Background: an optimization exercise with open tools, aiming at small area and a short achievable clock period. Do not read the settings as production practice.
RTL that was checked went through simulation tests only; none was proved equivalent to the original.
Some runs may be left out. An edit can pass the tests and still lose a function that they never use.
For runs 2, 3, 7 and 8, only the layout was checked, not whether the RTL still works.

<file path="flow/config.mk">
export PLATFORM = sky130hd
export DESIGN_NAME = top_FPU
export DESIGN_NICKNAME = top_FPU
export VERILOG_FILES = /design/flow/design.v
export SDC_FILE = /design/flow/constraint.sdc
export NUM_CORES = 8
export LEC_CHECK = 0
export ABC_AREA = 1
export ABC_CLOCK_PERIOD_IN_PS = 1000000
export CAP_MARGIN = 20
export CORE_MARGIN = 2
export CORE_UTILIZATION = 45
export GPL_ROUTABILITY_DRIVEN = 0
export GPL_TIMING_DRIVEN = 0
export SLEW_MARGIN = 20
export SYNTH_HIERARCHICAL = 1
</file>
<file path="flow/constraint.sdc">
create_clock -name core_clock -period 1000.0 [get_ports {clk}]
set_input_delay 200.0000 -clock core_clock [delete_from_list [all_inputs] [get_ports {clk}]]
set_output_delay 200.0000 -clock core_clock [all_outputs]
set_load 0.01 [all_outputs]
</file>
<file path="flow/design.v">
`timescale 1ns / 1ps
module top_FPU ( clk, rst, operation, a_fpn, b_fpn, out );
  input  logic        clk;
  input  logic        rst;
  input  logic [1:0]  operation;
  input  logic [31:0] a_fpn;
  input  logic [31:0] b_fpn;
  output logic [31:0] out;
  localparam W = 27;    
  logic        sa, sb, ha, hb;
  logic [7:0]  ea, eb;
  logic [22:0] ma, mb;
  logic [23:0] Ma, Mb;
  assign sa = a_fpn[31];    assign sb = b_fpn[31];
  assign ea = a_fpn[30:23]; assign eb = b_fpn[30:23];
  assign ma = a_fpn[22:0];  assign mb = b_fpn[22:0];
  assign ha = |ea;          assign hb = |eb;
  assign Ma = {ha, ma};     assign Mb = {hb, mb};
  logic op_add, op_sub, op_mul, op_div;
  assign op_add = (operation == 2'd0);
  assign op_sub = (operation == 2'd1);
  assign op_mul = (operation == 2'd2);
  assign op_div = (operation == 2'd3);
  logic zero_a, zero_b, inf_a, inf_b, nan_a, nan_b;
  assign zero_a = (a_fpn[30:0] == 31'd0);
  assign zero_b = (b_fpn[30:0] == 31'd0);
  assign inf_a  = (ea == 8'd255) && (ma == 23'd0);
  assign inf_b  = (eb == 8'd255) && (mb == 23'd0);
  assign nan_a  = (ea == 8'd255) && (ma != 23'd0);
  assign nan_b  = (eb == 8'd255) && (mb != 23'd0);
  logic a_lt_b, mag_eq, e_lt, flag;
  assign a_lt_b = (a_fpn[30:0] < b_fpn[30:0]);
  assign mag_eq = (a_fpn[30:0] == b_fpn[30:0]);
  assign e_lt   = (ea < eb);
  assign flag   = (ma < mb);
  logic [7:0] d;    
  assign d = e_lt ? (eb - ea) : (ea - eb);
  function automatic [4:0] lzc24(input [23:0] v);
    integer j;
    begin
      lzc24 = 5'd23;
      for (j = 0; j < 24; j = j + 1)
        if (v[j]) lzc24 = 5'd23 - j[4:0];
    end
  endfunction
  logic [4:0] zb;
  assign zb = lzc24(Mb);
  logic [23:0] Msmall;
  assign Msmall = a_lt_b ? Ma : Mb;
  logic [23:0] V;
  logic [4:0]  sh;
  assign V  = op_div ? Ma : ((op_mul || d > 8'd24) ? 24'd0 : Msmall);
  assign sh = op_div ? (zb + {4'd0, flag}) : (5'd24 - d[4:0]);
  logic [47:0] X;
  assign X = {24'd0, V} << sh;
  logic [30:0] big;
  logic        sbig, ssmall;
  assign big    = a_lt_b ? b_fpn[30:0] : a_fpn[30:0];
  assign sbig   = a_lt_b ? sb : sa;
  assign ssmall = a_lt_b ? sa : sb;
  logic [7:0]  e_big;
  logic [23:0] Mbig;
  assign e_big = big[30:23];
  assign Mbig  = {|big[30:23], big[22:0]};
  logic sign_a_as, sign_b_as, eff_sub, sign_as;
  assign sign_a_as = sbig   ^ (op_sub &  e_lt);
  assign sign_b_as = ssmall ^ (op_sub & ~e_lt);
  assign eff_sub   = sign_a_as ^ sign_b_as;
  assign sign_as   = (mag_eq && eff_sub) ? 1'b0 : sign_a_as;
  logic [24:0] sum;
  assign sum = eff_sub ? ({1'b0, Mbig} - {1'b0, X[47:24]}) : ({1'b0, Mbig} + {1'b0, X[47:24]});
  logic [23:0] U, Un;
  logic [4:0]  zu;
  assign U  = op_div ? Mb : sum[23:0];
  assign zu = lzc24(U);
  assign Un = U << zu;
  logic [31:0] res_as;
  always_comb begin
    if (inf_a || inf_b) begin
      res_as = {(!a_lt_b && !mag_eq) ? sa : sb, 8'd255, 23'd0};
    end else if (sum[24]) begin
      res_as = {sign_as, e_big + 8'd1, sum[23:1]};
    end else if ((e_big >= 8'd127) && ((e_big - 8'd127) < {3'd0, zu})) begin
      res_as = {sign_as, 31'd0};
    end else begin
      res_as = {sign_as, e_big - {3'd0, zu}, Un[22:0]};
    end
  end
  logic [5:0] t;
  always_comb begin
    case (d)
      8'd24: t = 6'd3;
      8'd25: t = 6'd6;
      8'd26: t = 6'd9;
      8'd27: t = 6'd12;
      8'd28: t = 6'd15;
      8'd29: t = 6'd18;
      default: t = 6'd0;
    endcase
  end
  logic [5:0] mclr;
  assign mclr = {1'b0, zu} + t;
  logic [23:0] Nd;
  genvar gi, gb;
  generate
    for (gi = 0; gi < 24; gi = gi + 1) begin : g_nd
      assign Nd[gi] = Un[gi] & (mclr <= gi);
    end
  endgenerate
  logic bz;    
  assign bz = (mclr >= 6'd24);
  logic [23:0] Np;    
  assign Np = op_mul ? Ma : Nd;
  logic [W-1:0] S [0:48];
  logic [W-1:0] C [0:48];
  logic [47:0]  qp_r, qn_r;
  logic [47:0]  so, co, mo;
  assign S[0] = {4'd0, X[47:25]};
  assign C[0] = '0;
  generate
    for (gi = 0; gi < 48; gi = gi + 1) begin : g_row
      logic          inj;
      logic [W-1:0]  Ss, Cs, Mv, mj, sm;
      logic [3:0]    y;
      logic          pos, neg, qp, qn;
      if (gi <= 24) begin : g_inj
        assign inj = X[24 - gi];
      end else begin : g_noinj
        assign inj = 1'b0;
      end
      assign y   = S[gi][W-2:W-5] + C[gi][W-2:W-5];
      assign pos = ~y[3];
      assign neg = y[3] & ~(&y[2:0]);
      if (gi >= 24) begin : g_mul
        assign qp = op_mul ? 1'b0 : pos;
        assign qn = op_mul ? Mb[47 - gi] : neg;
      end else begin : g_div
        assign qp = ~op_mul & pos;
        assign qn = ~op_mul & neg;
      end
      assign Ss = {S[gi][W-2:0], qp};
      assign Cs = {C[gi][W-2:0], inj};
      assign Mv = {{(W-24){qp}}, (Np & {24{qn}}) | (~Np & {24{qp}})};
      for (gb = 0; gb < W; gb = gb + 1) begin : g_bit
        if ((gi == 0 && gb >= 24)) begin : g_w
          assign sm[gb] = Mv[gb];
          assign mj[gb] = 1'b0;
        end else if ((gb == 1 && gi > 0) || (gi == 0 && gb >= 1) || (gb == 0 && gi > 24)) begin : g_h
          fpu_ha u_ha (.a(Ss[gb]), .b(Mv[gb]), .s(sm[gb]), .co(mj[gb]));
        end else begin : g_f
          fpu_fa u_fa (.a(Ss[gb]), .b(Cs[gb]), .c(Mv[gb]), .s(sm[gb]), .co(mj[gb]));
        end
      end
      assign S[gi+1] = sm;
      assign C[gi+1] = {mj[W-2:0], 1'b0};
      assign so[gi] = S[gi][W-1];
      assign co[gi] = C[gi][W-1];
      assign mo[gi] = mj[W-1];
      assign qp_r[gi] = qp;
      assign qn_r[gi] = qn;
    end
  endgenerate
  logic [20:0] H1, H2, H3, Hx, Hy;
  generate
    for (gi = 0; gi < 21; gi = gi + 1) begin : g_h
      assign H1[gi] = so[47 - gi];
      assign H2[gi] = co[47 - gi];
      assign H3[gi] = mo[47 - gi];
    end
  endgenerate
  logic [20:0] hmj;
  generate
    for (gi = 0; gi < 21; gi = gi + 1) begin : g_hcsa
      fpu_fa u_fa (.a(H1[gi]), .b(H2[gi]), .c(H3[gi]), .s(Hx[gi]), .co(hmj[gi]));
    end
  endgenerate
  assign Hy = {hmj[19:0], 1'b0};
  logic [47:0] P;
  assign P = {Hx, S[48]} + {Hy, C[48]};
  logic [22:0] Qp, Qn, Wq, Wd;
  generate
    for (gi = 0; gi < 23; gi = gi + 1) begin : g_q
      assign Qp[gi] = qp_r[47 - gi];
      assign Qn[gi] = qn_r[47 - gi];
    end
  endgenerate
  assign Wq = Qp - Qn - {22'd0, P[W-1]};
  logic [5:0] cnt;
  assign cnt = 6'd23 + {5'd0, flag} - {d[4:0], 1'b0} - {1'b0, d[4:0]};
  generate
    for (gi = 0; gi < 23; gi = gi + 1) begin : g_wd
      assign Wd[gi] = bz | (Wq[gi] & ((d == 8'd0) ? 1'b0 : (d > 8'd7) ? 1'b1 : (cnt <= gi)));
    end
  endgenerate
  logic [31:0] res_div;
  always_comb begin
    if (zero_a) begin
      res_div = zero_b ? 32'hffffffff : 32'h0;
    end else if (inf_a) begin
      res_div = (zero_b || inf_b) ? 32'hffffffff : {sa, 8'd255, 23'd0};
    end else if (zero_b) begin
      res_div = {sa, 8'd255, 23'd0};
    end else if (inf_b) begin
      res_div = {sa ^ sb, 31'd0};
    end else if (d > 8'd29) begin
      res_div = 32'h0;
    end else begin
      res_div = {sa ^ sb, ea - eb + 8'd127 - {7'd0, flag}, Wd};
    end
  end
  logic [8:0]  em;
  logic [22:0] mant_m;
  assign em = {1'b0, ea} + {1'b0, eb} + {8'd0, P[47]} - 9'd127;
  assign mant_m = P[47] ? P[46:24] : P[45:23];
  logic [31:0] res_mul;
  always_comb begin
    if (zero_a || zero_b) begin
      res_mul = 32'h0;
    end else if (inf_a || inf_b) begin
      res_mul = {sa ^ sb, 8'd255, 23'd0};
    end else if (em[8] & !em[7]) begin
      res_mul = {sa ^ sb, 8'hFF, 23'd0};
    end else if (em[8] & em[7]) begin
      res_mul = {sa ^ sb, 31'd0};
    end else if (ma == 23'd0 && mb == 23'd0) begin
      res_mul = {sa ^ sb, em[7:0], 23'd0};
    end else begin
      res_mul = {sa ^ sb, em[7:0], mant_m};
    end
  end
  always_ff @(posedge clk) begin
    if (rst)
      out <= 32'h0;
    else if (nan_a || nan_b)
      out <= 32'hffffffff;
    else if (op_mul)
      out <= res_mul;
    else if (op_div)
      out <= res_div;
    else
      out <= res_as;
  end
endmodule
module fpu_fa (input logic a, input logic b, input logic c, output logic s, output logic co);
  assign s  = a ^ b ^ c;
  assign co = (a & b) | (a & c) | (b & c);
endmodule
module fpu_ha (input logic a, input logic b, output logic s, output logic co);
  assign s  = a ^ b;
  assign co = a & b;
endmodule
</file>
<file path="flow/run.sh">
#!/bin/bash
# synth_recipe.tcl (not shown) runs the flow's synth.tcl, then flattens the netlist and writes it again
# the make line also repeats each setting of config.mk as NAME=value (left out here)
make -C /OpenROAD-flow-scripts/flow DESIGN_CONFIG=/design/flow/config.mk WORK_HOME=/design/flow/orfs CLKGATE_MAP_FILE= SYNTH_SCRIPT=/design/flow/synth_recipe.tcl finish
</file>
==> flow_summary.ini, run 1 <==
[timing]
relSlewSlack_pct = 13.1
setup_violations = 0
maxSlewViolCount = 0
rsz0062_at_grt = false
worstMarginPinSlew_ps = 1300
fmax_mhz = 2.90
hold_viol_final = 0

[synth]
synth_mux_area_share_pct = 0
syn_avg_cell_area_um2 = 7.68
ys_seq_area_share_pct = 1.06
synth_top_family_by_area = adder cells
yosys.area_share.simple_pct = 21.6
synthXorXnorAreaFrac_pct = 3.09
synth-seq-cells = 32
synth_warnings = 9
ys.flop_type = dfxtp_1

[layout]
nonClkBufAreaFrac_pct = 6.15
final_cell_mix = nand2_1, fa_1, o21ai_0
nClkBuffers = 7
fillers = 13500
largest_reg_flops = 32
largest-register = out
clkCellAreaFrac_pct = 0.238
syn2layout_area_growth_pct = 5.65
seq_area_um2 = 641
multi_input_comb_cells = 6808
multi_input_area_share_pct = 86.0
largest_cell_class = multi-input gates
final_cells = 9793
diodes = 14

[critical_path]
crit_path_max_incr_delay_ps = 1060
crit_fanout = 10
cp_slowest_cell = clkdlybuf4s50_1
crit_type = primary input to register
cp_data_arrival_time_ps = 345260
cpMostUsedCell = fa_1
required_ps = 1000190

[floorplanning]
ioPinCount = 100
dieArea_um2 = 138000
nWellTaps = 1768
rows = 134

[clock_tree]
cts_tree = done
numCtsBuffers = 5
cts_root_buffer = clkbuf_16
clkSinkCount = 32
clk_pin_slew_ps = 50
post_cts_buffers = 0

[run]
maxCapViolCount = 0

[global_route]
met3_usage_pct = 12.7
use_met1_pct = 48.7
grt_max_degree = 14
grtUsageMet2_pct = 54.4
antenna_found_initial = 15
track_usage_pct = 37.7
busiest_layer = met2
grt_pass1_wl_um = 386000

[hold_path]
hold_path_end = out[30]
hold_class = primary input to register

[detailed_routing]
drc = 0
firstDrtPassIters = 9
dr_total_vias = 60500
wl_per_cell_um = 26.7

[run_status]
outcome = complete, no violations
-- run 1: per-layer routing --
| metal | share of wire [%] | routed length (µm) |
|---|---|---|
| met3 | 14 | 35500 |
| met2 | 41 | 108000 |
| met4 | 7.6 | 19800 |
| met5 | 0.041 | 107 |
| met1 | 37 | 97800 |
-- run 1: synthesized netlist by cell type, drive strengths merged, types with 9 or more instances --
master / instances / area (µm²)
nand4: 42 / 269
o21ai: 1402 / 7290
nor3: 28 / 175
xnor2: 91 / 797
nor2: 276 / 1090
a22oi: 9 / 67.6
inv: 511 / 1920
clkinv: 9 / 33.8
nand2: 2154 / 8250
a211oi: 12 / 90.1
fa: 1252 / 25100
a31oi: 19 / 125
o22ai: 14 / 93.8
or2: 15 / 93.9
o211ai: 17 / 138
buf: 269 / 1890
ha: 443 / 5540
xor2: 122 / 1080
dfxtp: 32 / 641
clkbuf: 275 / 1050
nor4: 14 / 87.6
nand3b: 21 / 158
nand3: 561 / 2940
a21oi: 264 / 1350
-- run 1: modules after synthesis (local to each module, per instance) --
module / copies in the design / flops+latches
fpu_ha: 93 / 0
fpu_fa: 1196 / 0
top_FPU: 1 / 32
-- run 1: metrics by stage --
stage                     cell area [µm²]  util, %  setup slack [ps]
after global placement              63900     47.8            659020
final                               64100     48.0            654940
after CTS                           64100     47.9            658100
after global routing                64100     47.9            648730
after detailed placement            63900     47.8            658310
after floorplan                     60700        -            691890
-- run 1: critical path, delay by kind of cell --
| family | cells | cell delay, ps |
|---|---|---|
| and+or+nand+nor | 166 | 27200 |
| xor gates and xnor gates | 17 | 2890 |
| buffers and inverters | 91 | 30450 |
| AOI/OAI and AO/OA | 132 | 27790 |
| adders and majority gates | 145 | 56660 |
-- run 1: worst max path at each step --
stage	startpoint	end	slack (ps)	depth (start not counted)
after global routing	b_fpn[22]	out[8]	648730	553
after global placement	b_fpn[22]	out[8]	659020	548
final	b_fpn[22]	out[8]	654940	551
after detailed placement	b_fpn[22]	out[8]	658310	543
after CTS	b_fpn[22]	out[8]	658100	543
after floorplan	a_fpn[23]	out[14]	691890	559
### Selected gate families, run 1

Bar = 100 µm.
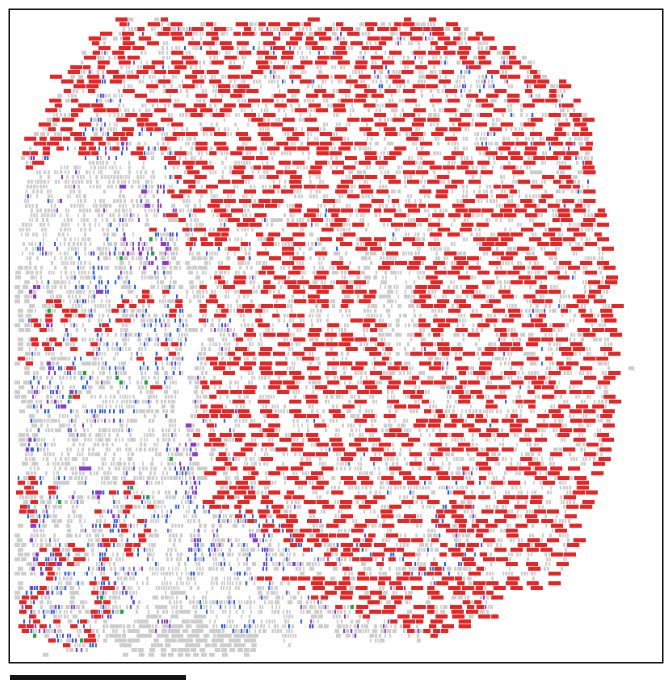
family	colour	cells	most used
fa/ha/maj cells	red	1695	fa_1
inv cells	blue	520	inv_1
nor cells	purple	321	nor2_1
and/or cells	green	18	or2_2

### Cell area per tile, run 1

The die is cut into 37 by 37 equal tiles; white is low, dark blue is high, 0 to 100% covered.
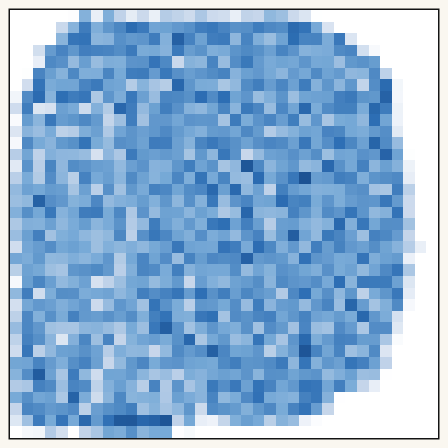
nearly empty tiles	14%
emptiest ninth of the die	south-east
mean over tiles	45%
tiles over 75% full	3.3%
fullest tile	86%

### Cell placement, run 1

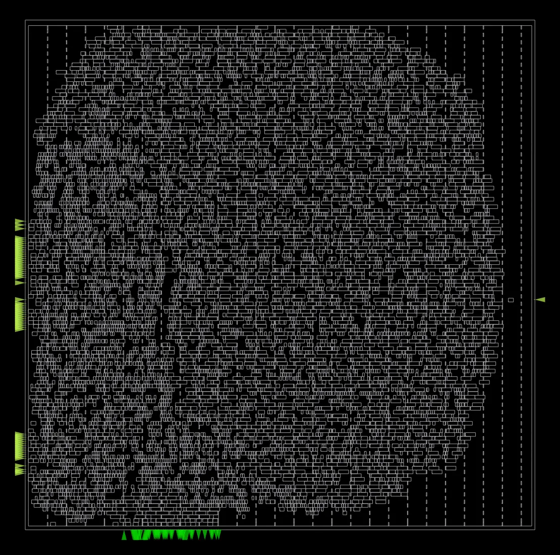
core area: 134000 µm²
sequential cell count: 32
Seq area share: 0.999%

--- run 2 (diff from run 1) ---
--- a/flow/design.v
+++ b/flow/design.v
@@ -103,3 +103,3 @@
   logic [23:0] Nd;
-  genvar gi, gb;
+  genvar gi;
   generate
@@ -122,3 +122,3 @@
       logic          inj;
-      logic [W-1:0]  Ss, Cs, Mv, mj, sm;
+      logic [W-1:0]  Ss, Cs, Mv, mj;
       logic [3:0]    y;
@@ -143,13 +143,4 @@
       assign Mv = {{(W-24){qp}}, (Np & {24{qn}}) | (~Np & {24{qp}})};
-      for (gb = 0; gb < W; gb = gb + 1) begin : g_bit
-        if ((gi == 0 && gb >= 24)) begin : g_w
-          assign sm[gb] = Mv[gb];
-          assign mj[gb] = 1'b0;
-        end else if ((gb == 1 && gi > 0) || (gi == 0 && gb >= 1) || (gb == 0 && gi > 24)) begin : g_h
-          fpu_ha u_ha (.a(Ss[gb]), .b(Mv[gb]), .s(sm[gb]), .co(mj[gb]));
-        end else begin : g_f
-          fpu_fa u_fa (.a(Ss[gb]), .b(Cs[gb]), .c(Mv[gb]), .s(sm[gb]), .co(mj[gb]));
-        end
-      end
-      assign S[gi+1] = sm;
+      assign mj = (Ss & Cs) | (Ss & Mv) | (Cs & Mv);
+      assign S[gi+1] = Ss ^ Cs ^ Mv;
       assign C[gi+1] = {mj[W-2:0], 1'b0};
@@ -170,9 +161,4 @@
   endgenerate
-  logic [20:0] hmj;
-  generate
-    for (gi = 0; gi < 21; gi = gi + 1) begin : g_hcsa
-      fpu_fa u_fa (.a(H1[gi]), .b(H2[gi]), .c(H3[gi]), .s(Hx[gi]), .co(hmj[gi]));
-    end
-  endgenerate
-  assign Hy = {hmj[19:0], 1'b0};
+  assign Hx = H1 ^ H2 ^ H3;
+  assign Hy = {((H1[19:0] & H2[19:0]) | (H1[19:0] & H3[19:0]) | (H2[19:0] & H3[19:0])), 1'b0};
   logic [47:0] P;
@@ -243,9 +229 @@
 endmodule
-module fpu_fa (input logic a, input logic b, input logic c, output logic s, output logic co);
-  assign s  = a ^ b ^ c;
-  assign co = (a & b) | (a & c) | (b & c);
-endmodule
-module fpu_ha (input logic a, input logic b, output logic s, output logic co);
-  assign s  = a ^ b;
-  assign co = a & b;
-endmodule
--- a/flow/config.mk
+++ b/flow/config.mk
@@ -15,2 +15 @@
 export SLEW_MARGIN = 20
-export SYNTH_HIERARCHICAL = 1
==> flow_summary.ini, run 2 <==
[run_status]
outcome = complete, no violations

[floorplanning]
dieArea_um2 = 139000
rows = 135
coreArea_um2 = 135000
ioPinCount = 100
dieWidth_um = 373

[hold_path]
hold_class = primary input to register
hold_path_end = out[9]

[synth]
synth.most_common_cell = nand2_1
synth_area_leaders = fa_1, nand2_1, o21ai_0
ys.flop_type = dfxtp_1
synth_top_area_share_pct = 39.9
syn_avg_cell_area_um2 = 7.34
syn-cell-area_um2 = 61300
synth-seq-cells = 32
synth_common_cells = nand2_1, o21ai_0, fa_1
synth_warnings = 3
synth_top_area_cell = fa_1
ys_seq_area_share_pct = 1.05

[global_route]
antenna_found_initial = 24
grt_max_degree = 13
track_usage_pct = 39.7
grt_pass1_wl_um = 410000

[critical_path]
cp_slowest_cell = nor2_2
cp_data_arrival_time_ps = 361450
cpMostUsedCell = inv_1
path_delay_family = adder cells
crit_path_max_incr_delay_ps = 990
crit_start = b_fpn[2]
cp.depth = 614
crit_type = primary input to register
crit_fanout = 12
cp-endpoint = out[22]
required_ps = 1000210

[clock_tree]
clk_pin_slew_ps = 60
cts_tree = done
post_cts_buffers = 0
cts_root_buffer = clkbuf_16
numCtsBuffers = 5
clkSinkCount = 32

[detailed_routing]
wl_per_cell_um = 27.5
drc = 0
dr_total_vias = 63500
firstDrtPassIters = 10

[layout]
largest-register = out
final_area_um2 = 64900
final_cell_mix = nand2_1, o21ai_0, fa_1
fillers = 13600
largest_reg_flops = 32

[timing]
fmax_mhz = 2.77
rsz0062_at_grt = false
relSlewSlack_pct = 10.2
hold_viol_final = 0
setup_violations = 0
maxSlewViolCount = 0
worstMarginPinSlew_ps = 1350

[placement]
dpl_cell_area_um2 = 64700
portBuffers = 99

[run]
maxCapViolCount = 0
run 2: cell count changes after synthesis, sizes merged, moves of 75 or more:
cell	before	now
clkbuf	275	441
nand3	561	211
buf	269	90
a21oi	264	339
inv	511	1200
nand2	2154	1920
run 2: stage by stage:
stage	hold slack, ps	cells	util, %	worst slack, ps
floorplan	200070	8349	-	684790
global placement	200700	10200	47.7	644280
detailed placement	200700	10200	47.8	644240
CTS	200420	10200	48.0	644170
global route	200440	10300	48.0	630550
finish	200410	10300	48.0	638760
run 2: cells by family (layout without fill, tap and decap cells):
group                    Yosys count  in the layout  synth area share (%)
adder cells (fa/ha/maj)         1686           1686                  49.4
multiplexers                      20             20                 0.327
flip-flops                        32             32                  1.05
AO/OA/AOI/OAI                   2117           2117                  18.7
other                              0             20                     0
XOR/XNOR                         175            175                  2.51
AND/OR/NAND/NOR                 2575           2575                  17.1
buffers and inverters           1744           1864                  10.9
run 2: per-layer routing:
| metal | wire, µm | part of all wire [%] | GRT usage [%] | vias to the layer above |
|---|---|---|---|---|
| li1 | - | - | - | 27000 |
| met1 | 105000 | 37 | 51.3 | 30700 |
| met2 | 113000 | 40 | 56.3 | 4787 |
| met3 | 43700 | 15 | 15.7 | 986 |
| met4 | 20600 | 7.3 | 22.3 | 28 |
| met5 | 270 | 0.096 | 0 | - |
run 2: cell type report:
| type | count | area (µm²) | area share, % |
|---|---|---|---|
| Multi-Input combinational cell | 6573 | 54100 | 83.2 |
| Inverter | 1213 | 4550 | 7.01 |
| Tap cell | 1781 | 2230 | 3.43 |
| Buffer | 531 | 2130 | 3.28 |
| Timing Repair Buffer | 112 | 1120 | 1.73 |
| Sequential cell | 32 | 641 | 0.986 |
| Clock buffer | 5 | 125 | 0.193 |
| Antenna cell | 20 | 50.0 | 0.0771 |
| Clock inverter | 3 | 42.5 | 0.0655 |
### Selected gate families, run 2

Bar = 100 µm.
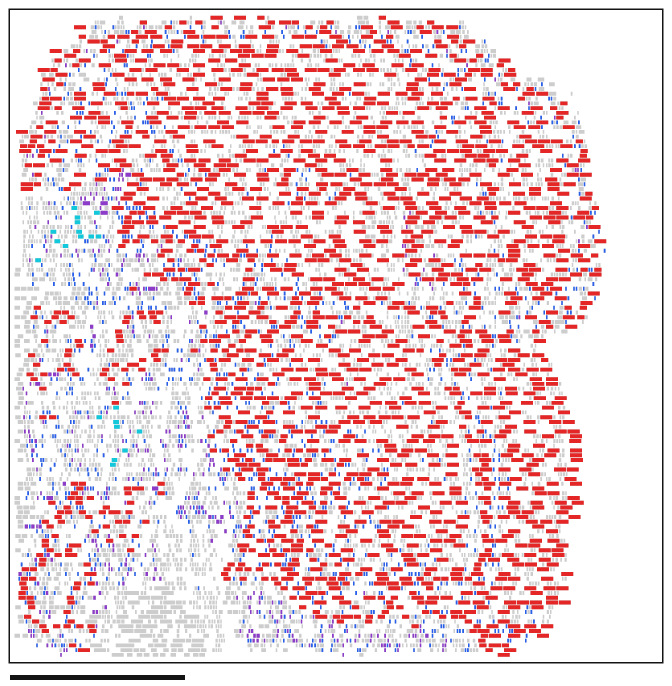
family	colour	cells	most used
fa/ha/maj cells	red	1686	fa_1
inv cells	blue	1213	inv_1
nor cells	purple	370	nor2_1
mux cells	cyan	20	mux2i_1

### Layout detail, run 2

Bar = 20 µm. Region (162, 87) to (212, 137) µm. Cells in grey, sequential cells in the stronger grey; small squares are vias.
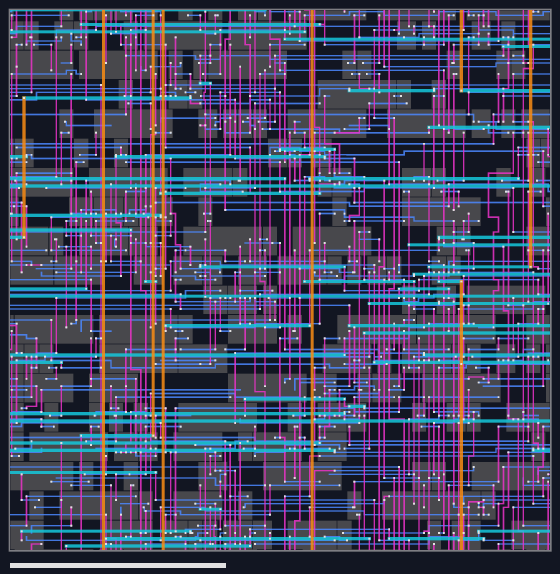
layer	colour
M3	cyan
M1	blue
M4	orange
M2	magenta
cells with their middle in the window	165
sequential cells in the window	0
most frequent	inv_1 (49), fa_1 (29), nand2_1 (26)

==> run 3: too many edits to list; what changed since run 2 <==
flow/design.v: 229 -> 4462 lines; modules unchanged: 0
  top_FPU: edited, 228 -> 4383 lines
  hd_fa_1: new, 4 lines
  hd_fa_2: new, 4 lines
  hd_ha_1: new, 4 lines
  hd_o22ai_1: new, 3 lines
  hd_xor2_1: new, 3 lines
  hd_and2_1: new, 3 lines
  hd_maj3_1: new, 3 lines
  hd_nand4_1: new, 3 lines
  hd_nor2_1: new, 3 lines
  hd_nor2_4: new, 3 lines
  hd_nand2_1: new, 3 lines
  hd_nand2_4: new, 3 lines
  hd_or2_1: new, 3 lines
  hd_or2_4: new, 3 lines
  hd_xnor2_1: new, 3 lines
  hd_xnor2_4: new, 3 lines
  hd_inv_1: new, 3 lines
  hd_inv_2: new, 3 lines
  hd_inv_4: new, 3 lines
  hd_buf_2: new, 3 lines
  hd_buf_4: new, 3 lines
  hd_and4_1: new, 3 lines
  hd_o21ai_1: new, 3 lines
  hd_a21oi_1: new, 3 lines
  hd_a32oi_4: new, 3 lines
==> module hd_and2_1 as of run 3 <==
module hd_and2_1 (input logic A, input logic B, output logic X);
  assign X = A & B;
endmodule
==> module hd_a32oi_4 as of run 3 <==
module hd_a32oi_4 (input logic A1, input logic A2, input logic A3, input logic B1, input logic B2, output logic Y);
  assign Y = ~((A1 & A2 & A3) | (B1 & B2));
endmodule
==> module hd_xnor2_1 as of run 3 <==
module hd_xnor2_1 (input logic A, input logic B, output logic Y);
  assign Y = ~(A ^ B);
endmodule
==> module hd_inv_1 as of run 3 <==
module hd_inv_1 (input logic A, output logic Y);
  assign Y = ~A;
endmodule
==> module hd_nand2_4 as of run 3 <==
module hd_nand2_4 (input logic A, input logic B, output logic Y);
  assign Y = ~(A & B);
endmodule
==> module hd_or2_1 as of run 3 <==
module hd_or2_1 (input logic A, input logic B, output logic X);
  assign X = A | B;
endmodule
==> module hd_inv_4 as of run 3 <==
module hd_inv_4 (input logic A, output logic Y);
  assign Y = ~A;
endmodule
==> module hd_fa_1 as of run 3 <==
module hd_fa_1 (input logic A, input logic B, input logic CIN, output logic COUT, output logic SUM);
  assign SUM = A ^ B ^ CIN;
  assign COUT = (A & B) | (A & CIN) | (B & CIN);
endmodule
==> module hd_or2_4 as of run 3 <==
module hd_or2_4 (input logic A, input logic B, output logic X);
  assign X = A | B;
endmodule
==> module hd_buf_4 as of run 3 <==
module hd_buf_4 (input logic A, output logic X);
  assign X = A;
endmodule
==> module hd_nor2_4 as of run 3 <==
module hd_nor2_4 (input logic A, input logic B, output logic Y);
  assign Y = ~(A | B);
endmodule
==> module hd_maj3_1 as of run 3 <==
module hd_maj3_1 (input logic A, input logic B, input logic C, output logic X);
  assign X = (A & B) | (A & C) | (B & C);
endmodule
==> module hd_a21oi_1 as of run 3 <==
module hd_a21oi_1 (input logic A1, input logic A2, input logic B1, output logic Y);
  assign Y = ~((A1 & A2) | B1);
endmodule
==> module hd_nand4_1 as of run 3 <==
module hd_nand4_1 (input logic A, input logic B, input logic C, input logic D, output logic Y);
  assign Y = ~(A & B & C & D);
endmodule
==> module hd_xnor2_4 as of run 3 <==
module hd_xnor2_4 (input logic A, input logic B, output logic Y);
  assign Y = ~(A ^ B);
endmodule
==> module hd_nor2_1 as of run 3 <==
module hd_nor2_1 (input logic A, input logic B, output logic Y);
  assign Y = ~(A | B);
endmodule
==> module hd_nand2_1 as of run 3 <==
module hd_nand2_1 (input logic A, input logic B, output logic Y);
  assign Y = ~(A & B);
endmodule
==> module hd_xor2_1 as of run 3 <==
module hd_xor2_1 (input logic A, input logic B, output logic X);
  assign X = A ^ B;
endmodule
==> module hd_inv_2 as of run 3 <==
module hd_inv_2 (input logic A, output logic Y);
  assign Y = ~A;
endmodule
==> module hd_and4_1 as of run 3 <==
module hd_and4_1 (input logic A, input logic B, input logic C, input logic D, output logic X);
  assign X = A & B & C & D;
endmodule
==> module hd_o22ai_1 as of run 3 <==
module hd_o22ai_1 (input logic A1, input logic A2, input logic B1, input logic B2, output logic Y);
  assign Y = ~((A1 | A2) & (B1 | B2));
endmodule
==> module hd_fa_2 as of run 3 <==
module hd_fa_2 (input logic A, input logic B, input logic CIN, output logic COUT, output logic SUM);
  assign SUM = A ^ B ^ CIN;
  assign COUT = (A & B) | (A & CIN) | (B & CIN);
endmodule
==> module hd_o21ai_1 as of run 3 <==
module hd_o21ai_1 (input logic A1, input logic A2, input logic B1, output logic Y);
  assign Y = ~((A1 | A2) & B1);
endmodule
==> module hd_buf_2 as of run 3 <==
module hd_buf_2 (input logic A, output logic X);
  assign X = A;
endmodule
==> module hd_ha_1 as of run 3 <==
module hd_ha_1 (input logic A, input logic B, output logic COUT, output logic SUM);
  assign SUM = A ^ B;
  assign COUT = A & B;
endmodule
--- a/flow/config.mk
+++ b/flow/config.mk
@@ -6,10 +6,11 @@
 export NUM_CORES = 8
 export LEC_CHECK = 0
-export ABC_AREA = 1
+export ABC_AREA = 0
 export ABC_CLOCK_PERIOD_IN_PS = 1000000
 export CAP_MARGIN = 20
 export CORE_MARGIN = 2
-export CORE_UTILIZATION = 45
+export CORE_UTILIZATION = 65
 export GPL_ROUTABILITY_DRIVEN = 0
 export GPL_TIMING_DRIVEN = 0
 export SLEW_MARGIN = 20
+export SYNTH_HIERARCHICAL = 1
==> flow_summary.ini, run 3 <==
[run_status]
outcome = finished with violations
so_faults = max-capacitance violations

[synth]
syn-cell-area_um2 = 55300
syn_inst = 5826
synth.most_common_cell = fa_1
synth_area_leaders = fa_1, o22ai_1, ha_1
ys_seq_area_share_pct = 1.16
ys.flop_type = dfxtp_1
syn_avg_cell_area_um2 = 9.49
synth_top_area_cell = fa_1
async_flop_share_pct = 0
synth_top_area_share_pct = 44.6
ys_types = 119
synth-seq-cells = 32
synth_edf_count = 0
synth_common_cells = fa_1, o22ai_1, nand2_1
synth_warnings = 7

[global_route]
track_usage_pct = 45.8
grt.overflow.total = 0
use_met1_pct = 59.8
met3_usage_pct = 21.1
grt_pass1_wl_um = 309000
antenna_found_initial = 13
grtUsageMet2_pct = 63.2
grt_max_degree = 61
busiest_layer = met2

[clock_tree]
clkSinkCount = 32
clk_pin_slew_ps = 50
numCtsBuffers = 5
cts_root_buffer = clkbuf_16
ctsResizeCount = 0
cts-htree-levels = 2
post_cts_buffers = 0
cts_tree = done

[layout]
fillers = 6848
final_cells = 7097
final_common_cell = fa_1
layout-drive-gt1-share_pct = 7.68
syn2layout_area_growth_pct = 5.13
largest_reg_flops = 32
final_cell_mix = fa_1, o22ai_1, nand2_1
final_area_um2 = 58100
largestRegisters = out: 32 flops
largest-register = out

[critical_path]
crit_fanout = 25
cp_data_arrival_time_ps = 297450
cpMostUsedCell = a21oi_2
required_ps = 1000110
crit_type = primary input to register
cp_slowest_cell = xnor2_1
crit_path_max_incr_delay_ps = 820
end_kind = register
startpoint_type = primary input

[timing]
hold_viol_final = 0
worstMarginPinSlew_ps = 1440
fmax_mhz = 3.36
maxSlewViolCount = 0
rsz0062_at_grt = false
min_period_ps = 297340
relSlewSlack_pct = 1.44
holdWs_ps = 200580
setup_violations = 0

[floorplanning]
dieWidth_um = 296
dieArea_um2 = 87400
coreArea_um2 = 84000
ioPinCount = 100
start_util_pct = 65.8
rows = 106

[detailed_routing]
drt_iter0_markers = 7277
drt_wl_total_um = 198000
wl_per_cell_um = 27.9
antenna_left = 0
dr_total_vias = 53300
firstDrtPassIters = 12
drc = 0

[run]
maxCapViolCount = 1

[placement]
post-place-cells = 7072
portBuffers = 98
dpl_cell_area_um2 = 57900

[hold_path]
hold_class = primary input to register
run 3: metrics by stage:
stage / worst slack (ps) / util [%]
6_report: 702660 / 69.2
5_1_grt: 696930 / 69.2
4_1_cts: 704300 / 69.1
3_5_place_dp: 704250 / 68.9
3_3_place_gp: 704300 / 68.7
2_1_floorplan: 723530 / -
run 3: final timing paths:
path,from,to,depth (start not counted)
max,a_fpn[23],out[20],365
min,rst,out[5],3
run 3: cell families (layout without fill, tap and decap cells):
group	count (synthesis)	in the layout	share of synthesized area [%]
other	1	18	0.00679
muxes	159	159	2.98
and+or+nand+nor	1168	1168	10.3
DFF	32	32	1.16
buffers and inverters	571	691	5.31
AOI/OAI and AO/OA	2035	2035	24.1
adders and majority gates	1467	1467	49.9
xor gates and xnor gates	393	393	6.29
run 3: layout make-up:
type	count	area (µm²)	share of cell area (%)
flip-flops and latches	32	641	1.10
diodes	15	37.5	0.0646
clock buffers	6	129	0.222
repair buffers	112	1140	1.97
clock inverters	2	35.0	0.0603
plain buffers	328	2030	3.49
multi-input cells	5225	51800	89.1
well taps	1134	1420	2.44
inverters	243	912	1.57
run 3: critical path, delay by kind of cell:
family	cells	cell delay, ps
simple gates	75	11920
compound gates	181	33070
buf+inv	5	1660
mux	1	350
xor+xnor	50	21560
fa+ha+maj	53	28770
run 3: per-layer routing:
layer  wire, µm  share of wire [%]  vias to the layer above
met5        313               0.16                        -
met4      14100                7.1                       20
met3      30800                 16                      930
met2      80600                 41                     4037
met1      72400                 37                    26500
li1           -                  -                    21900
run 3: modules after synthesis, one instance, submodules excluded, excerpt:
module / times used / flops+latches
hd_inv_2: 96 / 0
hd_xor2_1: 259 / 0
hd_or2_1: 47 / 0
hd_buf_2: 96 / 0
top_FPU: 1 / 32
hd_nand2_1: 141 / 0
hd_nand2_4: 1 / 0
hd_ha_1: 93 / 0
hd_o21ai_1: 47 / 0
hd_inv_4: 3 / 0
hd_a21oi_1: 70 / 0
hd_fa_1: 1224 / 0
### Layout detail, run 3

Bar = 20 µm. Region (123, 64) to (173, 114) µm. Cells in grey, sequential cells in the stronger grey; small squares are vias.
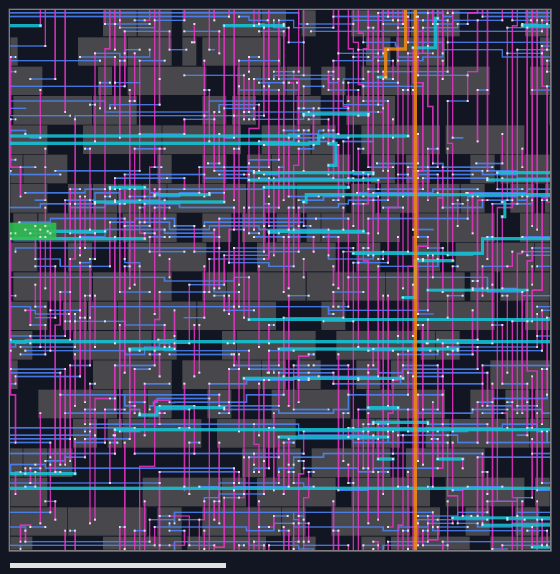
layer	colour
M5	green
M2	magenta
M3	cyan
M4	orange
M1	blue
most frequent	o22ai_1 (63), fa_1 (50), ha_1 (8)
sequential cells in the window	0
cells with their middle in the window	140

### Cell area per tile, run 3

The die is cut into 30 by 30 equal tiles; white is low, dark blue is high, 0 to 100% covered.
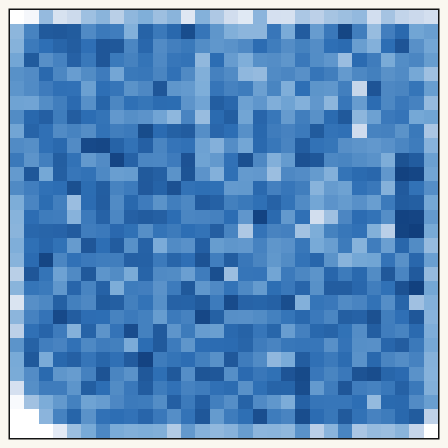
tiles over 75% full	26%
mean over tiles	65%
nearly empty tiles	0.80%
fullest tile	94%

### Cell placement, run 3

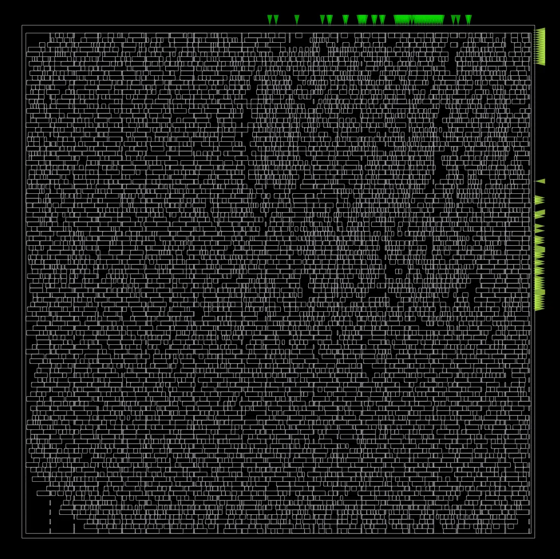

--- run 4: outline of the changes from run 3 ---
flow/design.v: 4462 -> 4368 lines; modules unchanged: 25
  top_FPU: edited, 4383 -> 4289 lines
==> flow/flow/run.sh (new file) <==
#!/bin/bash
set -euo pipefail
here=$(cd "$(dirname "${BASH_SOURCE[0]}")" && pwd)
work=$(cd "$here/.." && pwd)
cd "$work"
bash "$work/standard.sh" "SYNTH_CANONICALIZE_TCL=$here/canon.tcl" synth > "$work/synth.log" 2>&1
bash "$work/standard.sh" > "$work/layout.log" 2>&1
==> flow/flow/canon.tcl (new file) <==
# Hook run in ORFS's canonicalize step (SYNTH_CANONICALIZE_TCL): each hd_* leaf
# module of the design is one standard cell; replace its behavioural body by an
# instance of that cell, so that synthesis keeps the cell as chosen.
set my_flow_dir [file dirname [file normalize [info script]]]
delete hd_*
read_verilog -sv $my_flow_dir/cells.v
hierarchy -check -top $::env(DESIGN_NAME)
==> flow/flow/cells.v (new file) <==
module hd_fa_1 (input A, input B, input CIN, output COUT, output SUM);
  sky130_fd_sc_hd__fa_1 u (.A(A), .B(B), .CIN(CIN), .COUT(COUT), .SUM(SUM));
endmodule
module hd_fa_2 (input A, input B, input CIN, output COUT, output SUM);
  sky130_fd_sc_hd__fa_2 u (.A(A), .B(B), .CIN(CIN), .COUT(COUT), .SUM(SUM));
endmodule
module hd_ha_1 (input A, input B, output COUT, output SUM);
  sky130_fd_sc_hd__ha_1 u (.A(A), .B(B), .COUT(COUT), .SUM(SUM));
endmodule
module hd_o22ai_1 (input A1, input A2, input B1, input B2, output Y);
  sky130_fd_sc_hd__o22ai_1 u (.A1(A1), .A2(A2), .B1(B1), .B2(B2), .Y(Y));
endmodule
module hd_xor2_1 (input A, input B, output X);
  sky130_fd_sc_hd__xor2_1 u (.A(A), .B(B), .X(X));
endmodule
module hd_and2_1 (input A, input B, output X);
  sky130_fd_sc_hd__and2_1 u (.A(A), .B(B), .X(X));
endmodule
module hd_maj3_1 (input A, input B, input C, output X);
  sky130_fd_sc_hd__maj3_1 u (.A(A), .B(B), .C(C), .X(X));
endmodule
module hd_nand4_1 (input A, input B, input C, input D, output Y);
  sky130_fd_sc_hd__nand4_1 u (.A(A), .B(B), .C(C), .D(D), .Y(Y));
endmodule
module hd_nor2_1 (input A, input B, output Y);
  sky130_fd_sc_hd__nor2_1 u (.A(A), .B(B), .Y(Y));
endmodule
module hd_nor2_4 (input A, input B, output Y);
  sky130_fd_sc_hd__nor2_4 u (.A(A), .B(B), .Y(Y));
endmodule
module hd_nand2_1 (input A, input B, output Y);
  sky130_fd_sc_hd__nand2_1 u (.A(A), .B(B), .Y(Y));
endmodule
module hd_nand2_4 (input A, input B, output Y);
  sky130_fd_sc_hd__nand2_4 u (.A(A), .B(B), .Y(Y));
endmodule
module hd_or2_1 (input A, input B, output X);
  sky130_fd_sc_hd__or2_1 u (.A(A), .B(B), .X(X));
endmodule
module hd_or2_4 (input A, input B, output X);
  sky130_fd_sc_hd__or2_4 u (.A(A), .B(B), .X(X));
endmodule
module hd_xnor2_1 (input A, input B, output Y);
  sky130_fd_sc_hd__xnor2_1 u (.A(A), .B(B), .Y(Y));
endmodule
module hd_xnor2_4 (input A, input B, output Y);
  sky130_fd_sc_hd__xnor2_4 u (.A(A), .B(B), .Y(Y));
endmodule
module hd_inv_1 (input A, output Y);
  sky130_fd_sc_hd__inv_1 u (.A(A), .Y(Y));
endmodule
module hd_inv_2 (input A, output Y);
  sky130_fd_sc_hd__inv_2 u (.A(A), .Y(Y));
endmodule
module hd_inv_4 (input A, output Y);
  sky130_fd_sc_hd__inv_4 u (.A(A), .Y(Y));
endmodule
module hd_buf_2 (input A, output X);
  sky130_fd_sc_hd__buf_2 u (.A(A), .X(X));
endmodule
module hd_buf_4 (input A, output X);
  sky130_fd_sc_hd__buf_4 u (.A(A), .X(X));
endmodule
module hd_and4_1 (input A, input B, input C, input D, output X);
  sky130_fd_sc_hd__and4_1 u (.A(A), .B(B), .C(C), .D(D), .X(X));
endmodule
module hd_o21ai_1 (input A1, input A2, input B1, output Y);
  sky130_fd_sc_hd__o21ai_1 u (.A1(A1), .A2(A2), .B1(B1), .Y(Y));
endmodule
module hd_a21oi_1 (input A1, input A2, input B1, output Y);
  sky130_fd_sc_hd__a21oi_1 u (.A1(A1), .A2(A2), .B1(B1), .Y(Y));
endmodule
module hd_a32oi_4 (input A1, input A2, input A3, input B1, input B2, output Y);
  sky130_fd_sc_hd__a32oi_4 u (.A1(A1), .A2(A2), .A3(A3), .B1(B1), .B2(B2), .Y(Y));
endmodule
==> flow/standard.sh (new file) <==
#!/bin/bash
# synth_recipe.tcl (not shown) runs the flow's synth.tcl, then flattens the netlist and writes it again
# the make line also repeats each setting of config.mk as NAME=value (left out here)
make -C /OpenROAD-flow-scripts/flow DESIGN_CONFIG=/design/flow/config.mk WORK_HOME=/design/flow/orfs CLKGATE_MAP_FILE= SYNTH_SCRIPT=/design/flow/synth_recipe.tcl "${@:-finish}"
--- a/flow/config.mk
+++ b/flow/config.mk
@@ -6,5 +6,5 @@
 export NUM_CORES = 8
 export LEC_CHECK = 0
-export ABC_AREA = 0
+export ABC_AREA = 1
 export ABC_CLOCK_PERIOD_IN_PS = 1000000
 export CAP_MARGIN = 20
@@ -14,3 +14,2 @@
 export GPL_TIMING_DRIVEN = 0
 export SLEW_MARGIN = 20
-export SYNTH_HIERARCHICAL = 1
removed: flow/run.sh
### Cell placement, run 4

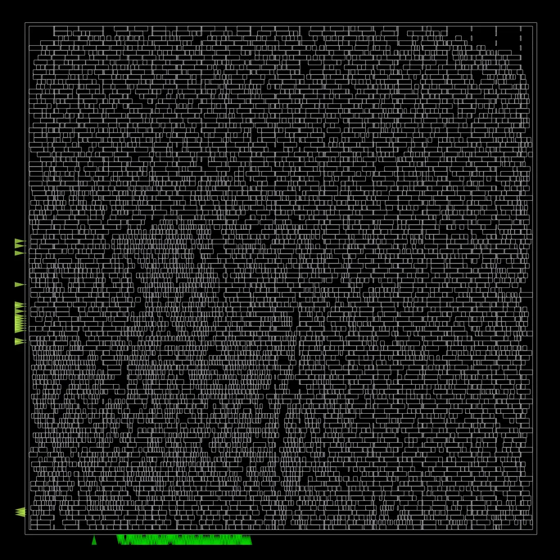
# Taps: 1060
final core occ: 69.0%
Finished Layout Cells: 7086

### Selected gate families, run 4

Bar = 100 µm.
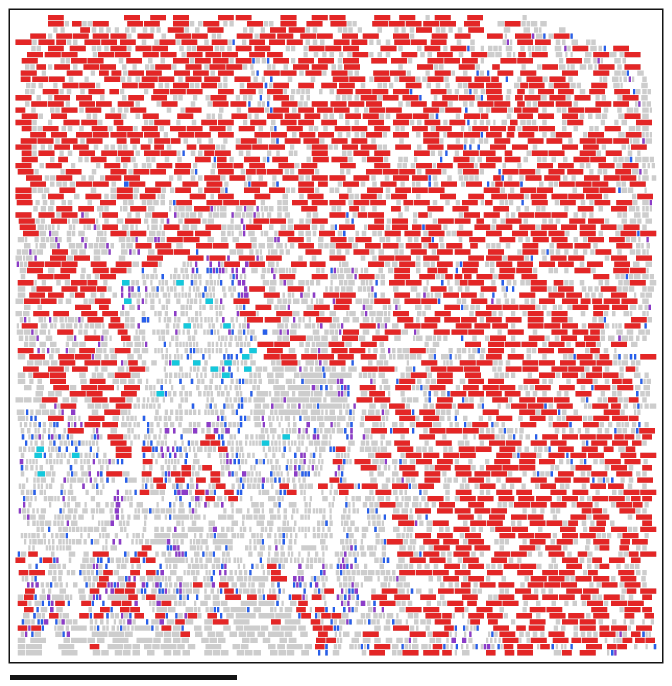
family	colour	cells	most used
inv cells	blue	445	inv_1
fa/ha/maj cells	red	1466	fa_1
nor cells	purple	301	nor2_1
mux cells	cyan	21	mux2i_1

==> flow_summary.ini, run 4 <==
[global_route]
met3_usage_pct = 13.3
grt_max_degree = 37
grtUsageMet2_pct = 69.5
busiest_layer = met2
track_usage_pct = 45.6
use_met1_pct = 57.3

[synth]
ys.flop_type = dfxtp_1
syn_inst = 5892
synth_top_area_cell = fa_1
synth.most_common_cell = fa_1
syn-cell-area_um2 = 52300
syn_avg_cell_area_um2 = 8.87
synth_edf_count = 0
synth_area_leaders = fa_1, o22ai_1, ha_1
synth_warnings = 1
synth-seq-cells = 32
async_flop_share_pct = 0

[placement]
portBuffers = 99
dpl_cell_area_um2 = 55100

[timing]
rsz0062_at_grt = false
min_period_ps = 292950
worstMarginPinSlew_ps = 1140
fmax_mhz = 3.41
maxSlewViolCount = 0
hold_viol_final = 0
relSlewSlack_pct = 22.9

[detailed_routing]
firstDrtPassIters = 11
drc = 0
antenna_left = 0
drt_iter0_markers = 6538
dr_total_vias = 50800
wl_per_cell_um = 26.5

[layout]
layout-drive-gt1-share_pct = 7.18
largestRegisters = out: 32 flops
final_area_um2 = 55300
final_cell_mix = fa_1, o22ai_1, nand2_1
fillers = 6722
seq_area_um2 = 641
syn2layout_area_growth_pct = 5.69
multi_input_area_um2 = 48500

[critical_path]
startpoint_type = primary input
cp_data_arrival_time_ps = 293140
cpMostUsedCell = a21oi_1
crit_fanout = 23
crit_start = a_fpn[23]
crit_path_max_incr_delay_ps = 820
cp-endpoint = out[19]
end_kind = register

[clock_tree]
clk_pin_slew_ps = 50
clkSinkCount = 32
cts_root_buffer = clkbuf_16
cts_tree = done
ctsResizeCount = 0
cts-htree-levels = 2
numCtsBuffers = 5

[floorplanning]
dieArea_um2 = 82700
ioPinCount = 100
coreArea_um2 = 80000
rows = 104
start_util_pct = 65.3
dieWidth_um = 288

[run]
maxCapViolCount = 0

[run_status]
outcome = complete, no violations

[hold_path]
hold_class = primary input to register
run 4: cell types whose count changed after synthesis, moves of 27 or more:
cell,delta
a211oi_1,-27
a21o_1,-32
a21oi_2,-72
buf_2,+66
buf_4,-105
inv_1,+91
inv_2,+101
mux2_2,-32
mux2i_1,-104
nand2_1,+333
nand2_2,+44
nor2_1,-58
o21ai_0,+235
xnor2_1,-42
run 4: logic make-up after synthesis:
family / after synthesis / synth area share, %
AOI/OAI and AO/OA: 1978 / 22.6
adders and majority gates: 1466 / 52.6
and+or+nand+nor: 1312 / 11.1
buffers and inverters: 741 / 6.34
xor gates and xnor gates: 341 / 5.71
DFF: 32 / 1.23
muxes: 21 / 0.402
other: 1 / 0.00717
run 4: critical path: cells and delay by family:
family	cells	cell delay, ps
AO/OA/AOI/OAI	107	20620
buffers and inverters	19	5220
AND/OR/NAND/NOR	136	25530
XOR/XNOR	49	11880
adder cells (fa/ha/maj)	54	29760
run 4: final cells by class:
class,count,share of cell area [%]
antenna,6,0.0272
buffer,296,2.97
clock buffer,7,0.276
inverter,445,3.04
multi-input combinational,5121,87.9
sequential,32,1.16
tap,1060,2.40
timing repair buffer,119,2.27
run 4: metal layers:
metal	part of all wire, %	up-vias
li1	-	21200
met1	35	25100
met2	44	3563
met3	12	865
met4	8.4	10
met5	0.067	-
run 4: how the worst min path moves through the flow:
stage,from,to,slack [ps],cells after the start
after CTS,rst,out[0],200480,2
after global placement,out[30],out[30],200740,1
after global routing,rst,out[0],200500,2
final,rst,out[0],200510,2
after detailed placement,out[30],out[30],200740,1
after floorplan,rst,out[0],200070,1
run 4: metrics by stage:
stage	worst slack, ps	utilization (%)	cells	hold slack (ps)
floorplan	724470	-	5894	200070
finish	707050	69.0	7086	200510
global placement	709930	68.2	7053	200740
detailed placement	708530	68.8	7073	200740
CTS	708690	69.0	7080	200480
global route	700960	69.0	7084	200500
--- run 5 (diff from run 4) ---
--- a/flow/config.mk
+++ b/flow/config.mk
@@ -11,3 +11,3 @@
 export CORE_MARGIN = 2
-export CORE_UTILIZATION = 65
+export CORE_UTILIZATION = 45
 export GPL_ROUTABILITY_DRIVEN = 0
==> flow_summary.ini, run 5 <==
[run_status]
outcome = complete, no violations

[clock_tree]
cts-htree-levels = 2
ctsResizeCount = 0
clock_path_buffers = 2
clk_pin_slew_ps = 50
cts_tree = done
cts_root_buffer = clkbuf_16
cts_hold_buf = 0
clkSinkCount = 32
numCtsBuffers = 5
post_cts_buffers = 0

[global_route]
grt.overflow.total = 0
grt_max_degree = 37
antenna_found_initial = 7
track_usage_pct = 34.0
grt_pass1_vias = 50100
grt_pass1_wl_um = 311000

[timing]
min_period_ps = 294030
rsz0062_at_grt = false
maxSlewViolCount = 0
worstMarginPinSlew_ps = 1190
setup_violations = 0
min_period_over_period_pct = 29.4
hold_viol_final = 0
relSlewSlack_pct = 19.6
setup_tns_ps = 0
setup_ws_ps = 705970
fmax_mhz = 3.40

[synth]
syn_avg_cell_area_um2 = 8.87
synth_top_area_cell = fa_1
ys_types = 63
synth_warnings = 1
async_flop_share_pct = 0
syn_inst = 5892
ys_seq_area_share_pct = 1.23
synth_area_leaders = fa_1, o22ai_1, ha_1
ys.flop_type = dfxtp_1
synth_top_area_share_pct = 47.1
synth_edf_count = 0
synth_common_cells = fa_1, o22ai_1, nand2_1
syn-cell-area_um2 = 52300
synth.most_common_cell = fa_1
synth-seq-cells = 32

[run]
maxCapViolCount = 0

[hold_path]
hold_class = primary input to register

[detailed_routing]
firstDrtPassIters = 8
drt_wl_total_um = 199000
dr_total_vias = 49300
wl_per_cell_um = 26.4
drc = 0
antenna_left = 0
via_per_inst = 6.53
drt_iter0_markers = 5634

[floorplanning]
ioPinCount = 100
dieArea_um2 = 119000
rows = 125
start_util_pct = 45.2
dieWidth_um = 345
coreArea_um2 = 116000
die_h_um = 345

[critical_path]
crit_path_max_incr_delay_ps = 790
cp_slowest_cell = o21ai_0
path_buf_inv = 25
cp_data_arrival_time_ps = 294200
end_kind = register
startpoint_type = primary input
path_delay_family = adder cells
crit_fanout = 23
crit_type = primary input to register
required_ps = 1000170

[placement]
place_hpwl_um = 167000
pre_cts_ws_ps = 707280
portBuffers = 99

[layout]
final_common_cell = fa_1
largestRegisters = out: 32 flops
multi_input_area_um2 = 48600
largest_reg_flops = 32
seq_area_um2 = 641
final_cell_mix = fa_1, o22ai_1, nand2_1
layout-drive-gt1-share_pct = 7.25
largest-register = out
syn2layout_area_growth_pct = 7.13
fillers = 11400
finalNetCount = 7536
==> run 5: cell counts after synthesis <==
Identical to the previous run, type by type.
==> run 5: routing by layer <==
| layer | routed length (µm) | up-vias | global-route usage [%] | part of all wire (%) |
|---|---|---|---|---|
| met5 | 28 | - | 0 | 0.014 |
| met4 | 12700 | 4 | 17.0 | 6.4 |
| met1 | 80000 | 25100 | 46.8 | 40 |
| met2 | 87200 | 2562 | 50.8 | 44 |
| met3 | 19200 | 471 | 7.03 | 9.6 |
| li1 | - | 21200 | - | - |
==> run 5: per-stage QoR <==
step	utilization, %	cells	cell area (µm²)	hold slack (ps)
after floorplan	-	5894	52300	200070
after global placement	47.7	7517	55200	200740
after detailed placement	48.3	7540	55900	200740
after CTS	48.4	7547	56000	200580
after global routing	48.4	7552	56000	200570
final	48.4	7553	56000	200600
==> run 5: layout make-up <==
type | instances | area share [%]
Antenna cell | 5 | 0.0223
Sequential cell | 32 | 1.14
Buffer | 296 | 2.93
Clock buffer | 6 | 0.230
Tap cell | 1524 | 3.40
Multi-Input combinational cell | 5121 | 86.8
Clock inverter | 1 | 0.00894
Timing Repair Buffer | 123 | 2.46
Inverter | 445 | 3.00
==> run 5: kinds of logic (layout without fill, tap and decap cells) <==
group	after synthesis	count (layout)	synth area share (%)
AND/OR/NAND/NOR	1312	1312	11.1
XOR/XNOR	341	341	5.71
other	1	8	0.00717
buffers and inverters	741	871	6.34
flip-flops	32	32	1.23
adder cells (fa/ha/maj)	1466	1466	52.6
AO/OA/AOI/OAI	1978	1978	22.6
multiplexers	21	21	0.402
==> run 5: path summary, 6_finish.rpt <==
check | from | endpoint | slack (ps) | cells after the start
worst max-delay path | a_fpn[23] | out[20] | 705970 | 351
worst min-delay path | rst | out[0] | 200600 | 2
### Cell area per tile, run 5

The die is cut into 34 by 34 equal tiles; white is low, dark blue is high, 0 to 100% covered.
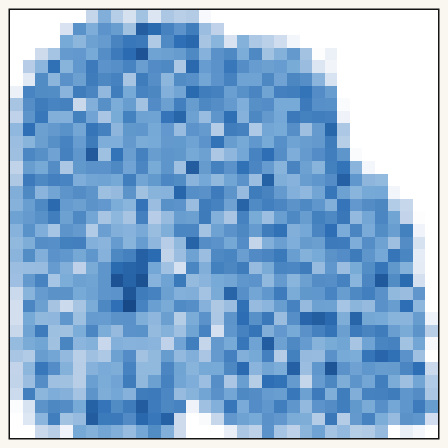
emptiest ninth of the die	north-east
nearly empty tiles	14%
fullest tile	90%
tiles over 75% full	4.3%
mean over tiles	46%

### Layout detail, run 5

Bar = 20 µm. Region (147, 78) to (197, 128) µm. Cells in grey, sequential cells in the stronger grey; small squares are vias.
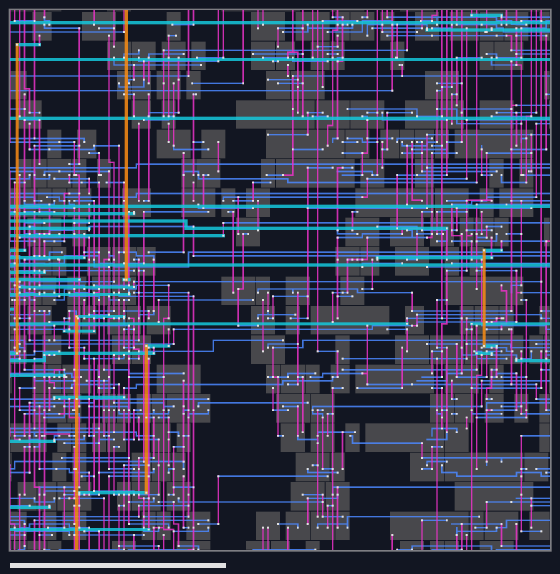
layer	colour
M2	magenta
M1	blue
M4	orange
M3	cyan
cells with their middle in the window	205
most frequent	nand2_1 (29), inv_1 (23)
sequential cells in the window	0

### Metal 2, run 5

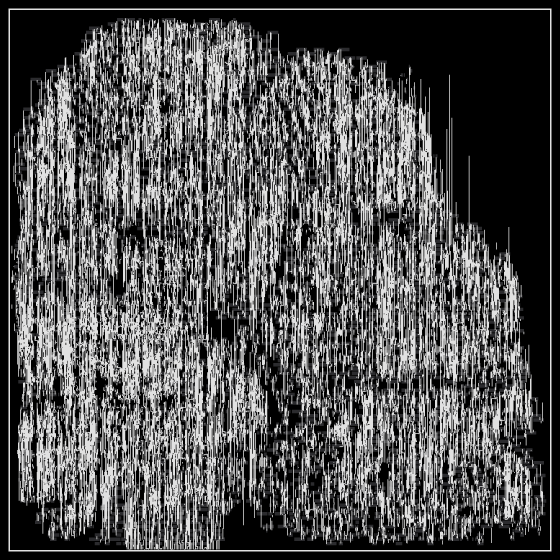

--- run 6 (diff from run 5) ---
==> flow/run.sh (new file) <==
#!/bin/bash
# synth_recipe.tcl (not shown) runs the flow's synth.tcl, then flattens the netlist and writes it again
# the make line also repeats each setting of config.mk as NAME=value (left out here)
make -C /OpenROAD-flow-scripts/flow DESIGN_CONFIG=/design/flow/config.mk WORK_HOME=/design/flow/orfs CLKGATE_MAP_FILE= SYNTH_SCRIPT=/design/flow/synth_recipe.tcl finish
--- a/flow/config.mk
+++ b/flow/config.mk
@@ -7,3 +7,3 @@
 export LEC_CHECK = 0
-export ABC_AREA = 1
+export ABC_AREA = 0
 export ABC_CLOCK_PERIOD_IN_PS = 1000000
@@ -11,3 +11,3 @@
 export CORE_MARGIN = 2
-export CORE_UTILIZATION = 45
+export CORE_UTILIZATION = 65
 export GPL_ROUTABILITY_DRIVEN = 0
@@ -15 +15,2 @@
 export SLEW_MARGIN = 20
+export SYNTH_HIERARCHICAL = 1
removed: flow/flow/run.sh
removed: flow/flow/canon.tcl
removed: flow/flow/cells.v
removed: flow/standard.sh
### Metal 2, run 6

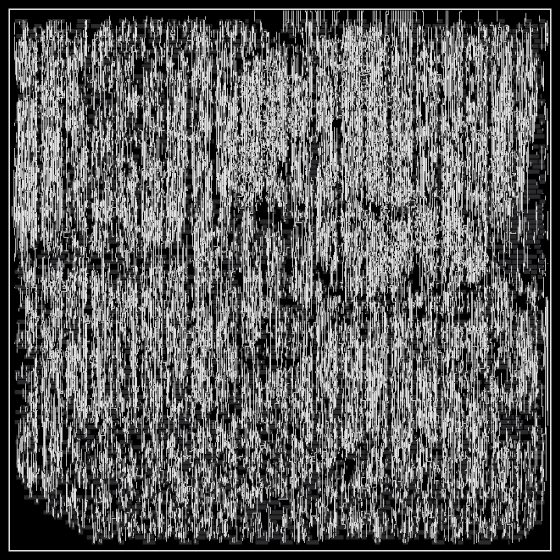
longest straight run	79.4 µm
share of all routed wire	41%

==> flow_summary.ini, run 6 <==
[floorplanning]
coreArea_um2 = 82400
die_h_um = 293
dieWidth_um = 293
dieArea_um2 = 85900

[detailed_routing]
firstDrtPassIters = 17
wl_per_cell_um = 28.2
drc = 0

[clock_tree]
clkSinkCount = 32
post_cts_buffers = 0
cts-htree-levels = 2
clock_path_buffers = 2
clk_pin_slew_ps = 60
ctsResizeCount = 0
cts_tree = done
cts_root_buffer = clkbuf_16

[hold_path]
hold_path_end = out[31]
min_path_cells = 4

[layout]
largest-register = out
final_common_cell = fa_1
layout-drive-gt1-share_pct = 6.80

[synth]
ys.flop_type = dfxtp_1
synth_top_area_cell = fa_1
synth_edf_count = 0
ys_seq_area_share_pct = 1.18
synth.most_common_cell = fa_1
synth_common_cells = fa_1, o22ai_1, nand2_1
synth_warnings = 7
synth-seq-cells = 32
async_flop_share_pct = 0

[placement]
dpl_cell_area_um2 = 56800

[timing]
maxSlewViolCount = 0
setup_violations = 0
hold_viol_final = 0
min_period_ps = 291400
relSlewSlack_pct = 19.0

[critical_path]
cpMostUsedCell = a21oi_2
cp_data_arrival_time_ps = 291530
startpoint_type = primary input
cp_slowest_cell = fa_1

[run_status]
outcome = complete, no violations

[global_route]
track_usage_pct = 45.5
### Layout detail, run 6

Bar = 20 µm. Region (122, 63) to (172, 113) µm. Cells in grey, sequential cells in the stronger grey; small squares are vias.
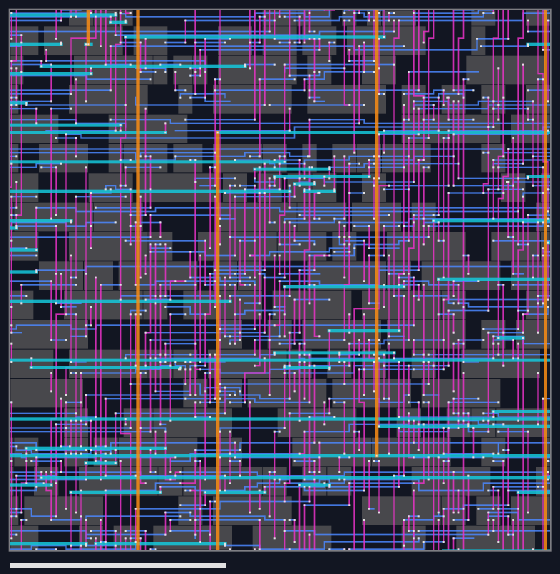
layer	colour
M2	magenta
M3	cyan
M1	blue
M4	orange
cells with their middle in the window	147
sequential cells in the window	0
most frequent	o22ai_1 (57), fa_1 (49), ha_1 (12)

[run 6: metrics by stage]
stage / hold WS [ps] / instances
after floorplan: 200140 / 5721
after global placement: 200580 / 6888
after detailed placement: 200620 / 6897
after CTS: 200330 / 6905
after global routing: 200360 / 6907
final: 200380 / 6917
[run 6: final cells by class]
| cell class | count | area (µm²) | area share [%] |
|---|---|---|---|
| Multi-Input combinational cell | 5134 | 50900 | 89.3 |
| Buffer | 320 | 1960 | 3.44 |
| Tap cell | 1070 | 1340 | 2.35 |
| Timing Repair Buffer | 107 | 1080 | 1.90 |
| Inverter | 235 | 882 | 1.55 |
| Sequential cell | 32 | 641 | 1.12 |
| Clock buffer | 5 | 125 | 0.219 |
| Clock inverter | 3 | 42.5 | 0.0746 |
| Antenna cell | 11 | 27.5 | 0.0483 |
[run 6: layer usage]
layer	part of all wire (%)	track usage (%)	vias to the layer above
met5	0.24	1.25	-
met1	37	61.0	25800
li1	-	-	21500
met2	41	63.9	3964
met3	15	18.3	862
met4	6.7	22.8	14
[run 6: kinds of logic after synthesis]
logic type                 Yosys count  synth area share (%)
muxes                              158                  3.04
AOI/OAI and AO/OA                 2059                  24.4
adders and majority gates         1467                  50.8
other                                1               0.00691
DFF                                 32                  1.18
buffers and inverters              555                  5.23
xor gates and xnor gates           349                  5.67
and+or+nand+nor                   1098                  9.73
[run 6: critical path: cells and delay by family]
kind            cells  cell delay [ps]
compound gates     77            13550
mux                 1              140
buf+inv            26            10510
simple gates       81            22130
xor+xnor           49            13740
fa+ha+maj          51            31320
[run 6: worst max-delay path by stage]
stage	depth (start not counted)	end	slack, ps
2_1_floorplan	369	out[22]	727650
3_3_place_gp	284	out[22]	710450
3_5_place_dp	287	out[22]	710450
4_1_cts	287	out[22]	710600
5_1_grt	291	out[22]	703770
6_report	285	out[22]	708600
--- run 7: outline of the changes from run 6 ---
flow/design.v: 4368 -> 4459 lines; modules unchanged: 25
  top_FPU: edited, 4289 -> 4380 lines
--- a/flow/config.mk
+++ b/flow/config.mk
@@ -10,5 +10,5 @@
 export CAP_MARGIN = 20
 export CORE_MARGIN = 2
-export CORE_UTILIZATION = 65
+export CORE_UTILIZATION = 55
 export GPL_ROUTABILITY_DRIVEN = 0
 export GPL_TIMING_DRIVEN = 0
### Cell area per tile, run 7

The die is cut into 32 by 32 equal tiles; white is low, dark blue is high, 0 to 100% covered.
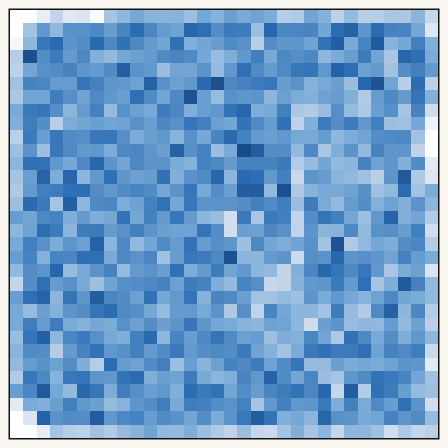
nearly empty tiles	0.80%
tiles over 75% full	6.3%
mean over tiles	55%
fullest tile	89%

### Layout detail, run 7

Bar = 20 µm. Region (134, 70) to (184, 120) µm. Cells in grey, sequential cells in the stronger grey; small squares are vias.
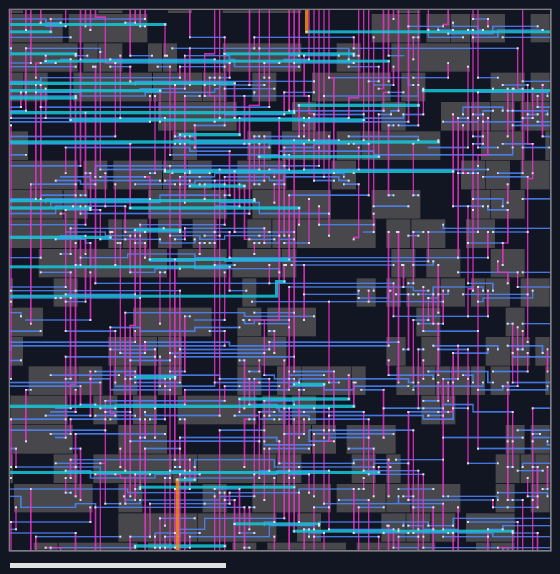
layer	colour
M4	orange
M3	cyan
M1	blue
M2	magenta
sequential cells in the window	0
most frequent	o22ai_1 (45), fa_1 (26), ha_1 (20)
cells with their middle in the window	148

==> flow_summary.ini, run 7 <==
[detailed_routing]
dr_total_vias = 52100
drc = 0
firstDrtPassIters = 12
drt_iter0_markers = 7417
wl_per_cell_um = 29.8

[layout]
final_cells = 7100
finalNetCount = 7322
largest-register = out
fin_util_pct = 58.5
final_area_um2 = 57400
fillers = 9026
seq_area_um2 = 641
layout-drive-gt1-share_pct = 6.07

[clock_tree]
cts_tree = done
cts_hold_buf = 0
clock_path_buffers = 2
clkSinkCount = 32

[synth]
syn-cell-area_um2 = 54300
ys.flop_type = dfxtp_1
synth_area_leaders = fa_1, o22ai_1, ha_1
async_flop_share_pct = 0
synth-seq-cells = 32
syn_avg_cell_area_um2 = 9.55
ys_types = 99

[placement]
pre_cts_ws_ps = 709800
portBuffers = 97
place_hpwl_um = 167000

[timing]
min_period_over_period_pct = 29.3
holdWs_ps = 200370
hold_viol_final = 0
setup_tns_ps = 0

[run_status]
outcome = complete, no violations

[floorplanning]
coreArea_um2 = 98100
die_h_um = 318
dieWidth_um = 318
start_util_pct = 55.4

[run]
maxCapViolCount = 0

[critical_path]
cp_slowest_cell = clkinv_1
path_delay_family = compound AO/OA/AOI/OAI gates
required_ps = 1000110
end_kind = register
startpoint_type = primary input
crit_path_max_incr_delay_ps = 1230

[hold_path]
hold_class = primary input to register
hold_path_end = out[31]
hp-start = a_fpn[31]

[global_route]
antenna_found_initial = 4
[run 7: cell types whose count changed in the layout (fill, tap and decap cells not counted), moves of 8 or more]
cell	previous run	this run
buf_16	0	8
diode_2	11	2
and2_1	88	113
xnor2_1	121	145
buf_4	197	144
inv_2	3	13
nor2_1	245	266
or2_1	47	0
xor2_1	226	273
inv_1	228	162
[run 7: cell type report]
cell class / count / share of cell area, %
inverter: 185 / 1.21
antenna: 2 / 0.00872
multi-input combinational: 5205 / 89.6
clock buffer: 5 / 0.218
timing repair buffer: 111 / 2.25
tap: 1287 / 2.80
sequential: 32 / 1.12
clock inverter: 3 / 0.0327
buffer: 270 / 2.76
[run 7: kinds of logic after synthesis]
family                     Yosys count  share of synthesized area [%]
AOI/OAI and AO/OA                 2060                           24.4
adders and majority gates         1467                           50.7
and+or+nand+nor                   1097                           9.63
buffers and inverters              455                           4.19
xor gates and xnor gates           421                           6.83
muxes                              157                           3.04
DFF                                 32                           1.18
other                                1                        0.00690
[run 7: per-layer routing]
layer,vias up,GRT usage (%)
li1,21500,-
met1,26200,60.8
met2,3737,57.2
met3,623,15.5
met4,4,15.8
met5,-,0
[run 7: modules after synthesis (local to each module, per instance), a selection]
module | times used | area, µm²
hd_a21oi_1 | 70 | 8.76
hd_and4_1 | 23 | 8.76
hd_buf_4 | 143 | 7.51
hd_ha_1 | 93 | 12.5
hd_inv_1 | 24 | 3.75
hd_inv_2 | 48 | 3.75
hd_inv_4 | 2 | 3.75
hd_maj3_1 | 22 | 11.3
hd_nand2_4 | 1 | 3.75
hd_nand4_1 | 24 | 6.26
hd_nor2_1 | 116 | 3.75
hd_o21ai_1 | 47 | 5.00
hd_o22ai_1 | 1152 | 6.26
hd_xor2_1 | 259 | 8.76
[run 7: how the worst max path moves through the flow]
stage / from / end / depth (start not counted)
final: a_fpn[23] / out[22] / 369
after detailed placement: a_fpn[23] / out[22] / 369
after CTS: a_fpn[23] / out[22] / 369
after floorplan: a_fpn[23] / out[22] / 369
after global placement: b_fpn[24] / out[22] / 365
after global routing: a_fpn[23] / out[22] / 369
--- run 8 (diff from run 7) ---
--- a/flow/design.v
+++ b/flow/design.v
@@ -98,25 +98,15 @@
   end
-  logic [5:0] t;
-  always_comb begin
-    case (d)
-      8'd24: t = 6'd3;
-      8'd25: t = 6'd6;
-      8'd26: t = 6'd9;
-      8'd27: t = 6'd12;
-      8'd28: t = 6'd15;
-      8'd29: t = 6'd18;
-      default: t = 6'd0;
-    endcase
-  end
-  logic [5:0] mclr;
-  assign mclr = {1'b0, zb} + t;
-  logic [23:0] N0, Nd;
-  assign N0 = Mb << zb;      
+  logic [23:0] Mbm, Nd;
   generate
-    for (gi = 0; gi < 24; gi = gi + 1) begin : g_nd
-      assign Nd[gi] = N0[gi] & (mclr <= gi);
+    for (gi = 0; gi < 24; gi = gi + 1) begin : g_mbm
+      if (gi < 18) begin : g_clr
+        assign Mbm[gi] = Mb[gi] & (d < 8'd24 + gi / 3);
+      end else begin : g_keep
+        assign Mbm[gi] = Mb[gi];
+      end
     end
   endgenerate
+  assign Nd = Mbm << zb;     
   logic bz;    
-  assign bz = (mclr >= 6'd24);
+  assign bz = (Mbm == 24'd0);
   logic [23:0] Np;    
==> flow_summary.ini, run 8 <==
[run_status]
outcome = complete, no violations

[timing]
hold_viol_final = 0
maxSlewViolCount = 0
holdWs_ps = 200200
min_period_over_period_pct = 29.1
relSlewSlack_pct = 14.9
setup_violations = 0

[synth]
synth_common_cells = fa_1, o22ai_1, nand2_1
ys.flop_type = dfxtp_1
synth_warnings = 7
syn_avg_cell_area_um2 = 9.54
synth.most_common_cell = fa_1
syn_inst = 5700

[detailed_routing]
dr_total_vias = 53000
drt_iter0_markers = 7944
wl_per_cell_um = 31.2
via_per_inst = 7.46
firstDrtPassIters = 12

[critical_path]
cpMostUsedCell = a21oi_2
crit_path_max_incr_delay_ps = 810
crit_start = b_fpn[28]
cp_slowest_cell = nor4_1
crit_fanout = 24

[clock_tree]
clkSinkCount = 32
ctsResizeCount = 0
cts_tree = done
cts_root_buffer = clkbuf_16

[layout]
layout-drive-gt1-share_pct = 6.90
syn2layout_area_growth_pct = 5.35
final_cells = 7103
multi_input_area_um2 = 51400
final_area_um2 = 57300
largest-register = out

[floorplanning]
die_h_um = 318
start_util_pct = 55.4

[global_route]
grt_pass1_wl_um = 338000

[run]
maxCapViolCount = 0

[placement]
post-place-cells = 7086

[hold_path]
hold_class = primary input to register
-- run 8: final timing paths --
path / end / slack (ps)
worst max-delay path: out[22] / 708980
worst min-delay path: out[21] / 200200
-- run 8: per-layer routing --
| metal | global-route usage (%) | part of all wire (%) | up-vias |
|---|---|---|---|
| met5 | 0 | 0.052 | - |
| met4 | 21.4 | 6.8 | 12 |
| met3 | 15.9 | 14 | 942 |
| met2 | 61.9 | 41 | 3887 |
| met1 | 58.5 | 38 | 26600 |
| li1 | - | - | 21500 |
-- run 8: modules after synthesis, one instance, submodules excluded, a selection --
module      cells  flops+latches  copies in the design  cell area [µm²]
hd_and2_1       1              0                    93             6.26
hd_buf_4        1              0                   143             7.51
hd_ha_1         1              0                    93             12.5
hd_inv_2        1              0                    48             3.75
hd_inv_4        1              0                     2             3.75
hd_nor2_1       1              0                   116             3.75
hd_o21ai_1      1              0                    47             5.00
hd_xnor2_1      1              0                    71             8.76
hd_xor2_1       1              0                   259             8.76
-- run 8: cells by family (layout without fill, tap and decap cells) --
logic type | after synthesis | in the layout | synth area share (%)
compound gates | 2040 | 2040 | 24.4
flops | 32 | 32 | 1.18
mux | 134 | 134 | 2.56
other cells | 1 | 9 | 0.00690
xor+xnor | 417 | 417 | 6.72
buf+inv | 463 | 571 | 4.29
simple gates | 1153 | 1153 | 10.3
fa+ha+maj | 1460 | 1460 | 50.5
-- run 8: final cells by class --
class,count,share of cell area (%)
Multi-Input combinational cell,5207,89.8
Inverter,186,1.22
Sequential cell,32,1.12
Antenna cell,6,0.0262
Clock inverter,3,0.0743
Timing Repair Buffer,100,1.87
Buffer,277,2.85
Clock buffer,5,0.218
Tap cell,1287,2.81
-- run 8: critical path, delay by kind of cell --
| family | cells | cell delay [ps] |
|---|---|---|
| XOR/XNOR | 47 | 13040 |
| buffers and inverters | 6 | 2380 |
| adder cells (fa/ha/maj) | 51 | 27410 |
| AND/OR/NAND/NOR | 89 | 15290 |
| AO/OA/AOI/OAI | 170 | 32900 |
### Cell placement, run 8

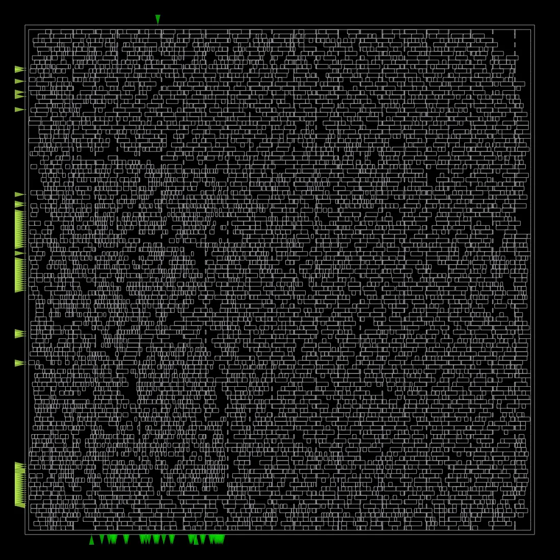
Core Rows: 115
Seq area share: 1.12%
core area: 98100 µm²
final core occ: 58.4%
Fillers: 9097

### Metal 2, run 8

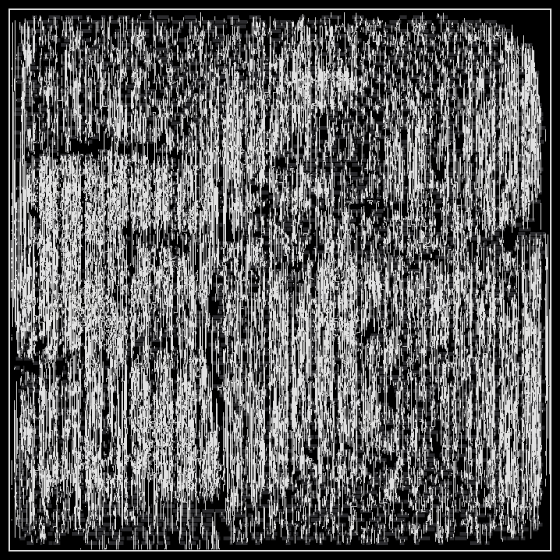
share of all routed wire	41%
longest straight run	179 µm
wire length on this layer	91.3 mm
nets with wire on the layer	6447
main direction	vertical

-- afterwards: timing with drivers on the ports --
The flow's constraints put no driver on any port. The routed layouts listed below were extracted and timed again, unchanged, in two steps. Step 1 (the two cells are an assumption about what drives the block):
set clk [get_ports {clk}]
set_driving_cell -lib_cell sky130_fd_sc_hd__clkbuf_16 $clk
set_driving_cell -lib_cell sky130_fd_sc_hd__buf_2 [delete_from_list [all_inputs] $clk]
Step 2 moves the port delays by t, midway between the first and last clock arrival at a register: inputs arrive t later, outputs are due t later. That takes back most of the time a late clock gives input paths. Three values: no drivers, after step 1, after step 2; two values: the first two.
run | shift t [ns] | setup slack, ns | worst setup path after step 2
run 1 | 0.296 | 654.936 / 654.930 / 654.634 | input to register
run 2 | 0.304 | 638.758 / 638.755 / 638.451 | input to register
run 3 | 0.304 | 702.659 / 702.669 / 702.365 | input to register
run 4 | 0.319 | 707.046 / 707.050 / 706.731 | input to register
run 5 | 0.298 | 705.968 / 705.968 / 705.670 | input to register
run 6 | 0.309 | 708.597 / 708.592 / 708.283 | input to register
run 7 | 0.324 | 706.518 / 706.532 / 706.209 | input to register
run 8 | 0.302 | 708.978 / 708.985 / 708.683 | input to register
For run 4, which loses most, drivers alone change the setup slack by +0.004 ns; drivers and shift together by -0.315 ns.
